Background: an optimization exercise with open tools, aiming at small area. Do not read the settings as production practice.
At most, simulation tests tie the RTL to the original design; equivalence was not proved.
Not every run is shown, and edits may drop behaviour that the tests do not exercise.
The RTL of run 12 was laid out without a check of its function.
The clock port is modelled as an ideal driver; clocking choices that lean on that would not hold on a real chip.

### flow/design.v
module votingmachine(
    input reset,
    input clk,
    input mode,
    input button1,
    input button2,
    input button3,
    input button4,
    output [7:0] leds
);
    wire [3:0] btn = {button4, button3, button2, button1};
    reg  [3:0] st [0:3];
    wire [3:0] vv;
    genvar g;
    generate
        for (g = 0; g < 4; g = g + 1) begin : deb
            assign vv[g] = st[g][3] & st[g][2] & st[g][1];
            always @(posedge clk or posedge reset) begin
                if (reset) st[g] <= 4'd0;
                else if (btn[g]) begin
                    if (st[g] == 4'd10) st[g] <= 4'hF;
                    else if (st[g][3] & st[g][1] & st[g][0]) st[g] <= 4'hB;   
                    else if (st[g] == 4'hE) st[g] <= 4'd1;
                    else st[g] <= st[g] + 4'd1;
                end else begin
                    if (st[g] == 4'd10) st[g] <= 4'hE;
                    else st[g] <= 4'd0;
                end
            end
        end
    endgenerate
    wire       any = |vv;
    wire [1:0] idx = vv[0] ? 2'd0 : vv[1] ? 2'd1 : vv[2] ? 2'd2 : 2'd3;
    reg [7:0] cnt [0:3];
    generate
        for (g = 0; g < 4; g = g + 1) begin : vc
            always @(posedge clk or posedge reset) begin
                if (reset) cnt[g] <= 8'd0;
                else if (!mode && any && idx == g) cnt[g] <= cnt[g] + 8'd1;
            end
        end
    endgenerate
    reg [2:0] ds;
    always @(posedge clk or posedge reset) begin
        if (reset) ds <= 3'd0;
        else if (mode) ds <= any ? {1'b1, idx} : 3'd0;
        else ds <= {2'b00, any};
    end
    assign leds = ds[2] ? cnt[ds[1:0]] : {8{ds[0]}};
endmodule
### flow/constraint.sdc
create_clock -name core_clock -period 5.0 [get_ports {clk}]
set_input_delay 1.0000 -clock core_clock [delete_from_list [all_inputs] [get_ports {clk}]]
set_output_delay 1.0000 -clock core_clock [all_outputs]
set_load 0.01 [all_outputs]
### flow/config.mk
export PLATFORM = sky130hd
export DESIGN_NAME = votingmachine
export DESIGN_NICKNAME = votingmachine
export VERILOG_FILES = /design/flow/design.v
export SDC_FILE = /design/flow/constraint.sdc
export NUM_CORES = 4
export LEC_CHECK = 0
export CAP_MARGIN = 20
export CORE_MARGIN = 2
export CORE_UTILIZATION = 40
export SLEW_MARGIN = 20
### flow/run.sh
#!/bin/bash
# synth_recipe.tcl (not shown) runs the flow's synth.tcl, then flattens the netlist and writes it again
# the make line also repeats each setting of config.mk as NAME=value (left out here)
make -C /OpenROAD-flow-scripts/flow DESIGN_CONFIG=/design/flow/config.mk WORK_HOME=/design/flow/orfs CLKGATE_MAP_FILE= SYNTH_SCRIPT=/design/flow/synth_recipe.tcl finish
### Gate-type map, run 1

Bar = 20 um.
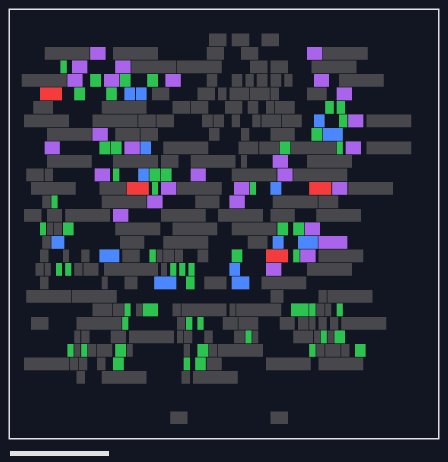
XOR/XNOR gates -> purple  # cells 28
NAND gates -> green  # cells 53
adder and majority cells -> red  # cells 4
AND and OR gates -> blue  # cells 14
final cell count without fillers: 350
most common cell after layout, fill and taps aside: sky130_fd_sc_hd__dfrtp_1
proportion of cell area occupied by multi-input gates: 44.2%

### Metal layers overlaid, run 1

Bar = 20 um.
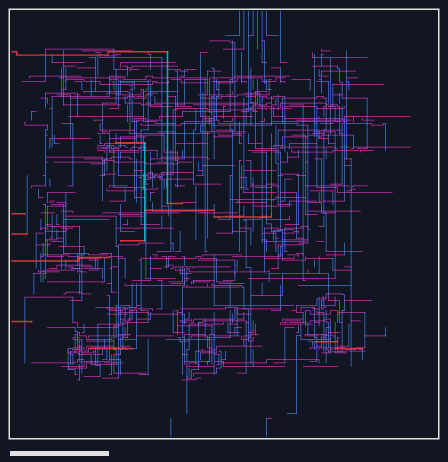
metal 3 -> red  # wire length 120 um
metal 2 -> blue  # wire length 2230 um
metal 1 -> magenta  # wire length 2470 um
metal 4 -> cyan  # wire length 50.3 um
routed len/inst: 13.9 um
All-Layer GR Usage: 14.4%
total length of routed wires: 4870 um

==> metrics.csv, run 1 <==
metric,value,unit
worst min-delay path category,flop to flop,
reg2reg path depth,3,
number of well taps,77,
signed area change from the synthesized netlist to the final layout,11.1,%
Non-CTS buffers,14,
Synth Area in Simple Gates,16.2,%
number of antenna violations at the first check in global routing,0,
met1 Track Usage GR,21.2,%
Critical Path Source Type,flop,
PortBufs,14,
combined area of the multi-input logic cells,0.00133,mm2
# Max-Cap Violations,0,
most flop-heavy register,cnt,
worst setup timing slack at the placement stage,2090,ps
via count of the first global-routing pass,1734,
Synth Area in XOR/XNOR,9.33,%
global routing usage on met3,2.76,%
endpoint of the worst-slack reg-to-reg timing path,cnt[1][1],
buffer depth of the longest clock path,2,
die height,86.3,um
kind of end point of the critical path,primary output,
asr flop ratio synth,100,%
# rows,29,
Slew @ Worst Pin,883,ps
Vias per Instance,5.33,
count of buffer and inverter cells on the critical path,1,
total area of sequential cells,0.00128,mm2
worst hold endpoint,cnt[0][7],
WHS,476,ps
Die Wd,86.3,um
Final Worst Setup Slack,1730,ps
fraction of final layout cells sized beyond drive strength 1,11.0,%
routability-driven placement congestion ratio,0.749,
top cells by area in the synthesized netlist,"sky130_fd_sc_hd__dfrtp_1 (47%), sky130_fd_sc_hd__xnor2_1 (7.1%), sky130_fd_sc_hd__mux2_2 (5.8%)",
Slew Limit Fails,0,
share of cell area taken by muxes after synthesis,9.33,%
#FFs+latches synth,51,
most used flip-flop cell after synthesis,sky130_fd_sc_hd__dfrtp_1,
result of the run,"complete, no violations",
detailed-routed wire length on met3,120,um
syn_nets,274,
H-tree lvl count,2,
top-count cell post-synth,sky130_fd_sc_hd__dfrtp_1,
Synth cell types,36,
worst max-slew margin expressed relative to the limit,41.1,%
effective utilization at floorplan,41.9,%
minimum clock period,3270,ps
number of flops mapped to enable cells by yosys,0,
### Clock network drawn from the DEF, run 1

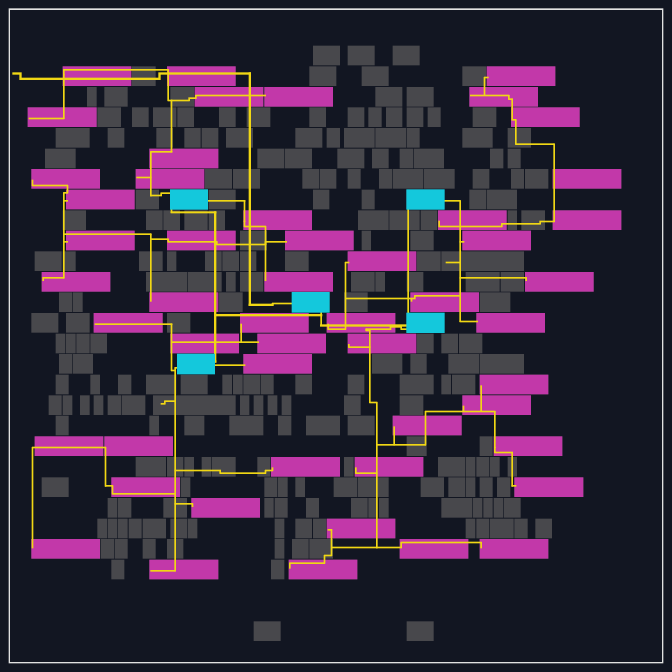
clock wires -> yellow  # length 648 um
clock drivers -> cyan  # count 5
flip-flops -> magenta  # count 51
routed clock nets = 6
clock latency on the worst-skew pair: 310 ps
final clock skew: 8.16 ps

### The clock tree on the layout, run 1

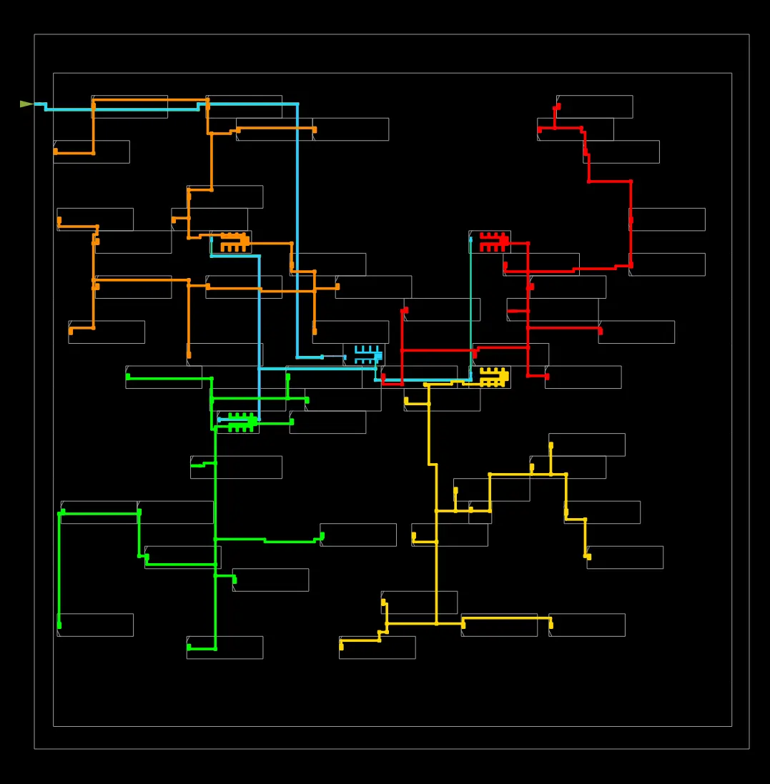
Root Buffer Master: sky130_fd_sc_hd__clkbuf_8
total number of sequential cells: 51
number of buffers created by CTS: 5
Clock Sinks: 51

==> run 2: changes to the inputs <==
==> flow/design.v (replaced) <==
module votingmachine(
    input reset,
    input clk,
    input mode,
    input button1,
    input button2,
    input button3,
    input button4,
    output [7:0] leds
);
    wire [3:0] btn = {button4, button3, button2, button1};
    wire [3:0] vv;
    genvar g;
    generate
        for (g = 0; g < 4; g = g + 1) begin : deb
            reg  [3:0] st;
            reg        nb, at10, v;
            always @(*) begin
                case (st)
                    4'b0001, 4'b0011, 4'b0101, 4'b1010: nb = 1'b0;
                    default:                            nb = 1'b1;
                endcase
                at10 = (st == 4'b1011) | (st == 4'b1110);
                v    = (st == 4'b0111) | (st == 4'b1000) | (st == 4'b1100);
            end
            assign vv[g] = v;
            always @(posedge clk or posedge reset) begin
                if (reset)       st <= 4'b0000;
                else if (btn[g]) st <= {st[2:0], nb};
                else             st <= {at10, 3'b000};
            end
        end
    endgenerate
    wire       any = |vv;
    wire [1:0] idx = vv[0] ? 2'd0 : vv[1] ? 2'd1 : vv[2] ? 2'd2 : 2'd3;
    wire [3:0] en;
    assign en[0] = !mode & vv[0];
    assign en[1] = !mode & !vv[0] & vv[1];
    assign en[2] = !mode & !vv[0] & !vv[1] & vv[2];
    assign en[3] = !mode & !vv[0] & !vv[1] & !vv[2] & vv[3];
    reg [7:0] cnt [0:3];
    generate
        for (g = 0; g < 4; g = g + 1) begin : vc
            wire [8:0] t;
            assign t[0] = en[g];
            genvar b;
            for (b = 0; b < 8; b = b + 1) begin : bt
                assign t[b+1] = t[b] & cnt[g][b];
            end
            always @(posedge clk or posedge reset) begin
                if (reset) cnt[g] <= 8'd0;
                else cnt[g] <= cnt[g] ^ t[7:0];
            end
        end
    endgenerate
    reg [2:0] ds;
    always @(posedge clk or posedge reset) begin
        if (reset) ds <= 3'd0;
        else if (mode) ds <= any ? {1'b1, idx} : 3'd0;
        else ds <= {2'b00, any};
    end
    assign leds = ds[2] ? cnt[ds[1:0]] : {8{ds[0]}};
endmodule
### Clock network drawn from the DEF, run 2

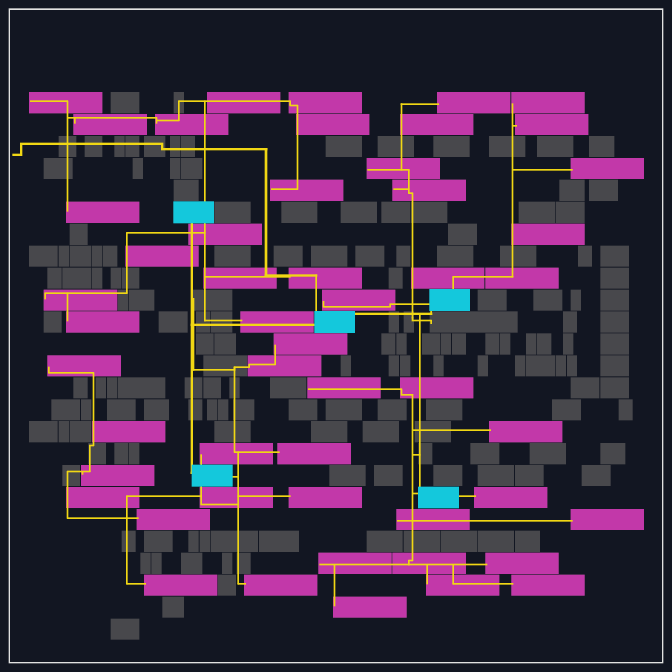
clock drivers -> cyan  # count 5
flip-flops -> magenta  # count 51
clock wires -> yellow  # length 638 um
routed clock nets = 6
flops lie = widely spread
final clock skew: 7.36 ps
clock latency on the worst-skew pair: 300 ps

### Gate-type map, run 2

Bar = 20 um.
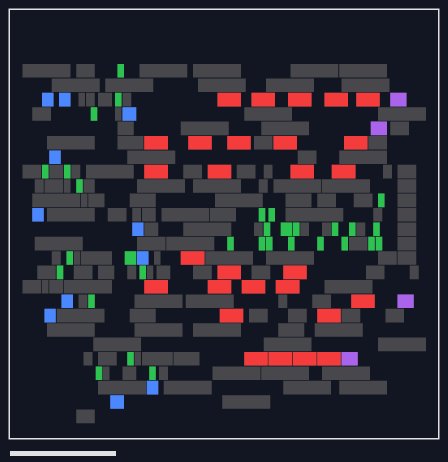
XOR/XNOR gates -> purple  # cells 4
AND and OR gates -> blue  # cells 11
NAND gates -> green  # cells 31
adder and majority cells -> red  # cells 28
proportion of cell area occupied by multi-input gates: 39.5%
final cell count without fillers: 284

### Metal layers overlaid, run 2

Bar = 20 um.
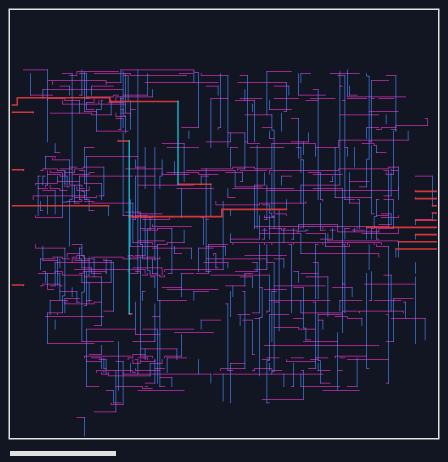
metal 4 -> cyan  # wire length 48.3 um
metal 3 -> red  # wire length 144 um
metal 1 -> magenta  # wire length 1690 um
metal 2 -> blue  # wire length 1650 um

==> metrics.csv, run 2 <==
metric,value,unit,change
Antenna Diode Count,0,,
placed cell count,276,,
Slew @ Worst Pin,860,ps,-22.9 ps
result of the run,"complete, no violations",,
detailed-routed wire length on met3,143,um,+19%
fraction of final layout cells sized beyond drive strength 1,7.55,%,-3.4 points
die height,80.9,um,-6.3%
#FFs+latches synth,51,,unchanged
top-count cell post-synth,sky130_fd_sc_hd__dfrtp_1,,
"most common cell after layout, fill and taps aside",sky130_fd_sc_hd__dfrtp_1,,
buffer depth of the longest clock path,2,,unchanged
Die Wd,80.9,um,-6.3%
Largest regs,"cnt: 32 flops, deb.st: 16 flops, ds: 3 flops",,
required arrival time at the worst endpoint,4000,ps,
worst max-slew margin expressed relative to the limit,42.6,%,+1.5 points
Non-CTS buffers,14,,unchanged
Filler Cells Inserted,530,,
Slew Limit Fails,0,,unchanged
most used flip-flop cell after synthesis,sky130_fd_sc_hd__dfrtp_1,,
Synth Area in XOR/XNOR,1.48,%,-7.9 points
reg2reg path depth,11,,+8
number of clock buffer instances in the layout,6,,
met1 Track Usage GR,15.6,%,-5.7 points
post-synth design cell area,0.00236,mm2,
worst reg-to-reg setup slack,2420,ps,
global routing usage on met3,5.00,%,+2.2 points
total length of routed wires,3540,um,-27%
worst min-delay path category,flop to flop,,
routability-driven placement congestion ratio,0.693,,-7.4%
top cells by area in the synthesized netlist,"sky130_fd_sc_hd__dfrtp_1 (54%), sky130_fd_sc_hd__ha_1 (15%), sky130_fd_sc_hd__mux2i_1 (8.5%)",,
total number of sequential cells,51,,unchanged
Final Worst Setup Slack,1730,ps,+1.28 ps
number of antenna violations at the first check in global routing,0,,unchanged
via count of the first global-routing pass,1440,,-17%
H-tree lvl count,2,,unchanged
effective utilization at floorplan,42.1,%,+0.20 points
number of flops mapped to enable cells by yosys,0,,unchanged
Synth cell types,29,,-19%
number of well taps,72,,-6.5%
wire length on met2,1650,um,
Synth Area in Simple Gates,12.1,%,-4.1 points
endpoint of the worst-slack reg-to-reg timing path,cnt[2][7],,
syn_nets,229,,-16%
combined area of the multi-input logic cells,0.00106,mm2,-20%
minimum clock period,3270,ps,-1.28 ps
Critical Path Source Type,flop,,
total area of sequential cells,0.00128,mm2,unchanged
Clock Sinks,51,,unchanged
Root Buffer Master,sky130_fd_sc_hd__clkbuf_8,,
PortBufs,14,,unchanged
All-Layer GR Usage,12.8,%,-1.6 points
# Max-Cap Violations,0,,unchanged
worst hold endpoint,cnt[2][7],,
Detail Placement HPWL,2580,um,
top cell family by delay on the critical path,flip-flops,,
most flop-heavy register,cnt,,
signed area change from the synthesized netlist to the final layout,13.9,%,
WHS,467,ps,-9.43 ps
clock slew at the register clock pins of the worst setup and hold paths,90,ps,
kind of end point of the critical path,primary output,,
Sum Neg Setup Slack,0,ps,
share of cell area taken by muxes after synthesis,8.47,%,-0.86 points
worst setup timing slack at the placement stage,1760,ps,-326 ps
asr flop ratio synth,100,%,unchanged
number of buffers created by CTS,5,,unchanged
Vias per Instance,4.92,,-7.6%
RSZ-0062 raised after global routing,no,,
largest incremental delay on the critical path,910,ps,
first-pass GRT wire length,6290,um,
post-synthesis adder-cell area fraction,14.8,%,
routed len/inst,12.5,um,-10%
# rows,27,,-6.9%
count of buffer and inverter cells on the critical path,1,,unchanged
"slowest stage cell, crit path",sky130_fd_sc_hd__dfrtp_1,,
detailed-route DRC error count,0,,
==> run 3: changes to the inputs <==
==> flow/flow/run.sh (new file) <==
#!/bin/bash
# Standard ORFS layout (standard.sh), with two changes:
#  - ports are buffered with the smallest buffer (buf_1) instead of the
#    default choice;
#  - CTS uses small clock buffers and inserts no dummy balancing loads.
set -euo pipefail
export BUFFER_PORTS_ARGS="-buffer_cell sky130_fd_sc_hd__buf_1"
export CTS_ARGS="-sink_clustering_enable -repair_clock_nets -dont_use_dummy_load -buf_list {sky130_fd_sc_hd__clkbuf_2 sky130_fd_sc_hd__clkbuf_4 sky130_fd_sc_hd__clkbuf_8}"
bash standard.sh > standard_flow.log 2>&1
==> flow/standard.sh (new file) <==
#!/bin/bash
# synth_recipe.tcl (not shown) runs the flow's synth.tcl, then flattens the netlist and writes it again
# the make line also repeats each setting of config.mk as NAME=value (left out here)
make -C /OpenROAD-flow-scripts/flow DESIGN_CONFIG=/design/flow/config.mk WORK_HOME=/design/flow/orfs CLKGATE_MAP_FILE= SYNTH_SCRIPT=/design/flow/synth_recipe.tcl "${@:-finish}"
removed: flow/run.sh
### Clock network drawn from the DEF, run 3

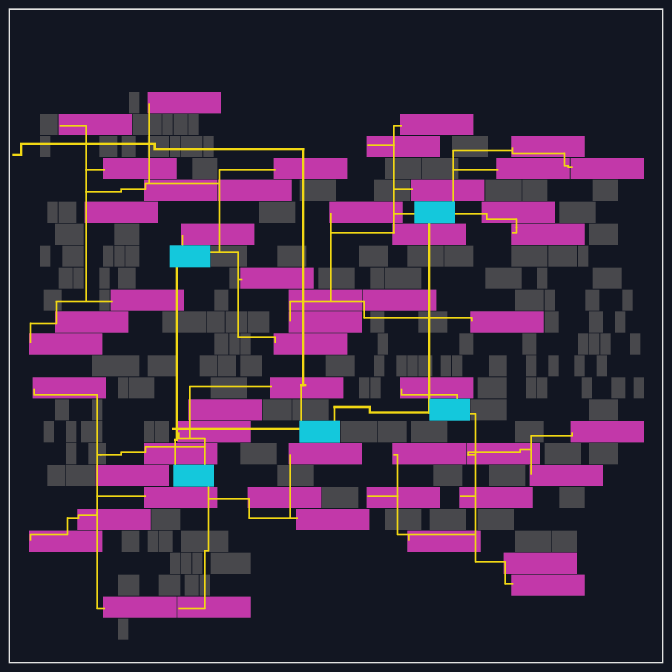
flip-flops -> magenta  # count 51
clock wires -> yellow  # length 608 um
clock drivers -> cyan  # count 5
routed clock nets = 6

### Metal layers overlaid, run 3

Bar = 20 um.
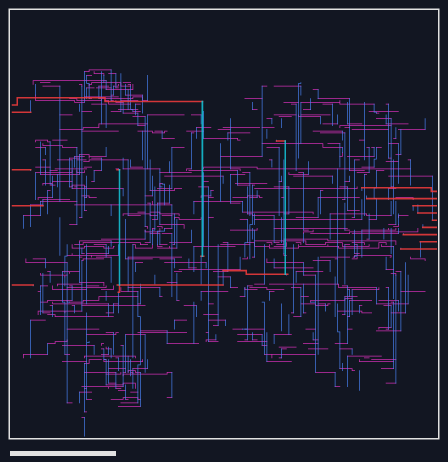
metal 2 -> blue  # wire length 1550 um
metal 3 -> red  # wire length 145 um
metal 4 -> cyan  # wire length 76.2 um
metal 1 -> magenta  # wire length 1660 um
All-Layer GR Usage: 12.2%
routed len/inst: 12.2 um
via count: 1429
total length of routed wires: 3430 um

### Gate-type map, run 3

Bar = 20 um.
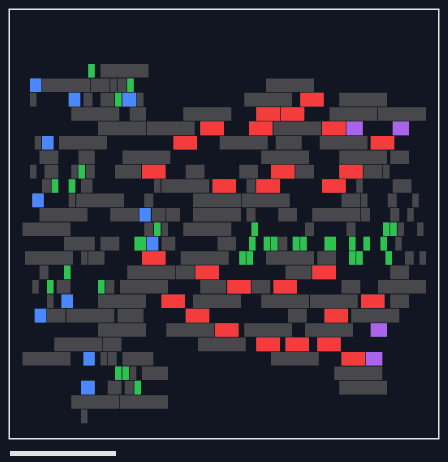
NAND gates -> green  # cells 31
AND and OR gates -> blue  # cells 11
XOR/XNOR gates -> purple  # cells 4
adder and majority cells -> red  # cells 28
final cell count without fillers: 281
proportion of cell area occupied by multi-input gates: 41.6%

==> metrics.csv, run 3 <==
metric,value,unit,change
result of the run,"complete, no violations",,
Critical Path Source Type,flop,,
routability-driven placement congestion ratio,0.697,,+0.52%
detailed-routed wire length on met3,145,um,+1.4%
Detail Placement HPWL,2510,um,-2.6%
final clock skew,18.4,ps,+11.0 ps
RSZ-0062 raised after global routing,no,,
met1 Track Usage GR,15.0,%,-0.53 points
die height,80.9,um,unchanged
syn_nets,229,,unchanged
reg2reg path depth,12,,+1
total area of sequential cells,0.00128,mm2,unchanged
clock latency on the worst-skew pair,300,ps,about the same
Die Wd,80.9,um,unchanged
Vias per Instance,5.09,,+3.3%
fraction of final layout cells sized beyond drive strength 1,6.22,%,-1.3 points
Filler Cells Inserted,553,,+4.3%
top cell family by delay on the critical path,flip-flops,,
required arrival time at the worst endpoint,4000,ps,about the same
via count of the first global-routing pass,1405,,-2.4%
Synth Area in XOR/XNOR,1.48,%,unchanged
signed area change from the synthesized netlist to the final layout,8.16,%,
number of antenna violations at the first check in global routing,0,,unchanged
total number of sequential cells,51,,unchanged
post-synthesis adder-cell area fraction,14.8,%,unchanged
most flop-heavy register,cnt,,
top cells by area in the synthesized netlist,"sky130_fd_sc_hd__dfrtp_1 (54%), sky130_fd_sc_hd__ha_1 (15%), sky130_fd_sc_hd__mux2i_1 (8.5%)",,
"most common cell after layout, fill and taps aside",sky130_fd_sc_hd__dfrtp_1,,
Clock Sinks,51,,unchanged
Root Buffer Master,sky130_fd_sc_hd__clkbuf_8,,
worst min-delay path category,flop to flop,,
worst hold endpoint,cnt[2][7],,
asr flop ratio synth,100,%,unchanged
worst max-slew margin expressed relative to the limit,42.8,%,+0.21 points
Slew Limit Fails,0,,unchanged
Final Worst Setup Slack,2130,ps,+400 ps
"slowest stage cell, crit path",sky130_fd_sc_hd__dfrtp_1,,
share of cell area taken by muxes after synthesis,8.47,%,unchanged
effective utilization at floorplan,42.1,%,unchanged
minimum clock period,2870,ps,-400 ps
global routing usage on met3,3.56,%,-1.4 points
first-pass GRT wire length,6000,um,-4.6%
post-synth design cell area,0.00236,mm2,unchanged
Largest regs,"cnt: 32 flops, deb.st: 16 flops, ds: 3 flops",,
WHS,474,ps,+7.06 ps
==> run 4: changes to the inputs <==
==> flow/flow/run.sh (replaced) <==
#!/bin/bash
# Standard ORFS layout (standard.sh), with two changes:
#  - ports are buffered with the smallest buffer (buf_1) instead of the
#    default choice;
#  - CTS uses small clock buffers and inserts no dummy balancing loads.
set -euo pipefail
export BUFFER_PORTS_ARGS="-buffer_cell sky130_fd_sc_hd__buf_1"
export CTS_ARGS="-sink_clustering_enable -repair_clock_nets -dont_use_dummy_load -buf_list {sky130_fd_sc_hd__clkbuf_4}"
bash standard.sh > standard_flow.log 2>&1
--- a/flow/config.mk
+++ b/flow/config.mk
@@ -7,5 +7,5 @@
 export LEC_CHECK = 0
 export CAP_MARGIN = 20
 export CORE_MARGIN = 2
-export CORE_UTILIZATION = 40
+export CORE_UTILIZATION = 70
 export SLEW_MARGIN = 20
### The clock tree on the layout, run 4

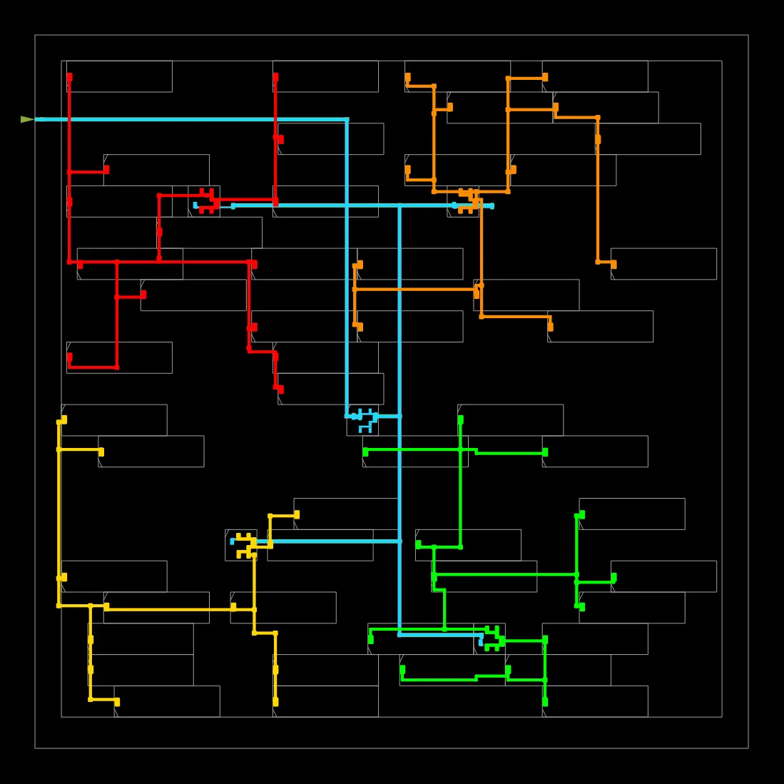
H-tree lvl count: 2
Root Buffer Master: sky130_fd_sc_hd__clkbuf_4

### Gate-type map, run 4

Bar = 20 um.
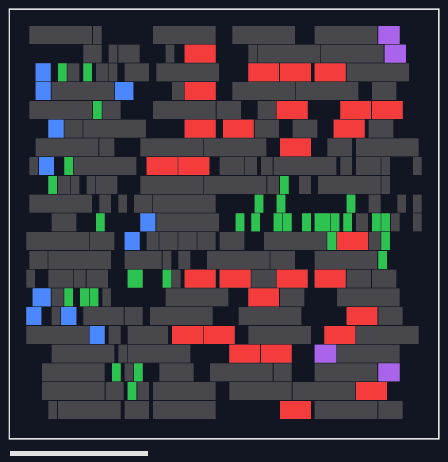
AND and OR gates -> blue  # cells 11
XOR/XNOR gates -> purple  # cells 4
adder and majority cells -> red  # cells 28
NAND gates -> green  # cells 31

==> metrics.csv, run 4 <==
metric,value,unit,change
routed len/inst,13.5,um,+10%
Synth Area in XOR/XNOR,1.48,%,unchanged
Critical Path Source Type,flop,,
"slowest stage cell, crit path",sky130_fd_sc_hd__dfrtp_1,,
worst min-delay path category,flop to flop,,
routability-driven placement congestion ratio,0.723,,+3.7%
All-Layer GR Usage,21.1,%,+8.9 points
final cell count without fillers,255,,-9.3%
total area of sequential cells,0.00128,mm2,unchanged
detailed-routed wire length on met3,119,um,-18%
die height,62.1,um,-23%
required arrival time at the worst endpoint,4000,ps,about the same
reg2reg path depth,11,,-1
post-synth design cell area,0.00236,mm2,unchanged
total number of sequential cells,51,,unchanged
proportion of cell area occupied by multi-input gates,42.6,%,+1.1 points
via count,1466,,+2.6%
"most common cell after layout, fill and taps aside",sky130_fd_sc_hd__dfrtp_1,,
share of cell area taken by muxes after synthesis,8.47,%,unchanged
syn_nets,229,,unchanged
asr flop ratio synth,100,%,unchanged
RSZ-0062 raised after global routing,no,,
number of antenna violations at the first check in global routing,0,,unchanged
global routing usage on met3,7.04,%,+3.5 points
final clock skew,16.0,ps,-2.33 ps
Clock Sinks,51,,unchanged
minimum clock period,2930,ps,+62.7 ps
WHS,479,ps,+5.52 ps
post-synthesis adder-cell area fraction,14.8,%,unchanged
signed area change from the synthesized netlist to the final layout,5.46,%,
Largest regs,"cnt: 32 flops, deb.st: 16 flops, ds: 3 flops",,
first-pass GRT wire length,5710,um,-4.8%
effective utilization at floorplan,71.9,%,+30 points
worst hold endpoint,cnt[0][7],,
worst max-slew margin expressed relative to the limit,44.2,%,+1.4 points
result of the run,"complete, no violations",,
Slew Limit Fails,0,,unchanged
met1 Track Usage GR,22.2,%,+7.1 points
clock latency on the worst-skew pair,350,ps,+50 ps
### Clock network drawn from the DEF, run 4

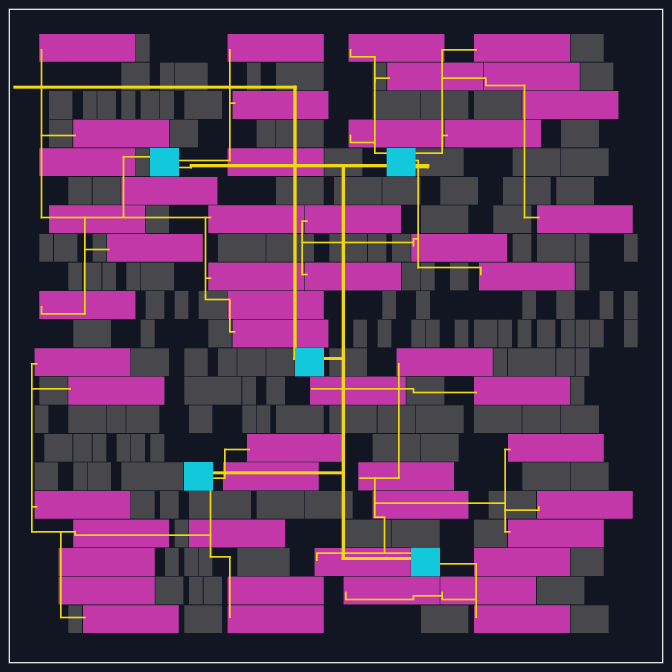
clock wires -> yellow  # length 501 um
flip-flops -> magenta  # count 51
clock drivers -> cyan  # count 5
flops lie = widely spread

### Metal layers overlaid, run 4

Bar = 20 um.
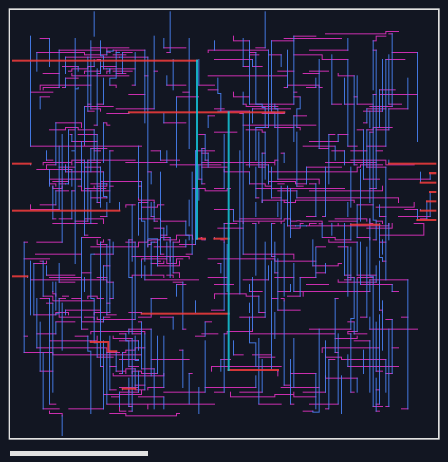

==> run 5: changes to the inputs <==
--- a/flow/design.v
+++ b/flow/design.v
@@ -56,8 +56,7 @@
     reg [2:0] ds;
     always @(posedge clk or posedge reset) begin
         if (reset) ds <= 3'd0;
-        else if (mode) ds <= any ? {1'b1, idx} : 3'd0;
-        else ds <= {2'b00, any};
+        else ds <= {mode & any, idx[1], any & (!mode | idx[0])};
     end
     assign leds = ds[2] ? cnt[ds[1:0]] : {8{ds[0]}};
 endmodule
==> flow/flow/run.sh (replaced) <==
#!/bin/bash
# Layout flow: the standard ORFS flow (standard.sh) with these changes:
#  - synthesis is the standard flow's synthesis script unchanged except that ABC maps
#    the logic with an area-oriented script (flow/area.abc) instead of
#    ORFS's speed script; registers are mapped before ABC, as before;
#  - ports are buffered with sky130_fd_sc_hd__buf_1;
set -euo pipefail
HERE=$(pwd)

# Synthesis script: ORFS's synth.tcl with the ABC script swapped.
sed "s|log_cmd abc {\*}\$abc_args|set abc_args [lreplace \$abc_args 1 1 $HERE/flow/area.abc]\n  log_cmd abc {*}\$abc_args|" \
  "$FLOW_HOME/scripts/synth.tcl" > "$HERE/synth_area.tcl"
grep -q "flow/area.abc" "$HERE/synth_area.tcl"
sed "s|source \$::env(SCRIPTS_DIR)/synth.tcl|source $HERE/synth_area.tcl|" synth_recipe.tcl > "$HERE/synth_recipe_area.tcl"
grep -q "synth_area.tcl" "$HERE/synth_recipe_area.tcl"
sed "s|SYNTH_SCRIPT=[^ ]*|SYNTH_SCRIPT=$HERE/synth_recipe_area.tcl|" standard.sh > "$HERE/standard_area.sh"
grep -q "synth_recipe_area.tcl" "$HERE/standard_area.sh"

export BUFFER_PORTS_ARGS="-buffer_cell sky130_fd_sc_hd__buf_1"
export POST_CTS_TCL="$HERE/flow/post_cts.tcl"
export CTS_ARGS="-sink_clustering_enable -repair_clock_nets -dont_use_dummy_load -buf_list {sky130_fd_sc_hd__clkbuf_4}"

bash "$HERE/standard_area.sh" synth > "$HERE/synth.log" 2>&1
bash standard.sh > "$HERE/layout.log" 2>&1
==> flow/flow/area.abc (new file) <==
strash
dch
map -a
topo
dnsize
==> flow/flow/post_cts.tcl (new file) <==
proc clk_sink_slew { inst } {
  set net [get_nets -of_objects [get_pins [get_full_name $inst]/X]]
  set worst 0
  foreach p [get_pins -of_objects $net -filter "direction==input"] {
    set s [get_property $p slew_max]
    if { $s > $worst } { set worst $s }
  }
  return $worst
}
set leaves {}
set root {}
foreach inst [get_cells clkbuf_*] {
  set net [get_nets -of_objects [get_pins [get_full_name $inst]/X]]
  set has_ff 0
  foreach p [get_pins -of_objects $net -filter "direction==input"] {
    if { [get_property $p is_clock] } { set has_ff 1 }
  }
  if { $has_ff } { lappend leaves $inst } else { lappend root $inst }
}
estimate_parasitics -placement
foreach inst $root {
  puts "clock root [get_full_name $inst]: [get_property $inst ref_name] -> sky130_fd_sc_hd__clkbuf_2"
  replace_cell $inst sky130_fd_sc_hd__clkbuf_2
}
foreach inst $leaves {
  foreach cell {sky130_fd_sc_hd__clkbuf_4 sky130_fd_sc_hd__clkbuf_8 sky130_fd_sc_hd__clkbuf_16} {
    replace_cell $inst $cell
    estimate_parasitics -placement
    set s [clk_sink_slew $inst]
    puts "clock leaf [get_full_name $inst]: $cell slew $s"
    if { $s < 0.115 } { break }
  }
}
detailed_placement
check_placement -verbose
estimate_parasitics -placement
foreach inst $leaves { puts "final leaf [get_full_name $inst] [get_property $inst ref_name] [clk_sink_slew $inst]" }
### Metal layers overlaid, run 5

Bar = 20 um.
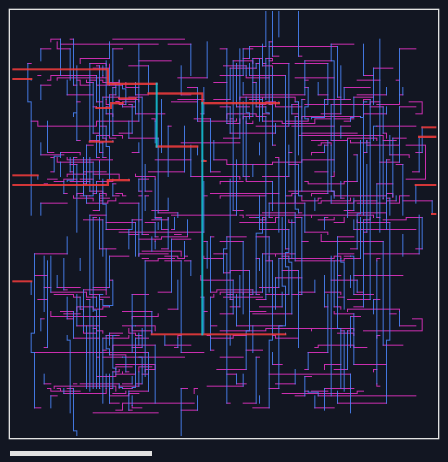
metal 1 -> magenta  # wire length 1460 um
metal 3 -> red  # wire length 110 um
metal 2 -> blue  # wire length 1830 um
metal 4 -> cyan  # wire length 41.5 um
routed len/inst: 13.2 um
All-Layer GR Usage: 22.3%
via count: 1473

### Gate-type map, run 5

Bar = 20 um.
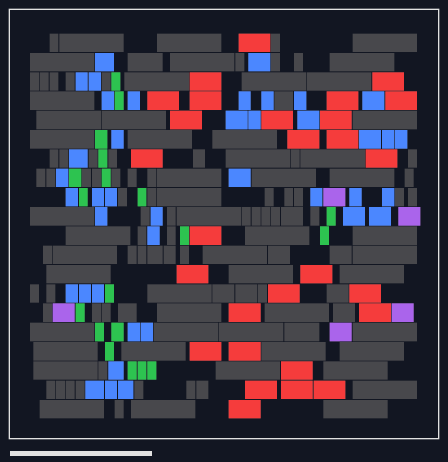
NAND gates -> green  # cells 19
XOR/XNOR gates -> purple  # cells 5
inverting AOI/OAI gates -> blue  # cells 40
adder and majority cells -> red  # cells 28

==> metrics.csv, run 5 <==
metric,value,unit,change
result of the run,"complete, no violations",,
RSZ-0062 raised after global routing,no,,
Die Wd,60.4,um,
syn_nets,232,,+1.3%
signed area change from the synthesized netlist to the final layout,7.02,%,
Synth Area in XOR/XNOR,1.97,%,+0.48 points
first-pass GRT wire length,5800,um,+1.5%
die height,60.4,um,-2.7%
total area of sequential cells,0.00128,mm2,unchanged
number of antenna violations at the first check in global routing,0,,unchanged
share of final layout cell area taken by clock buffers and inverters,1.99,%,
detailed-routed wire length on met3,109,um,-8.4%
met1 Track Usage GR,24.9,%,+2.8 points
"most common cell after layout, fill and taps aside",sky130_fd_sc_hd__dfrtp_1,,
kind of end point of the critical path,primary output,,
worst min-delay path category,flop to flop,,
Worst Setup EP,leds[1],,
"slowest stage cell, crit path",sky130_fd_sc_hd__nor2_1,,
post-synth design cell area,0.00223,mm2,-5.7%
global routing usage on met3,6.18,%,-0.86 points
flip-flop count of the largest register after layout,32,,
asr flop ratio synth,100,%,unchanged
Synth Warn #,2,,
final clock skew,29.1,ps,+13.0 ps
detailed-route DRC error count,0,,
Max Used Layer,met4,,
Clock Sinks,51,,unchanged
effective utilization at floorplan,73.6,%,+1.6 points
library cell with the largest summed area after synthesis,sky130_fd_sc_hd__dfrtp_1,,
# Max-Cap Violations,0,,
post-route ant nets,0,,
largest incremental delay on the critical path,440,ps,
reg2reg path depth,14,,+3
WHS,478,ps,-1.09 ps
total number of sequential cells,51,,unchanged
Sum Neg Setup Slack,0,ps,
Yosys top cell area share,57.3,%,
cell type taking the most area,flip-flops and latches,,
required arrival time at the worst endpoint,4000,ps,about the same
via count of the first global-routing pass,1419,,
Detail Placement HPWL,2660,um,
Critical Path Source Type,flop,,
pin count of the biggest net entering global routing,52,,
routability-driven placement congestion ratio,0.750,,+3.8%
Synth cell types,16,,
post-synthesis adder-cell area fraction,15.7,%,+0.90 points
worst hold endpoint,cnt[1][7],,
Slew Limit Fails,0,,unchanged
proportion of cell area occupied by multi-input gates,36.3,%,-6.4 points
largest family of logic cells by synthesized area,adder cells,,
startpoint of the worst register-to-register path,deb[1].st[3],,
Largest regs,"cnt: 32 flops, deb.st: 16 flops, ds: 3 flops",,
multi-input gates,123,,
minimum clock period,3000,ps,+67.3 ps
endpoint of the worst-slack reg-to-reg timing path,cnt[3][7],,
final cell count without fillers,260,,+2.0%
Antenna Diode Count,0,,
worst max-slew margin expressed relative to the limit,44.9,%,+0.70 points
share of cell area taken by muxes after synthesis,0,%,-8.5 points
clock slew at the register clock pins of the worst setup and hold paths,80,ps,
number of well taps,44,,
area of the die,0.00365,mm2,
placed cell count,255,,
number of clock buffer instances in the layout,5,,
Non-clock inverters,23,,
Final Worst Setup Slack,2000,ps,
top cells by area in the synthesized netlist,"sky130_fd_sc_hd__dfrtp_1 (57%), sky130_fd_sc_hd__ha_1 (16%), sky130_fd_sc_hd__clkinv_1 (3.9%)",,
### Clock network drawn from the DEF, run 5

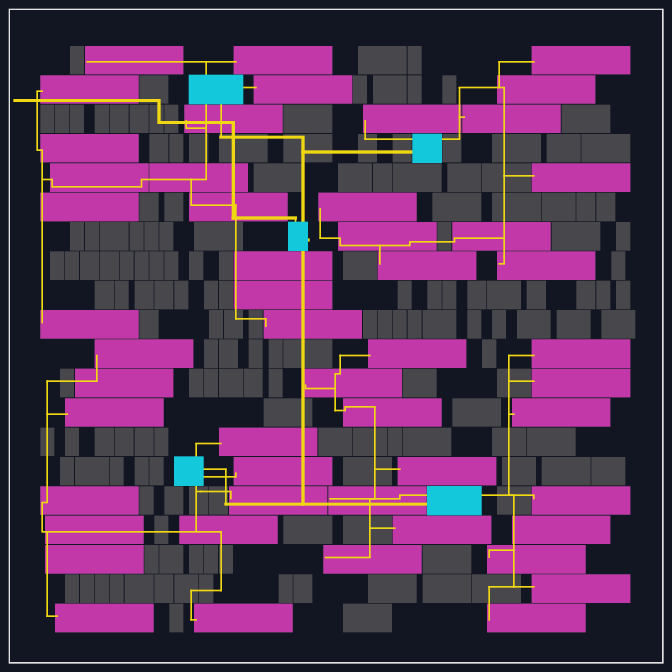
flip-flops -> magenta  # count 51
clock wires -> yellow  # length 457 um
clock drivers -> cyan  # count 5
flops lie = widely spread
routed clock nets = 6
clock latency on the worst-skew pair: 380 ps

### Signal wires on met3, run 5

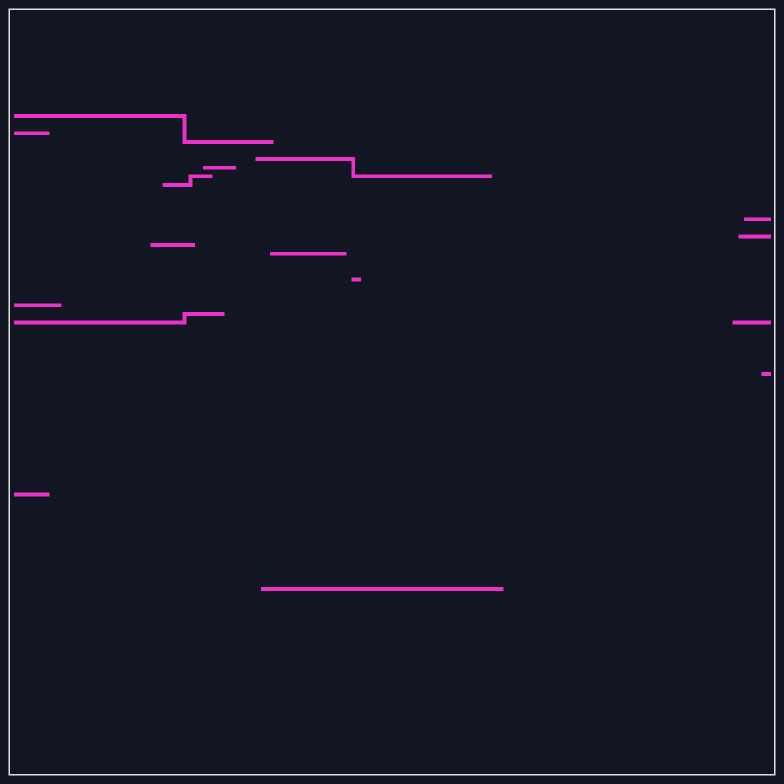

==> run 6: changes to the inputs <==
--- a/flow/design.v
+++ b/flow/design.v
@@ -17,10 +17,10 @@
             reg        nb, at10, v;
             always @(*) begin
                 case (st)
-                    4'b0001, 4'b0011, 4'b0101, 4'b1010: nb = 1'b0;
-                    default:                            nb = 1'b1;
+                    4'b0001, 4'b0011, 4'b0101, 4'b1010, 4'b1110: nb = 1'b0;
+                    default: nb = 1'b1;
                 endcase
-                at10 = (st == 4'b1011) | (st == 4'b1110);
+                at10 = (st == 4'b1011);
                 v    = (st == 4'b0111) | (st == 4'b1000) | (st == 4'b1100);
             end
             assign vv[g] = v;
### Signal wires on met3, run 6

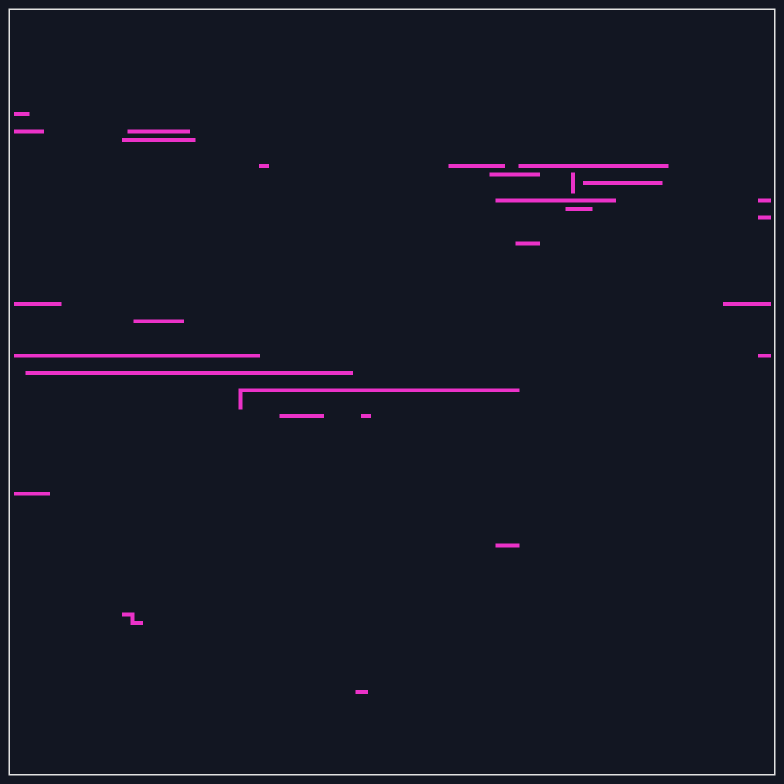
main direction = horizontal
wire length on this layer = 144 um
nets with wire on the layer = 22

### Metal layers overlaid, run 6

Bar = 20 um.
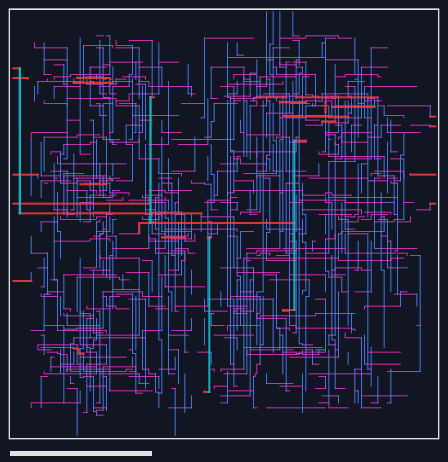
metal 3 -> red  # wire length 144 um
metal 2 -> blue  # wire length 2130 um
metal 1 -> magenta  # wire length 1480 um
metal 4 -> cyan  # wire length 83.6 um

==> metrics.csv, run 6 <==
metric,value,unit,change
"slowest stage cell, crit path",sky130_fd_sc_hd__nor2_1,,
library cell with the largest summed area after synthesis,sky130_fd_sc_hd__dfrtp_1,,
global routing usage on met3,6.49,%,+0.31 points
reg2reg path depth,11,,-3
Antenna Diode Count,0,,unchanged
Largest regs,"cnt: 32 flops, deb.st: 16 flops, ds: 3 flops",,
Synth Area in XOR/XNOR,1.58,%,-0.38 points
multi-input gates,108,,-12%
post-synthesis adder-cell area fraction,15.8,%,+0.098 points
required arrival time at the worst endpoint,4000,ps,about the same
result of the run,"complete, no violations",,
Max Used Layer,met4,,
Worst Setup EP,leds[2],,
"most common cell after layout, fill and taps aside",sky130_fd_sc_hd__dfrtp_1,,
proportion of cell area occupied by multi-input gates,35.3,%,-0.94 points
clock slew at the register clock pins of the worst setup and hold paths,80,ps,about the same
post-synth design cell area,0.00221,mm2,-0.62%
cell type taking the most area,flip-flops and latches,,
met1 Track Usage GR,28.3,%,+3.4 points
worst min-delay path category,flop to flop,,
startpoint of the worst register-to-register path,deb[1].st[1],,
Yosys top cell area share,57.7,%,+0.36 points
All-Layer GR Usage,24.9,%,+2.6 points
Sum Neg Setup Slack,0,ps,unchanged
Final Worst Setup Slack,1930,ps,-71.0 ps
total area of sequential cells,0.00128,mm2,unchanged
via count,1552,,+5.4%
worst hold endpoint,cnt[3][7],,
RSZ-0062 raised after global routing,no,,
post-route ant nets,0,,unchanged
number of antenna violations at the first check in global routing,0,,unchanged
worst max-slew margin expressed relative to the limit,44.7,%,-0.23 points
Detail Placement HPWL,2880,um,+8.3%
effective utilization at floorplan,73.1,%,-0.45 points
Critical Path Source Type,flop,,
pin count of the biggest net entering global routing,52,,unchanged
syn_nets,220,,-5.2%
share of cell area taken by muxes after synthesis,0,%,unchanged
Slew Limit Fails,0,,unchanged
final cell count without fillers,248,,-4.6%
total number of sequential cells,51,,unchanged
### Gate-type map, run 6

Bar = 20 um.
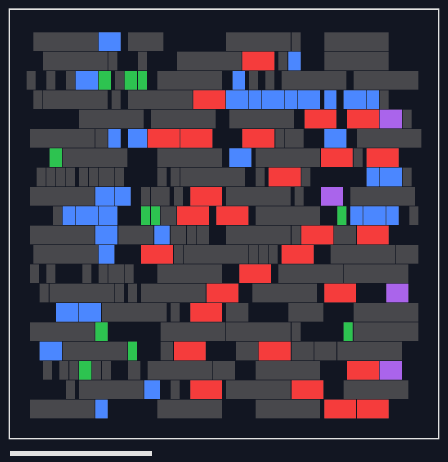
XOR/XNOR gates -> purple  # cells 4
adder and majority cells -> red  # cells 28
NAND gates -> green  # cells 11
inverting AOI/OAI gates -> blue  # cells 34

### Clock network drawn from the DEF, run 6

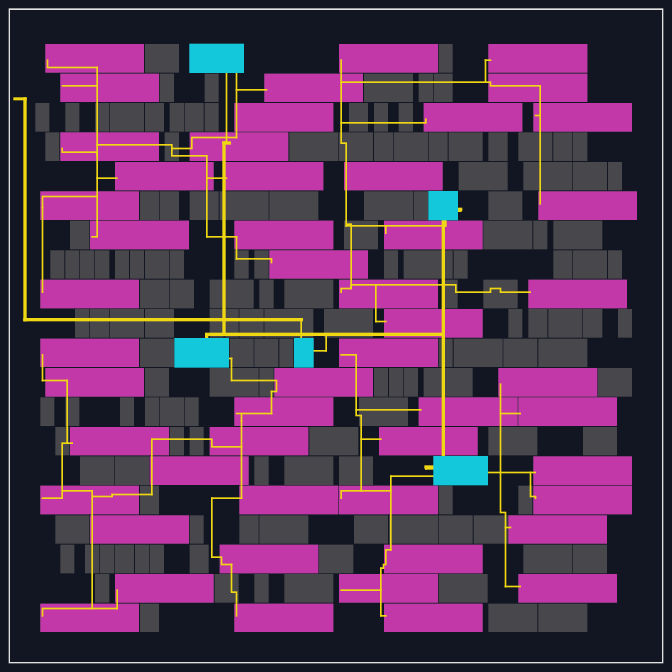

==> run 7: changes to the inputs <==
==> flow/flow/run.sh (replaced) <==
#!/bin/bash
# Layout flow: the standard ORFS flow (standard.sh) with these changes:
#  - synthesis is the standard flow's synthesis script unchanged except for the ABC
#    script that maps the logic: each area-oriented script in flow/abc/ is
#    tried (in its own scratch folder under trials/), and the one that gives
#    the smallest synthesized cell area is used for the real synthesis.
#    Registers are mapped before ABC runs, so they are the same for every
#    script;
#  - ports are buffered with sky130_fd_sc_hd__buf_1;
set -euo pipefail
HERE=$(pwd)

# synthesis script for ABC script $1: ORFS's synth.tcl with the ABC script
# swapped, sourced from the standard flow's synthesis script in place of synth.tcl.
make_synth() {
  local abc=$1 tag=$2
  sed "s|log_cmd abc {\*}\$abc_args|set abc_args [lreplace \$abc_args 1 1 $abc]\n  log_cmd abc {*}\$abc_args|" \
    "$FLOW_HOME/scripts/synth.tcl" > "$HERE/synth_$tag.tcl"
  grep -q "$abc" "$HERE/synth_$tag.tcl"
  sed "s|source \$::env(SCRIPTS_DIR)/synth.tcl|source $HERE/synth_$tag.tcl|" synth_recipe.tcl > "$HERE/synth_recipe_$tag.tcl"
  grep -q "synth_$tag.tcl" "$HERE/synth_recipe_$tag.tcl"
}

# Try each ABC script, 4 at a time.
mkdir -p "$HERE/trials"
for abc in "$HERE"/flow/abc/*.abc; do
  tag=$(basename "$abc" .abc)
  make_synth "$abc" "$tag"
  sed -e "s|SYNTH_SCRIPT=[^ ]*|SYNTH_SCRIPT=$HERE/synth_recipe_$tag.tcl|" \
      -e "s|WORK_HOME=[^ ]*|WORK_HOME=$HERE/trials/$tag|" standard.sh > "$HERE/trials/$tag.sh"
  grep -q "trials/$tag " "$HERE/trials/$tag.sh"
  ( bash "$HERE/trials/$tag.sh" synth > "$HERE/trials/$tag.log" 2>&1 || true ) &
  while [ "$(jobs -rp | wc -l)" -ge 4 ]; do sleep 1; done
done
wait
best=""; best_area=""
for abc in "$HERE"/flow/abc/*.abc; do
  tag=$(basename "$abc" .abc)
  stat=$(ls "$HERE"/trials/$tag/reports/*/votingmachine/base/synth_stat.txt 2>/dev/null | head -1 || true)
  [ -n "$stat" ] || continue
  area=$(awk '/Chip area for module/ {print $NF}' "$stat" | tail -1)
  [ -n "$area" ] || continue
  echo "$tag $area" >> "$HERE/trials/areas.txt"
  if [ -z "$best" ] || awk -v a="$area" -v b="$best_area" 'BEGIN{exit !(a<b)}'; then
    best=$tag; best_area=$area
  fi
done
[ -n "$best" ]
echo "chosen ABC script: $best ($best_area um2)" | tee -a "$HERE/trials/areas.txt"
rm -rf "$HERE"/trials/*/objects "$HERE"/trials/*/results

sed "s|SYNTH_SCRIPT=[^ ]*|SYNTH_SCRIPT=$HERE/synth_recipe_$best.tcl|" standard.sh > "$HERE/standard_area.sh"
grep -q "synth_recipe_$best.tcl" "$HERE/standard_area.sh"

export BUFFER_PORTS_ARGS="-buffer_cell sky130_fd_sc_hd__buf_1"
export POST_CTS_TCL="$HERE/flow/post_cts.tcl"
export CTS_ARGS="-sink_clustering_enable -repair_clock_nets -dont_use_dummy_load -buf_list {sky130_fd_sc_hd__clkbuf_4}"

bash "$HERE/standard_area.sh" synth > "$HERE/synth.log" 2>&1
bash standard.sh > "$HERE/layout.log" 2>&1
==> flow/flow/abc/a1.abc (new file) <==
strash
dch
map -a
topo
dnsize
==> flow/flow/abc/b6.abc (new file) <==
strash
dch -f
map -a
topo
dnsize
==> flow/flow/abc/c6.abc (new file) <==
strash
balance
dch
map -a
topo
dnsize
==> flow/flow/abc/e10.abc (new file) <==
strash
refactor
dch -f
map -a
topo
dnsize
==> flow/flow/abc/e2.abc (new file) <==
strash
balance
rewrite
dch
map -a
topo
dnsize
==> flow/flow/abc/e3.abc (new file) <==
strash
refactor
dch
map -a
topo
dnsize
==> flow/flow/abc/e5.abc (new file) <==
strash
balance
rewrite
refactor
balance
dch
map -a
topo
dnsize
==> flow/flow/abc/e9.abc (new file) <==
strash
refactor
rewrite
dch
map -a
topo
dnsize
removed: flow/flow/area.abc
### Clock network drawn from the DEF, run 7

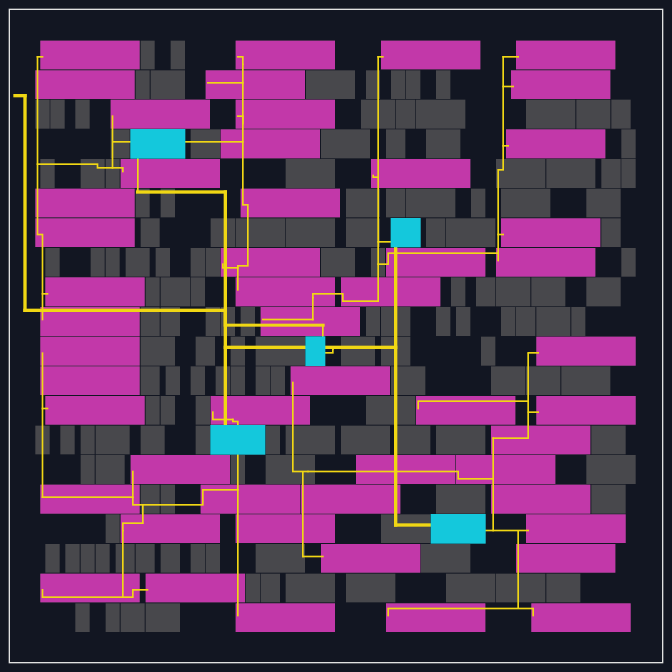
flip-flops -> magenta  # count 51
clock drivers -> cyan  # count 5
clock wires -> yellow  # length 469 um
flops lie = widely spread
routed clock nets = 6
final clock skew: 26.8 ps
clock latency on the worst-skew pair: 390 ps

### Gate-type map, run 7

Bar = 20 um.
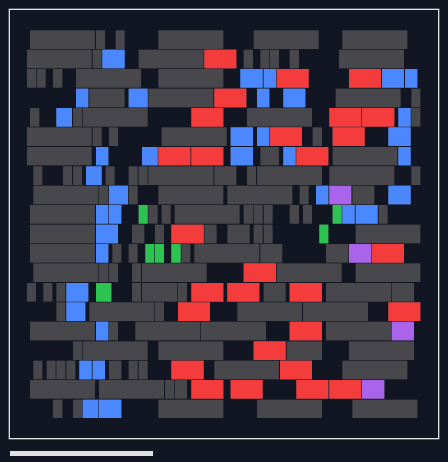
XOR/XNOR gates -> purple  # cells 4
inverting AOI/OAI gates -> blue  # cells 36, where widely spread
NAND gates -> green  # cells 7
adder and majority cells -> red  # cells 28
final cell count without fillers: 237
proportion of cell area occupied by multi-input gates: 34.8%

==> metrics.csv, run 7 <==
metric,value,unit,change
number of well taps,33,,
Placed Area,0.00228,mm2,
minimum clock period,2990,ps,
Non-CTS buffers,14,,
effective utilization at floorplan,72.8,%,-0.27 points
clock slew at the register clock pins of the worst setup and hold paths,80,ps,about the same
reg2reg path depth,14,,+3
die height,59.9,um,
placed cell count,232,,
syn_nets,220,,unchanged
post-synth design cell area,0.00219,mm2,-1.2%
Slew @ Worst Pin,843,ps,
startpoint of the worst register-to-register path,deb[0].st[0],,
library cell with the largest summed area after synthesis,sky130_fd_sc_hd__dfrtp_1,,
Worst Setup EP,leds[3],,
Yosys top cell area share,58.4,%,+0.69 points
Sum Neg Setup Slack,0,ps,unchanged
worst setup timing slack at the placement stage,2080,ps,
crit path kind,flop to primary output,,
RSZ-0062 raised after global routing,no,,
Antenna Diode Count,0,,unchanged
Slew Limit Fails,0,,unchanged
final count of hold timing violations,0,,
Synth Area in Simple Gates,5.89,%,
fraction of final layout cells sized beyond drive strength 1,2.94,%,
post-synthesis adder-cell area fraction,16.0,%,+0.19 points
number of antenna violations at the first check in global routing,0,,unchanged
Critical Path Source Type,flop,,
All-Layer GR Usage,23.2,%,-1.7 points
worst hold endpoint,deb[0].st[3],,
routed length on met1,1460,um,
# Max-Cap Violations,0,,
Max Used Layer,met4,,
pin count of the biggest net entering global routing,52,,unchanged
Largest regs,"cnt: 32 flops, deb.st: 16 flops, ds: 3 flops",,
1st-iter DRT viols,48,,
required arrival time at the worst endpoint,4000,ps,about the same
worst max-slew margin expressed relative to the limit,43.7,%,-0.99 points
routability-driven placement congestion ratio,0.776,,
post-route ant nets,0,,unchanged
endpoint of the worst-slack reg-to-reg timing path,cnt[1][7],,
"slowest stage cell, crit path",sky130_fd_sc_hd__nor2_1,,
worst min-delay path category,flop to flop,,
Filler Cells Inserted,208,,
largest fanout on the critical path,8,,
cell type taking the most area,flip-flops and latches,,
gate count after technology mapping,185,,
Synth Area in XOR/XNOR,1.60,%,+0.019 points
CP cell instances,clkinv_1 > nor2_1 > a22o_1 > a221oi_1 > o21ai_0 > buf_1,,
top cell family by delay on the critical path,compound AO/OA/AOI/OAI gates,,
most used flip-flop cell after synthesis,sky130_fd_sc_hd__dfrtp_1,,
multi-input gates,108,,unchanged
total area of sequential cells,0.00128,mm2,unchanged
top cells by area in the synthesized netlist,"sky130_fd_sc_hd__dfrtp_1 (58%), sky130_fd_sc_hd__ha_1 (16%), sky130_fd_sc_hd__a221oi_1 (4.8%)",,
Clock Sinks,51,,
number of flops mapped to enable cells by yosys,0,,
cell count along the critical path,6,,
Detail Placement HPWL,2640,um,-8.4%
period utilization,59.8,%,
total number of sequential cells,51,,unchanged
"most common cell after layout, fill and taps aside",sky130_fd_sc_hd__dfrtp_1,,
met1 Track Usage GR,23.9,%,-4.4 points
asr flop ratio synth,100,%,
share of cell area taken by muxes after synthesis,0,%,unchanged
worst hold stages,1,,
Arrival @ worst endpoint,1990,ps,
Final Worst Setup Slack,2010,ps,+77.2 ps
most used cells in the layout excluding fill and tap cells,"sky130_fd_sc_hd__dfrtp_1 (51), sky130_fd_sc_hd__ha_1 (28), sky130_fd_sc_hd__clkinv_1 (25)",,
result of the run,"complete, no violations",,
global routing usage on met3,5.84,%,-0.65 points
via count,1407,,-9.3%
Non-clock inverters,26,,
### Metal layers overlaid, run 7

Bar = 20 um.
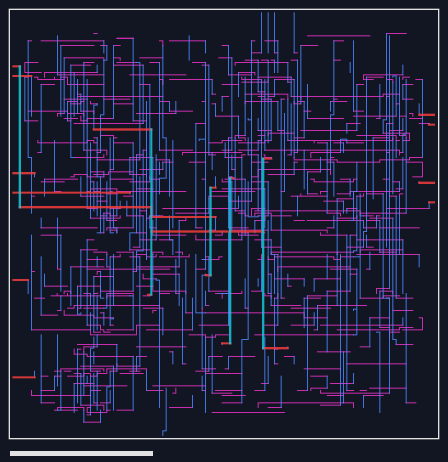
metal 1 -> magenta  # wire length 1460 um
metal 3 -> red  # wire length 93.4 um
metal 4 -> cyan  # wire length 105 um
metal 2 -> blue  # wire length 1900 um

==> run 8: changes to the inputs <==
--- a/flow/flow/post_cts.tcl
+++ b/flow/flow/post_cts.tcl
@@ -28,7 +28,7 @@
     estimate_parasitics -placement
     set s [clk_sink_slew $inst]
     puts "clock leaf [get_full_name $inst]: $cell slew $s"
-    if { $s < 0.115 } { break }
+    if { $s < 0.110 } { break }
   }
 }
 detailed_placement
--- a/flow/config.mk
+++ b/flow/config.mk
@@ -8,4 +8,5 @@
 export CAP_MARGIN = 20
 export CORE_MARGIN = 2
 export CORE_UTILIZATION = 70
+export PLACE_DENSITY = 0.85
 export SLEW_MARGIN = 20
### Signal wires on met3, run 8

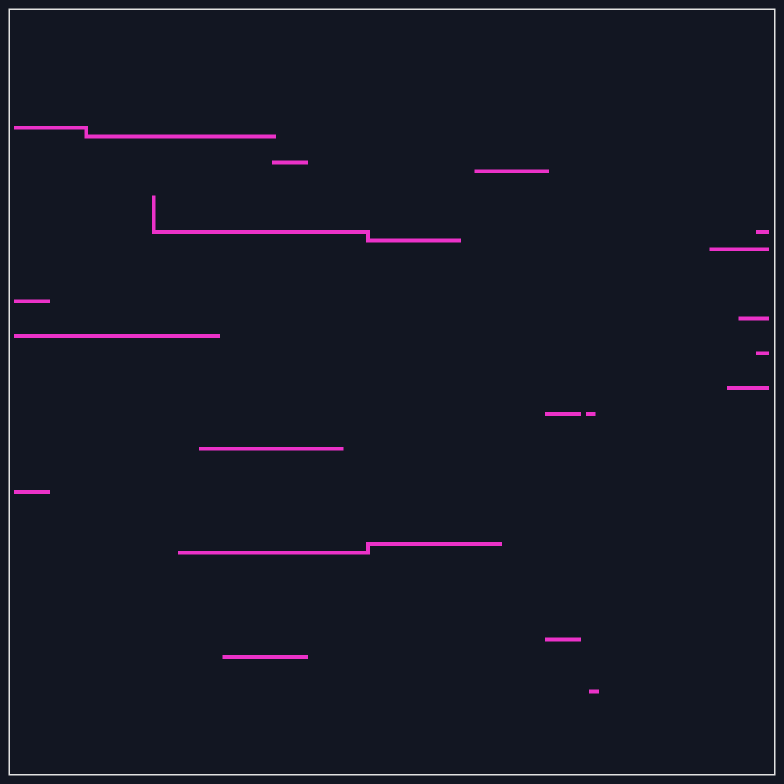
share of all routed wire = 3.6%
longest straight run = 16.8 um
nets with wire on the layer = 15
wire length on this layer = 137 um
main direction = horizontal

### Metal layers overlaid, run 8

Bar = 20 um.
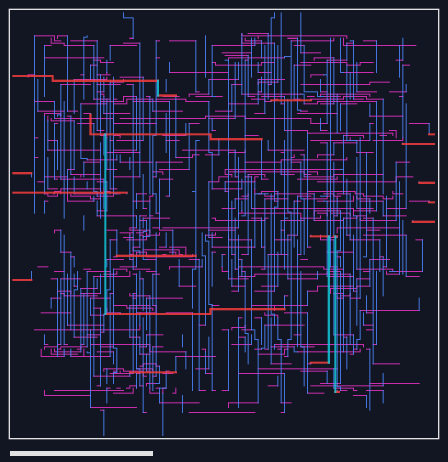
metal 2 -> blue  # wire length 2110 um
metal 3 -> red  # wire length 137 um
metal 4 -> cyan  # wire length 66.6 um
metal 1 -> magenta  # wire length 1480 um

==> metrics.csv, run 8 <==
metric,value,unit,change
post-route ant nets,0,,unchanged
Largest regs,"cnt: 32 flops, deb.st: 16 flops, ds: 3 flops",,
clock latency on the worst-skew pair,380,ps,about the same
Yosys top cell area share,58.4,%,unchanged
top cells by area in the synthesized netlist,"sky130_fd_sc_hd__dfrtp_1 (58%), sky130_fd_sc_hd__ha_1 (16%), sky130_fd_sc_hd__a221oi_1 (4.8%)",,
cell type taking the most area,flip-flops and latches,,
Synth Area in XOR/XNOR,1.60,%,unchanged
final count of hold timing violations,0,,unchanged
CP cell instances,clkinv_1 > nor2_1 > a22o_1 > a221oi_1 > o21ai_0 > buf_1,,
total area of sequential cells,0.00128,mm2,unchanged
Slew @ Worst Pin,831,ps,-12.7 ps
number of well taps,33,,unchanged
worst setup timing slack at the placement stage,2040,ps,-37.3 ps
Detail Placement HPWL,2860,um,+8.5%
reg2reg path depth,14,,unchanged
effective utilization at floorplan,72.8,%,unchanged
worst hold stages,1,,unchanged
cell count along the critical path,6,,unchanged
syn_nets,220,,unchanged
result of the run,"complete, no violations",,
startpoint of the worst register-to-register path,deb[0].st[0],,
Non-clock inverters,26,,unchanged
most numerous cell types in the synthesized netlist,"sky130_fd_sc_hd__dfrtp_1 (51), sky130_fd_sc_hd__ha_1 (28), sky130_fd_sc_hd__clkinv_1 (26)",,
RSZ-0062 raised after global routing,no,,
pin count of the biggest net entering global routing,52,,unchanged
Antenna Diode Count,0,,unchanged
met1 Track Usage GR,26.8,%,+2.9 points
largest fanout on the critical path,8,,unchanged
fraction of final layout cells sized beyond drive strength 1,2.94,%,unchanged
most used flip-flop cell after synthesis,sky130_fd_sc_hd__dfrtp_1,,
multi-input gates,108,,unchanged
most used cells in the layout excluding fill and tap cells,"sky130_fd_sc_hd__dfrtp_1 (51), sky130_fd_sc_hd__ha_1 (28), sky130_fd_sc_hd__clkinv_1 (25)",,
Sum Neg Setup Slack,0,ps,unchanged
All-Layer GR Usage,25.0,%,+1.8 points
post-synth design cell area,0.00219,mm2,unchanged
"most common cell after layout, fill and taps aside",sky130_fd_sc_hd__dfrtp_1,,
placed cell count,232,,unchanged
crit path kind,flop to primary output,,
Critical Path Source Type,flop,,
post-synthesis adder-cell area fraction,16.0,%,unchanged
routability-driven placement congestion ratio,0.828,,+6.6%
library cell with the largest summed area after synthesis,sky130_fd_sc_hd__dfrtp_1,,
Final Worst Setup Slack,1930,ps,-83.2 ps
1st-iter DRT viols,74,,+54%
clock slew at the register clock pins of the worst setup and hold paths,80,ps,about the same
Synth Area in Simple Gates,5.89,%,unchanged
Filler Cells Inserted,193,,-7.2%
final cell count without fillers,237,,unchanged
global routing usage on met3,4.98,%,-0.87 points
worst min-delay path category,flop to flop,,
Worst Setup EP,leds[3],,
number of flops mapped to enable cells by yosys,0,,unchanged
worst hold endpoint,cnt[3][7],,
final clock skew,6.06,ps,-20.8 ps
Non-CTS buffers,14,,unchanged
number of antenna violations at the first check in global routing,0,,unchanged
Clock Sinks,51,,unchanged
routed length on met1,1480,um,+1.2%
flip-flop count of the largest register after layout,32,,
top cell family by delay on the critical path,compound AO/OA/AOI/OAI gates,,
# Max-Cap Violations,0,,unchanged
### Gate-type map, run 8

Bar = 20 um.
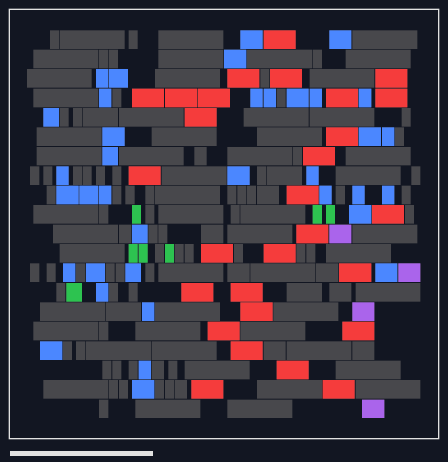
adder and majority cells -> red  # cells 28
NAND gates -> green  # cells 7
inverting AOI/OAI gates -> blue  # cells 36
XOR/XNOR gates -> purple  # cells 4
proportion of cell area occupied by multi-input gates: 34.7%

### Clock network drawn from the DEF, run 8

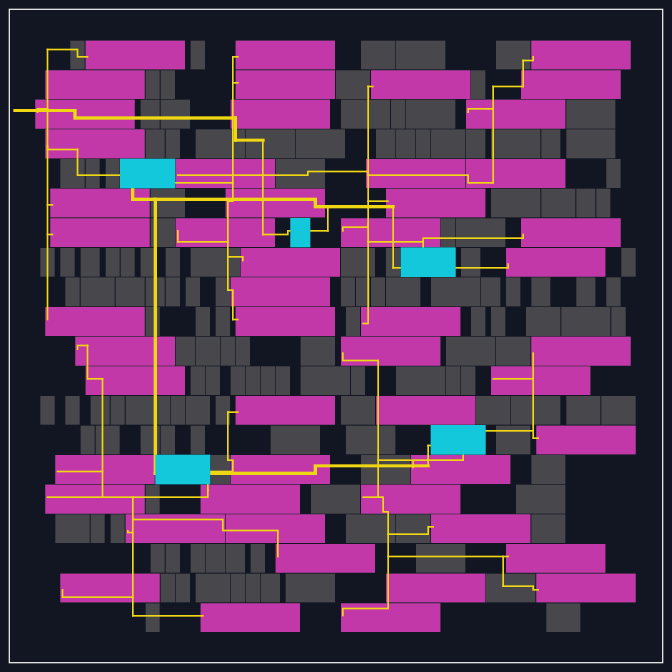

==> run 9: changes to the inputs <==
--- a/flow/config.mk
+++ b/flow/config.mk
@@ -8,5 +8,5 @@
 export CAP_MARGIN = 20
 export CORE_MARGIN = 2
 export CORE_UTILIZATION = 70
-export PLACE_DENSITY = 0.85
+export PLACE_DENSITY = 0.95
 export SLEW_MARGIN = 20
### Clock network drawn from the DEF, run 9

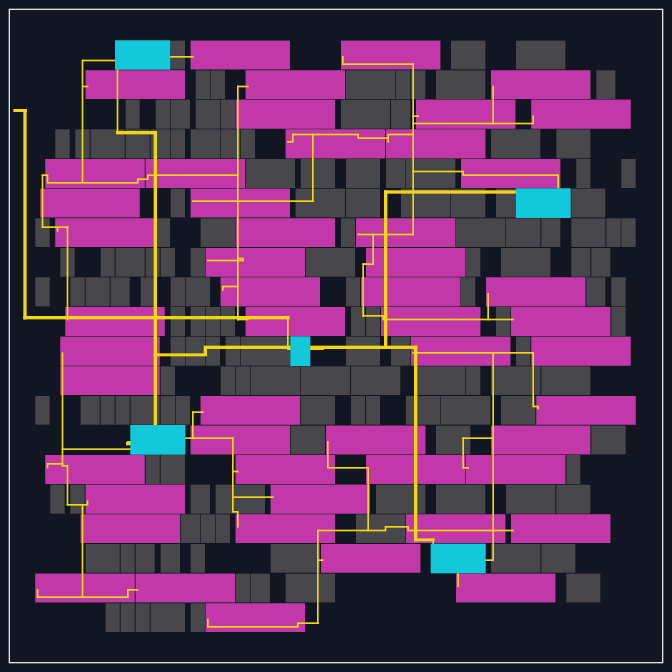
clock drivers -> cyan  # count 5
clock wires -> yellow  # length 535 um
flip-flops -> magenta  # count 51
routed clock nets = 6
clock latency on the worst-skew pair: 420 ps
final clock skew: 15.0 ps

### Metal layers overlaid, run 9

Bar = 20 um.
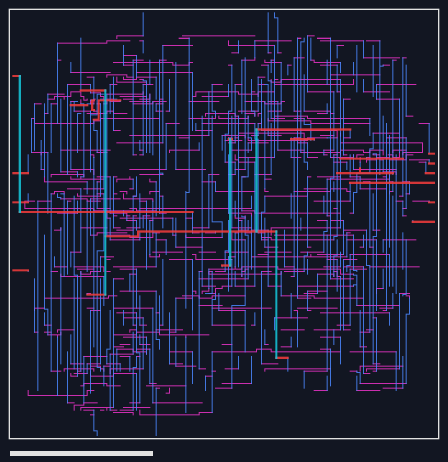
metal 1 -> magenta  # wire length 1430 um
metal 2 -> blue  # wire length 2190 um
metal 4 -> cyan  # wire length 97.2 um
metal 3 -> red  # wire length 127 um

### Signal wires on met3, run 9

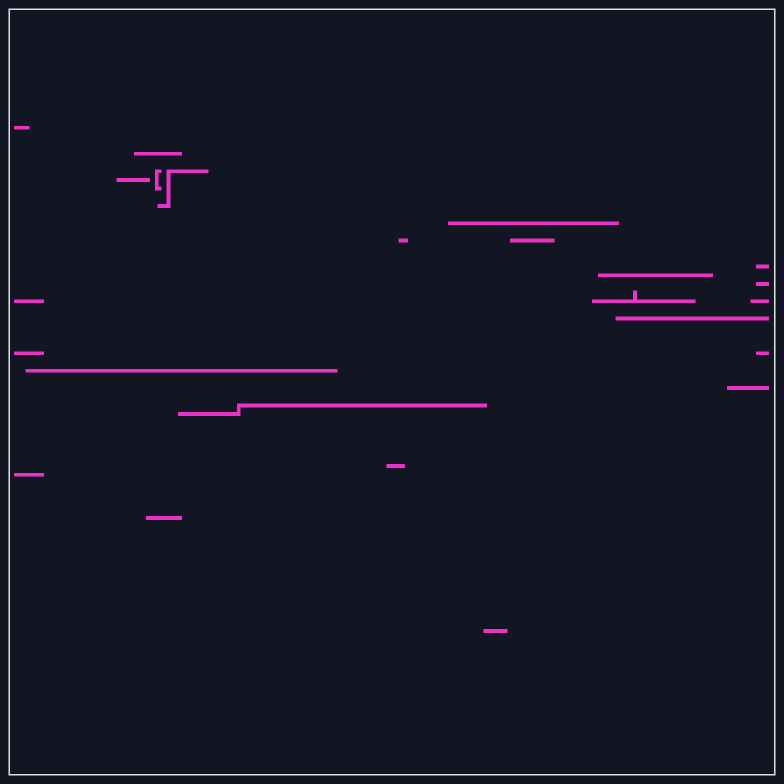
wire length on this layer = 127 um
main direction = horizontal
longest straight run = 24.1 um
global routing usage on met3: 5.63%
total length of routed wires: 3850 um
via count: 1462

==> metrics.csv, run 9 <==
metric,value,unit,change
top cells by area in the synthesized netlist,"sky130_fd_sc_hd__dfrtp_1 (58%), sky130_fd_sc_hd__ha_1 (16%), sky130_fd_sc_hd__a221oi_1 (4.8%)",,
utilization after layout,78.0,%,
Max Used Layer,met4,,
Non-clock inverters,26,,unchanged
worst hold endpoint,cnt[2][7],,
Synth Area in XOR/XNOR,1.60,%,unchanged
multi-input gates,108,,unchanged
post-synthesis adder-cell area fraction,16.0,%,unchanged
number of flops mapped to enable cells by yosys,0,,unchanged
Synth Area in Simple Gates,5.89,%,unchanged
worst setup timing slack at the placement stage,2060,ps,+23.2 ps
Non-CTS buffers,14,,unchanged
most numerous cell types in the synthesized netlist,"sky130_fd_sc_hd__dfrtp_1 (51), sky130_fd_sc_hd__ha_1 (28), sky130_fd_sc_hd__clkinv_1 (26)",,
syn_nets,220,,unchanged
library cell with the largest summed area after synthesis,sky130_fd_sc_hd__dfrtp_1,,
most used cells in the layout excluding fill and tap cells,"sky130_fd_sc_hd__dfrtp_1 (51), sky130_fd_sc_hd__ha_1 (28), sky130_fd_sc_hd__clkinv_1 (25)",,
startpoint of the worst register-to-register path,deb[0].st[0],,
Sum Neg Setup Slack,0,ps,unchanged
largest fanout on the critical path,8,,unchanged
Compound-Gate Fraction of Synth Area,13.7,%,
# Max-Cap Violations,0,,unchanged
Final Worst Setup Slack,1890,ps,-37.2 ps
first-pass GRT wire length,6300,um,
clock tree from TritonCTS,done,,
syn avg cell area,11.8,um2,
Clock Sinks,51,,unchanged
crit path kind,flop to primary output,,
effective utilization at floorplan,72.8,%,unchanged
Filler Cells Inserted,184,,-4.7%
post-route ant nets,0,,unchanged
post-synth design cell area,0.00219,mm2,unchanged
Detail Placement HPWL,2970,um,+3.7%
fraction of final layout cells sized beyond drive strength 1,2.94,%,unchanged
routability-driven placement congestion ratio,0.830,,+0.25%
met1 Track Usage GR,25.6,%,-1.2 points
cell count along the critical path,6,,unchanged
1st-iter DRT viols,63,,-15%
number of well taps,33,,unchanged
pin count of the biggest net entering global routing,52,,unchanged
CP cell instances,clkinv_1 > nor2_1 > a22o_1 > a221oi_1 > o21ai_0 > buf_1,,
final cell count without fillers,237,,unchanged
final count of hold timing violations,0,,unchanged
proportion of cell area occupied by multi-input gates,34.7,%,unchanged
WHS,474,ps,
placed cell count,232,,unchanged
minimum clock period,3110,ps,
All-Layer GR Usage,25.0,%,about the same
sequential share of cell area,54.5,%,
"most common cell after layout, fill and taps aside",sky130_fd_sc_hd__dfrtp_1,,
routed length on met1,1430,um,-3.2%
result of the run,"complete, no violations",,
most used flip-flop cell after synthesis,sky130_fd_sc_hd__dfrtp_1,,
number of antenna violations at the first check in global routing,0,,unchanged
total area of sequential cells,0.00128,mm2,unchanged
Slew @ Worst Pin,830,ps,-0.254 ps
Antenna Diode Count,0,,unchanged
worst min-delay path category,flop to flop,,
Critical Path Source Type,flop,,
RSZ-0062 raised after global routing,no,,
top cell family by delay on the critical path,compound AO/OA/AOI/OAI gates,,
Yosys top cell area share,58.4,%,unchanged
==> run 10: changes to the inputs <==
--- a/flow/config.mk
+++ b/flow/config.mk
@@ -8,5 +8,4 @@
 export CAP_MARGIN = 20
 export CORE_MARGIN = 2
 export CORE_UTILIZATION = 70
-export PLACE_DENSITY = 0.95
 export SLEW_MARGIN = 20
==> metrics.csv, run 10 <==
metric,value,unit,change
via count,1407,,-3.8%
total length of routed wires,3560,um,-7.4%
CP cell instances,clkinv_1 > nor2_1 > a22o_1 > a221oi_1 > o21ai_0 > buf_1,,
top cells by area in the synthesized netlist,"sky130_fd_sc_hd__dfrtp_1 (58%), sky130_fd_sc_hd__ha_1 (16%), sky130_fd_sc_hd__a221oi_1 (4.8%)",,
Slew @ Worst Pin,843,ps,+13.0 ps
1st-iter DRT viols,48,,-24%
pin count of the biggest net entering global routing,52,,unchanged
Yosys top cell area share,58.4,%,unchanged
minimum clock period,2990,ps,-120 ps
multi-input gates,108,,unchanged
worst min-delay path category,flop to flop,,
most used flip-flop cell after synthesis,sky130_fd_sc_hd__dfrtp_1,,
syn_nets,220,,unchanged
fraction of final layout cells sized beyond drive strength 1,2.94,%,unchanged
post-route ant nets,0,,unchanged
crit path kind,flop to primary output,,
total area of sequential cells,0.00128,mm2,unchanged
final count of hold timing violations,0,,unchanged
clock tree from TritonCTS,done,,
Final Worst Setup Slack,2010,ps,+120 ps
Antenna Diode Count,0,,unchanged
gate count after technology mapping,185,,
"most common cell after layout, fill and taps aside",sky130_fd_sc_hd__dfrtp_1,,
worst setup timing slack at the placement stage,2080,ps,+14.1 ps
first-pass GRT wire length,5890,um,-6.6%
startpoint of the worst register-to-register path,deb[0].st[0],,
number of antenna violations at the first check in global routing,0,,unchanged
Clock Sinks,51,,unchanged
placed cell count,232,,unchanged
result of the run,"complete, no violations",,
top-count cell post-synth,sky130_fd_sc_hd__dfrtp_1,,
clock latency on the worst-skew pair,390,ps,-30 ps
cell count along the critical path,6,,unchanged
# Max-Cap Violations,0,,unchanged
number of flops mapped to enable cells by yosys,0,,unchanged
most numerous cell types in the synthesized netlist,"sky130_fd_sc_hd__dfrtp_1 (51), sky130_fd_sc_hd__ha_1 (28), sky130_fd_sc_hd__clkinv_1 (26)",,
effective utilization at floorplan,72.8,%,unchanged
post-synth design cell area,0.00219,mm2,unchanged
post-synthesis adder-cell area fraction,16.0,%,unchanged
Critical Path Source Type,flop,,
routability-driven placement congestion ratio,0.776,,-6.4%
proportion of cell area occupied by multi-input gates,34.8,%,+0.093 points
met1 Track Usage GR,23.9,%,-1.7 points
final cell count without fillers,237,,unchanged
most used cells in the layout excluding fill and tap cells,"sky130_fd_sc_hd__dfrtp_1 (51), sky130_fd_sc_hd__ha_1 (28), sky130_fd_sc_hd__clkinv_1 (25)",,
global routing usage on met3,5.84,%,+0.22 points
WHS,471,ps,-3.48 ps
Max Used Layer,met4,,
top cell family by delay on the critical path,compound AO/OA/AOI/OAI gates,,
Non-CTS buffers,14,,unchanged
Compound-Gate Fraction of Synth Area,13.7,%,unchanged
RSZ-0062 raised after global routing,no,,
Non-clock inverters,26,,unchanged
syn avg cell area,11.8,um2,unchanged
number of well taps,33,,unchanged
==> run 11: changes to the inputs <==
--- a/flow/flow/post_cts.tcl
+++ b/flow/flow/post_cts.tcl
@@ -23,7 +23,7 @@
   replace_cell $inst sky130_fd_sc_hd__clkbuf_2
 }
 foreach inst $leaves {
-  foreach cell {sky130_fd_sc_hd__clkbuf_4 sky130_fd_sc_hd__clkbuf_8 sky130_fd_sc_hd__clkbuf_16} {
+  foreach cell {sky130_fd_sc_hd__clkbuf_4 sky130_fd_sc_hd__buf_6 sky130_fd_sc_hd__clkbuf_8 sky130_fd_sc_hd__clkbuf_16} {
     replace_cell $inst $cell
     estimate_parasitics -placement
     set s [clk_sink_slew $inst]
### Clock network drawn from the DEF, run 11

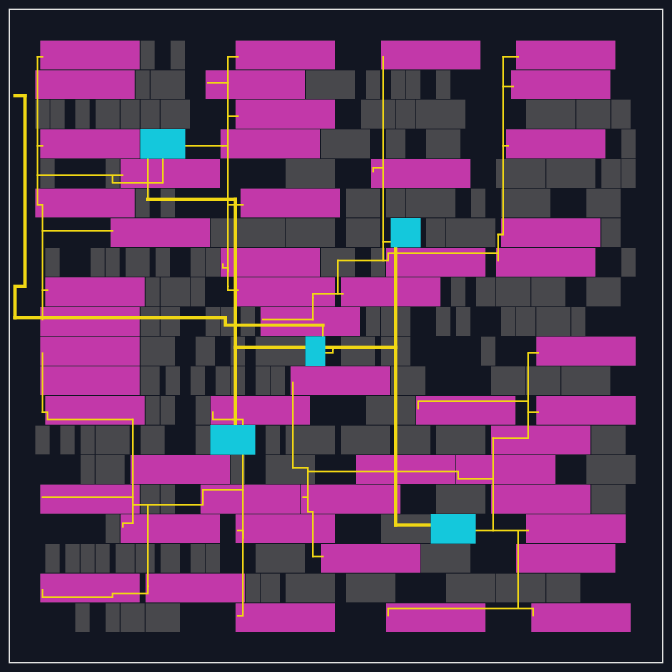
flip-flops -> magenta  # count 51
clock wires -> yellow  # length 480 um
clock drivers -> cyan  # count 5
routed clock nets = 6
clock latency on the worst-skew pair: 400 ps
final clock skew: 56.6 ps

### Metal layers overlaid, run 11

Bar = 20 um.
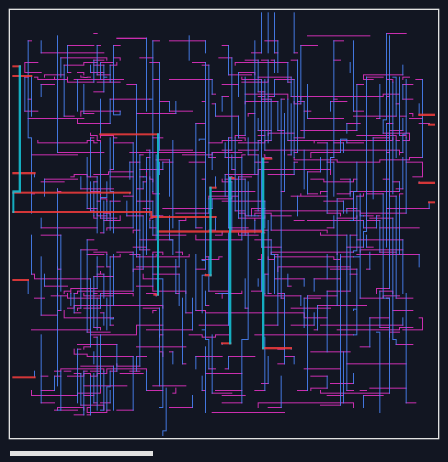
metal 1 -> magenta  # wire length 1410 um
metal 4 -> cyan  # wire length 106 um
metal 3 -> red  # wire length 93.1 um
metal 2 -> blue  # wire length 1820 um
via count: 1402
total length of routed wires: 3430 um

### Gate-type map, run 11

Bar = 20 um.
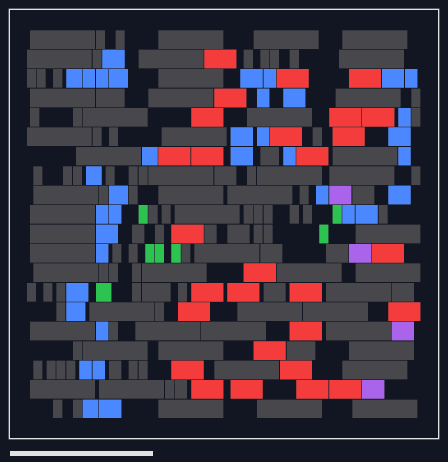
inverting AOI/OAI gates -> blue  # cells 36, where widely spread
NAND gates -> green  # cells 7
adder and majority cells -> red  # cells 28
XOR/XNOR gates -> purple  # cells 4

==> metrics.csv, run 11 <==
metric,value,unit,change
global routing usage on met3,5.84,%,unchanged
Compound-Gate Fraction of Synth Area,13.7,%,unchanged
combined area of the multi-input logic cells,813,um2,
# Max-Cap Violations,0,,unchanged
cell area after layout,0.00233,mm2,
largest fanout on the critical path,8,,
Non-CTS buffers,14,,unchanged
top-count cell post-synth,sky130_fd_sc_hd__dfrtp_1,,
effective utilization at floorplan,72.8,%,unchanged
startpoint of the worst register-to-register path,deb[0].st[0],,
WHS,467,ps,-4.20 ps
worst setup timing slack at the placement stage,2080,ps,unchanged
number of well taps,33,,unchanged
total area of sequential cells,0.00128,mm2,unchanged
minimum clock period,2960,ps,-28.3 ps
share of final layout cell area taken by clock buffers and inverters,1.99,%,
number of flops mapped to enable cells by yosys,0,,unchanged
largest incremental delay on the critical path,440,ps,
sequential-to-total area share from yosys stat,58.4,%,
Slew @ Worst Pin,838,ps,-4.99 ps
Synth cell types,14,,
reg2reg path depth,14,,
most used cells in the layout excluding fill and tap cells,"sky130_fd_sc_hd__dfrtp_1 (51), sky130_fd_sc_hd__ha_1 (28), sky130_fd_sc_hd__clkinv_1 (25)",,
most numerous cell types in the synthesized netlist,"sky130_fd_sc_hd__dfrtp_1 (51), sky130_fd_sc_hd__ha_1 (28), sky130_fd_sc_hd__clkinv_1 (26)",,
number of antenna violations at the first check in global routing,0,,unchanged
RSZ-0062 raised after global routing,no,,
final cell count without fillers,237,,unchanged
Synth Area in Simple Gates,5.89,%,
clock slew at the register clock pins of the worst setup and hold paths,90,ps,
proportion of cell area occupied by multi-input gates,34.9,%,+0.11 points
detailed-routed wire length on met3,93,um,
worst hold endpoint,deb[3].st[3],,
total number of nets in the final design,241,,
hold wc startpoint,deb[3].st[2],,
placed cell count,232,,unchanged
clock tree from TritonCTS,done,,
routability-driven placement congestion ratio,0.776,,unchanged
final count of hold timing violations,0,,unchanged
result of the run,"complete, no violations",,
Yosys top cell area share,58.4,%,unchanged
Slew Limit Fails,0,,
routed length on met1,1410,um,
Filler Cells Inserted,210,,
met1 Track Usage GR,23.8,%,-0.11 points
"most common cell after layout, fill and taps aside",sky130_fd_sc_hd__dfrtp_1,,
crit path kind,flop to primary output,,
multi-input gates,108,,unchanged
library cell with the largest summed area after synthesis,sky130_fd_sc_hd__dfrtp_1,,
Clock Sinks,51,,unchanged
CP cell instances,clkinv_1 > nor2_1 > a22o_1 > a221oi_1 > o21ai_0 > buf_1,,
Finish-stage setup viols,0,,
first-pass GRT wire length,5710,um,-2.9%
most used flip-flop cell after synthesis,sky130_fd_sc_hd__dfrtp_1,,
Final Worst Setup Slack,2040,ps,+28.3 ps
post-synthesis adder-cell area fraction,16.0,%,unchanged
fraction of final layout cells sized beyond drive strength 1,2.94,%,unchanged
total number of sequential cells,51,,
cell count along the critical path,6,,unchanged
top cell family by delay on the critical path,compound AO/OA/AOI/OAI gates,,
top cells by area in the synthesized netlist,"sky130_fd_sc_hd__dfrtp_1 (58%), sky130_fd_sc_hd__ha_1 (16%), sky130_fd_sc_hd__a221oi_1 (4.8%)",,
Non-clock inverters,26,,unchanged
asr flop ratio synth,100,%,
syn_nets,220,,unchanged
Antenna Diode Count,0,,unchanged
pin count of the biggest net entering global routing,52,,unchanged
first drt pass iteration count,3,,
worst min-delay path category,flop to flop,,
post-synth design cell area,0.00219,mm2,unchanged
syn avg cell area,11.8,um2,unchanged
1st-iter DRT viols,52,,+8.3%
gate count after technology mapping,185,,unchanged
post-route ant nets,0,,unchanged
Critical Path Source Type,flop,,
detailed-route DRC error count,0,,
Arrival @ worst endpoint,1960,ps,
Max Used Layer,met4,,
startpoint of the most critical setup path,ds[0],,
==> run 12: changes to the inputs <==
==> flow/design.v (replaced) <==
`timescale 1ns / 1ps
module votingmachine(
    input reset,
    input clk,
    input mode,
    input button1,
    input button2,
    input button3,
    input button4,
    output [7:0] leds
);
    wire any_valid_vote;
    wire valid_vote1;
    wire valid_vote2;
    wire valid_vote3;
    wire valid_vote4;
    wire [7:0] candidate1;
    wire [7:0] candidate2;
    wire [7:0] candidate3;
    wire [7:0] candidate4;
    buttonControl bc1(reset,clk,button1,valid_vote1); 
    buttonControl bc2(reset,clk,button2,valid_vote2); 
    buttonControl bc3(reset,clk,button3,valid_vote3); 
    buttonControl bc4(reset,clk,button4,valid_vote4); 
    assign any_valid_vote=valid_vote1|valid_vote2|valid_vote3|valid_vote4;
    vote_logger candidates_register(reset,clk,mode,valid_vote1,valid_vote2,valid_vote3,valid_vote4,candidate1,candidate2,candidate3,candidate4);
    modeControl mC(reset,clk,mode,any_valid_vote,valid_vote1,valid_vote2,valid_vote3,valid_vote4,candidate1,candidate2,candidate3,candidate4,leds);
endmodule
module buttonControl(
    input reset,
    input clk,
    input button,
    output reg valid_vote
    );
    reg [30:0] counter;
    always@(posedge clk or posedge reset) begin
        if(reset) counter<=0;
        else if(button & counter<11)
            counter<=counter+1;
        else if(!button) counter<=0;
    end 
    always@(posedge clk or posedge reset) begin
        if(reset) valid_vote<=0;
        else begin
            if(counter==10) valid_vote<=1;
            else valid_vote<=0;
        end
    end
endmodule
module vote_logger(
    input reset,
    input clk,
    input mode,
    input valid_vote1,
    input valid_vote2,
    input valid_vote3,
    input valid_vote4,
    output reg [7:0] candidate1,
    output reg [7:0] candidate2,
    output reg [7:0] candidate3,
    output reg [7:0] candidate4
);
    always@(posedge clk or posedge reset) begin
        if(reset) begin
            candidate1<=0;
            candidate2<=0;
            candidate3<=0;
            candidate4<=0;
        end
        else if(mode==0) begin
            if(valid_vote1) candidate1<=candidate1+1;
            else if(valid_vote2) candidate2<=candidate2+1;
            else if(valid_vote3) candidate3<=candidate3+1;
            else if(valid_vote4) candidate4<=candidate4+1;
        end
    end
endmodule
module modeControl(
    input reset,
    input clk,
    input mode,
    input any_valid_vote,
    input valid_vote1,
    input valid_vote2,
    input valid_vote3,
    input valid_vote4,
    input [7:0] candidate1,
    input [7:0] candidate2,
    input [7:0] candidate3,
    input [7:0] candidate4,
    output reg [7:0] leds
);
    always@(posedge clk or posedge reset) begin
        if(reset) leds<=0;
        else if(mode==0 & any_valid_vote) leds=8'hFF;
        else if(mode==0 & !any_valid_vote) leds=8'h00;
        else if(mode==1) begin
            if(valid_vote1) leds<=candidate1;
            else if(valid_vote2) leds<=candidate2;
            else if(valid_vote3) leds<=candidate3;
            else if(valid_vote4) leds<=candidate4;
            else leds<=0;
        end            
    end
endmodule
==> flow/run.sh (new file) <==
#!/bin/bash
# synth_recipe.tcl (not shown) runs the flow's synth.tcl, then flattens the netlist and writes it again
# the make line also repeats each setting of config.mk as NAME=value (left out here)
make -C /OpenROAD-flow-scripts/flow DESIGN_CONFIG=/design/flow/config.mk WORK_HOME=/design/flow/orfs CLKGATE_MAP_FILE= SYNTH_SCRIPT=/design/flow/synth_recipe.tcl finish
--- a/flow/config.mk
+++ b/flow/config.mk
@@ -7,5 +7,5 @@
 export LEC_CHECK = 0
 export CAP_MARGIN = 20
 export CORE_MARGIN = 2
-export CORE_UTILIZATION = 70
+export CORE_UTILIZATION = 40
 export SLEW_MARGIN = 20
removed: flow/flow/run.sh
removed: flow/flow/abc/a1.abc
removed: flow/flow/abc/b6.abc
removed: flow/flow/abc/c6.abc
removed: flow/flow/abc/e10.abc
removed: flow/flow/abc/e2.abc
removed: flow/flow/abc/e3.abc
removed: flow/flow/abc/e5.abc
removed: flow/flow/abc/e9.abc
removed: flow/flow/post_cts.tcl
removed: flow/standard.sh
### Gate-type map, run 12

Bar = 50 um.
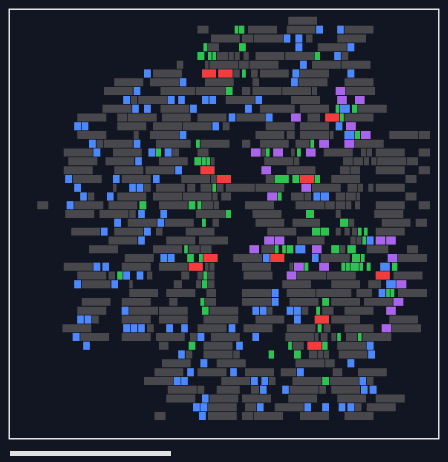
NAND gates -> green  # cells 74
XOR/XNOR gates -> purple  # cells 28
AND and OR gates -> blue  # cells 120
adder and majority cells -> red  # cells 12
final cell count without fillers: 784
proportion of cell area occupied by multi-input gates: 30.1%

### The clock tree on the layout, run 12

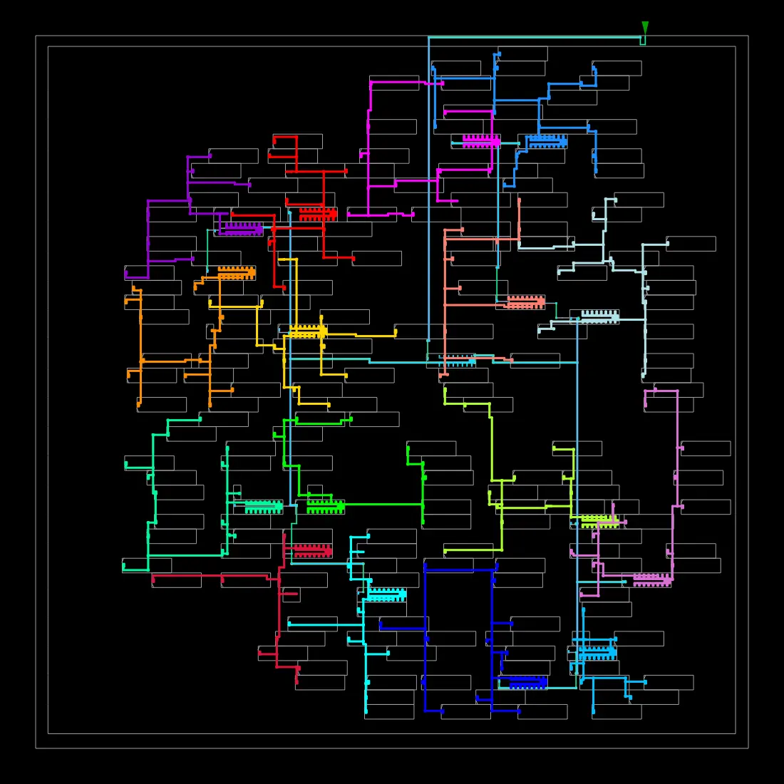
Root Buffer Master: sky130_fd_sc_hd__clkbuf_16
Clock Sinks: 168
total number of sequential cells: 168
number of buffers created by CTS: 17
H-tree lvl count: 4

### Clock network drawn from the DEF, run 12

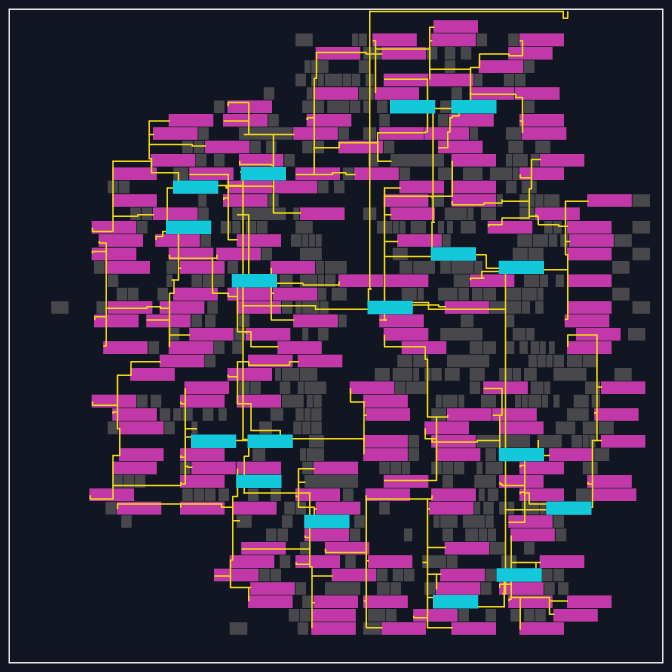
clock drivers -> cyan  # count 17
clock wires -> yellow  # length 1860 um
flip-flops -> magenta  # count 168
routed clock nets = 18

==> metrics.csv, run 12 <==
metric,value,unit,change
Critical Path Source Type,primary input,,
final clock skew,7.30,ps,-49.3 ps
number of well taps,220,,+570%
clock latency on the worst-skew pair,420,ps,+20 ps
clock slew at the register clock pins of the worst setup and hold paths,60,ps,-30 ps
minimum clock period,2300,ps,-663 ps
Filler Cells Inserted,1470,,+600%
post-synthesis adder-cell area fraction,2.27,%,-14 points
most used cells in the layout excluding fill and tap cells,"sky130_fd_sc_hd__dfrtp_1 (168), sky130_fd_sc_hd__and2_1 (109), sky130_fd_sc_hd__nand2_1 (39)",,
cell count along the critical path,5,,-1
most used flip-flop cell after synthesis,sky130_fd_sc_hd__dfrtp_1,,
first-pass GRT wire length,18900,um,+230%
Synth cell types,34,,+20
combined area of the multi-input logic cells,0.00230,mm2,+180%
asr flop ratio synth,100,%,unchanged
worst hold endpoint,candidates_register.candidate2[7],,
worst min-delay path category,flop to flop,,
clock tree from TritonCTS,done,,
Antenna Diode Count,0,,unchanged
startpoint of the worst register-to-register path,bc1.valid_vote,,
top-count cell post-synth,sky130_fd_sc_hd__dfrtp_1,,
top cells by area in the synthesized netlist,"sky130_fd_sc_hd__dfrtp_1 (64%), sky130_fd_sc_hd__and2_1 (10%), sky130_fd_sc_hd__nor4_1 (2.6%)",,
Slew @ Worst Pin,917,ps,+78.8 ps
first drt pass iteration count,5,,+2
RSZ-0062 raised after global routing,no,,
total area of sequential cells,0.00420,mm2,+230%
total number of nets in the final design,570,,+140%
crit path kind,primary input to flop,,
reg2reg path depth,3,,-11
routability-driven placement congestion ratio,0.802,,+3.3%
gate count after technology mapping,533,,+190%
Slew Limit Fails,0,,unchanged
post-synth design cell area,0.00661,mm2,+200%
Final Worst Setup Slack,2700,ps,+663 ps
met1 Track Usage GR,18.6,%,-5.1 points
final count of hold timing violations,0,,unchanged
WHS,474,ps,+6.83 ps
worst setup timing slack at the placement stage,2130,ps,+48.9 ps
number of flops mapped to enable cells by yosys,0,,unchanged
result of the run,"complete, no violations",,
Synth Area in Simple Gates,23.1,%,+17 points
share of final layout cell area taken by clock buffers and inverters,8.58,%,+6.6 points
number of antenna violations at the first check in global routing,0,,unchanged
placed cell count,751,,+220%
detailed-routed wire length on met3,226,um,+140%
most numerous cell types in the synthesized netlist,"sky130_fd_sc_hd__dfrtp_1 (168), sky130_fd_sc_hd__and2_1 (109), sky130_fd_sc_hd__nand2_1 (39)",,
library cell with the largest summed area after synthesis,sky130_fd_sc_hd__dfrtp_1,,

separate check: timing with driven ports:
No port has a modelled driver above. Below, the same layouts with a new extraction and two added sets of constraints.
Step 1 assumes that a clkbuf_16 drives the clock port and a buf_2 every other input.
Step 2 also shifts input and output timing later by t, the mid clock arrival at the registers, as if the neighbouring blocks saw the same clock.
Three values: no drivers, after step 1, after step 2; two values: the first two.
run | t (ns) | setup slack, ns | hold WS [ns] | pins driven straight from the clock port
run 1 | 0.332 | 1.731 / 1.703 / 2.035 | 0.476 / 0.476 / 0.476 | 1
run 2 | 0.325 | 1.733 / 1.706 / 1.760 | 0.467 / 0.467 / 0.467 | 1
run 3 | 0.319 | 2.133 / 2.104 / 2.089 | 0.474 / 0.474 / 0.474 | 1
run 4 | 0.371 | 2.070 / 2.045 / 2.106 | 0.479 / 0.479 / 0.479 | 1
run 5 | 0.385 | 2.003 / 1.981 / 2.060 | 0.478 / 0.478 / 0.478 | 1
run 6 | 0.408 | 1.932 / 1.909 / 2.051 | 0.475 / 0.475 / 0.475 | 1
run 7 | 0.402 | 2.009 / 1.986 / 2.052 | 0.471 / 0.471 / 0.471 | 1
run 8 | 0.398 | 1.926 / 1.906 / 2.013 | 0.475 / 0.475 / 0.475 | 1
run 9 | 0.431 | 1.888 / 1.866 / 2.058 | 0.474 / 0.474 / 0.474 | 1
run 10 | 0.402 | 2.009 / 1.986 / 2.052 | 0.471 / 0.471 / 0.471 | 1
run 11 | 0.393 | 2.037 / 2.014 / 2.056 | 0.467 / 0.467 / 0.467 | 1
run 12 | 0.455 | 2.700 / 2.694 / 2.259 | 0.474 / 0.474 / 0.474 | 1
After both steps every run listed still meets setup and hold. For run 12, which loses most, drivers alone change the setup slack by -0.006 ns; drivers and shift together by -0.441 ns.
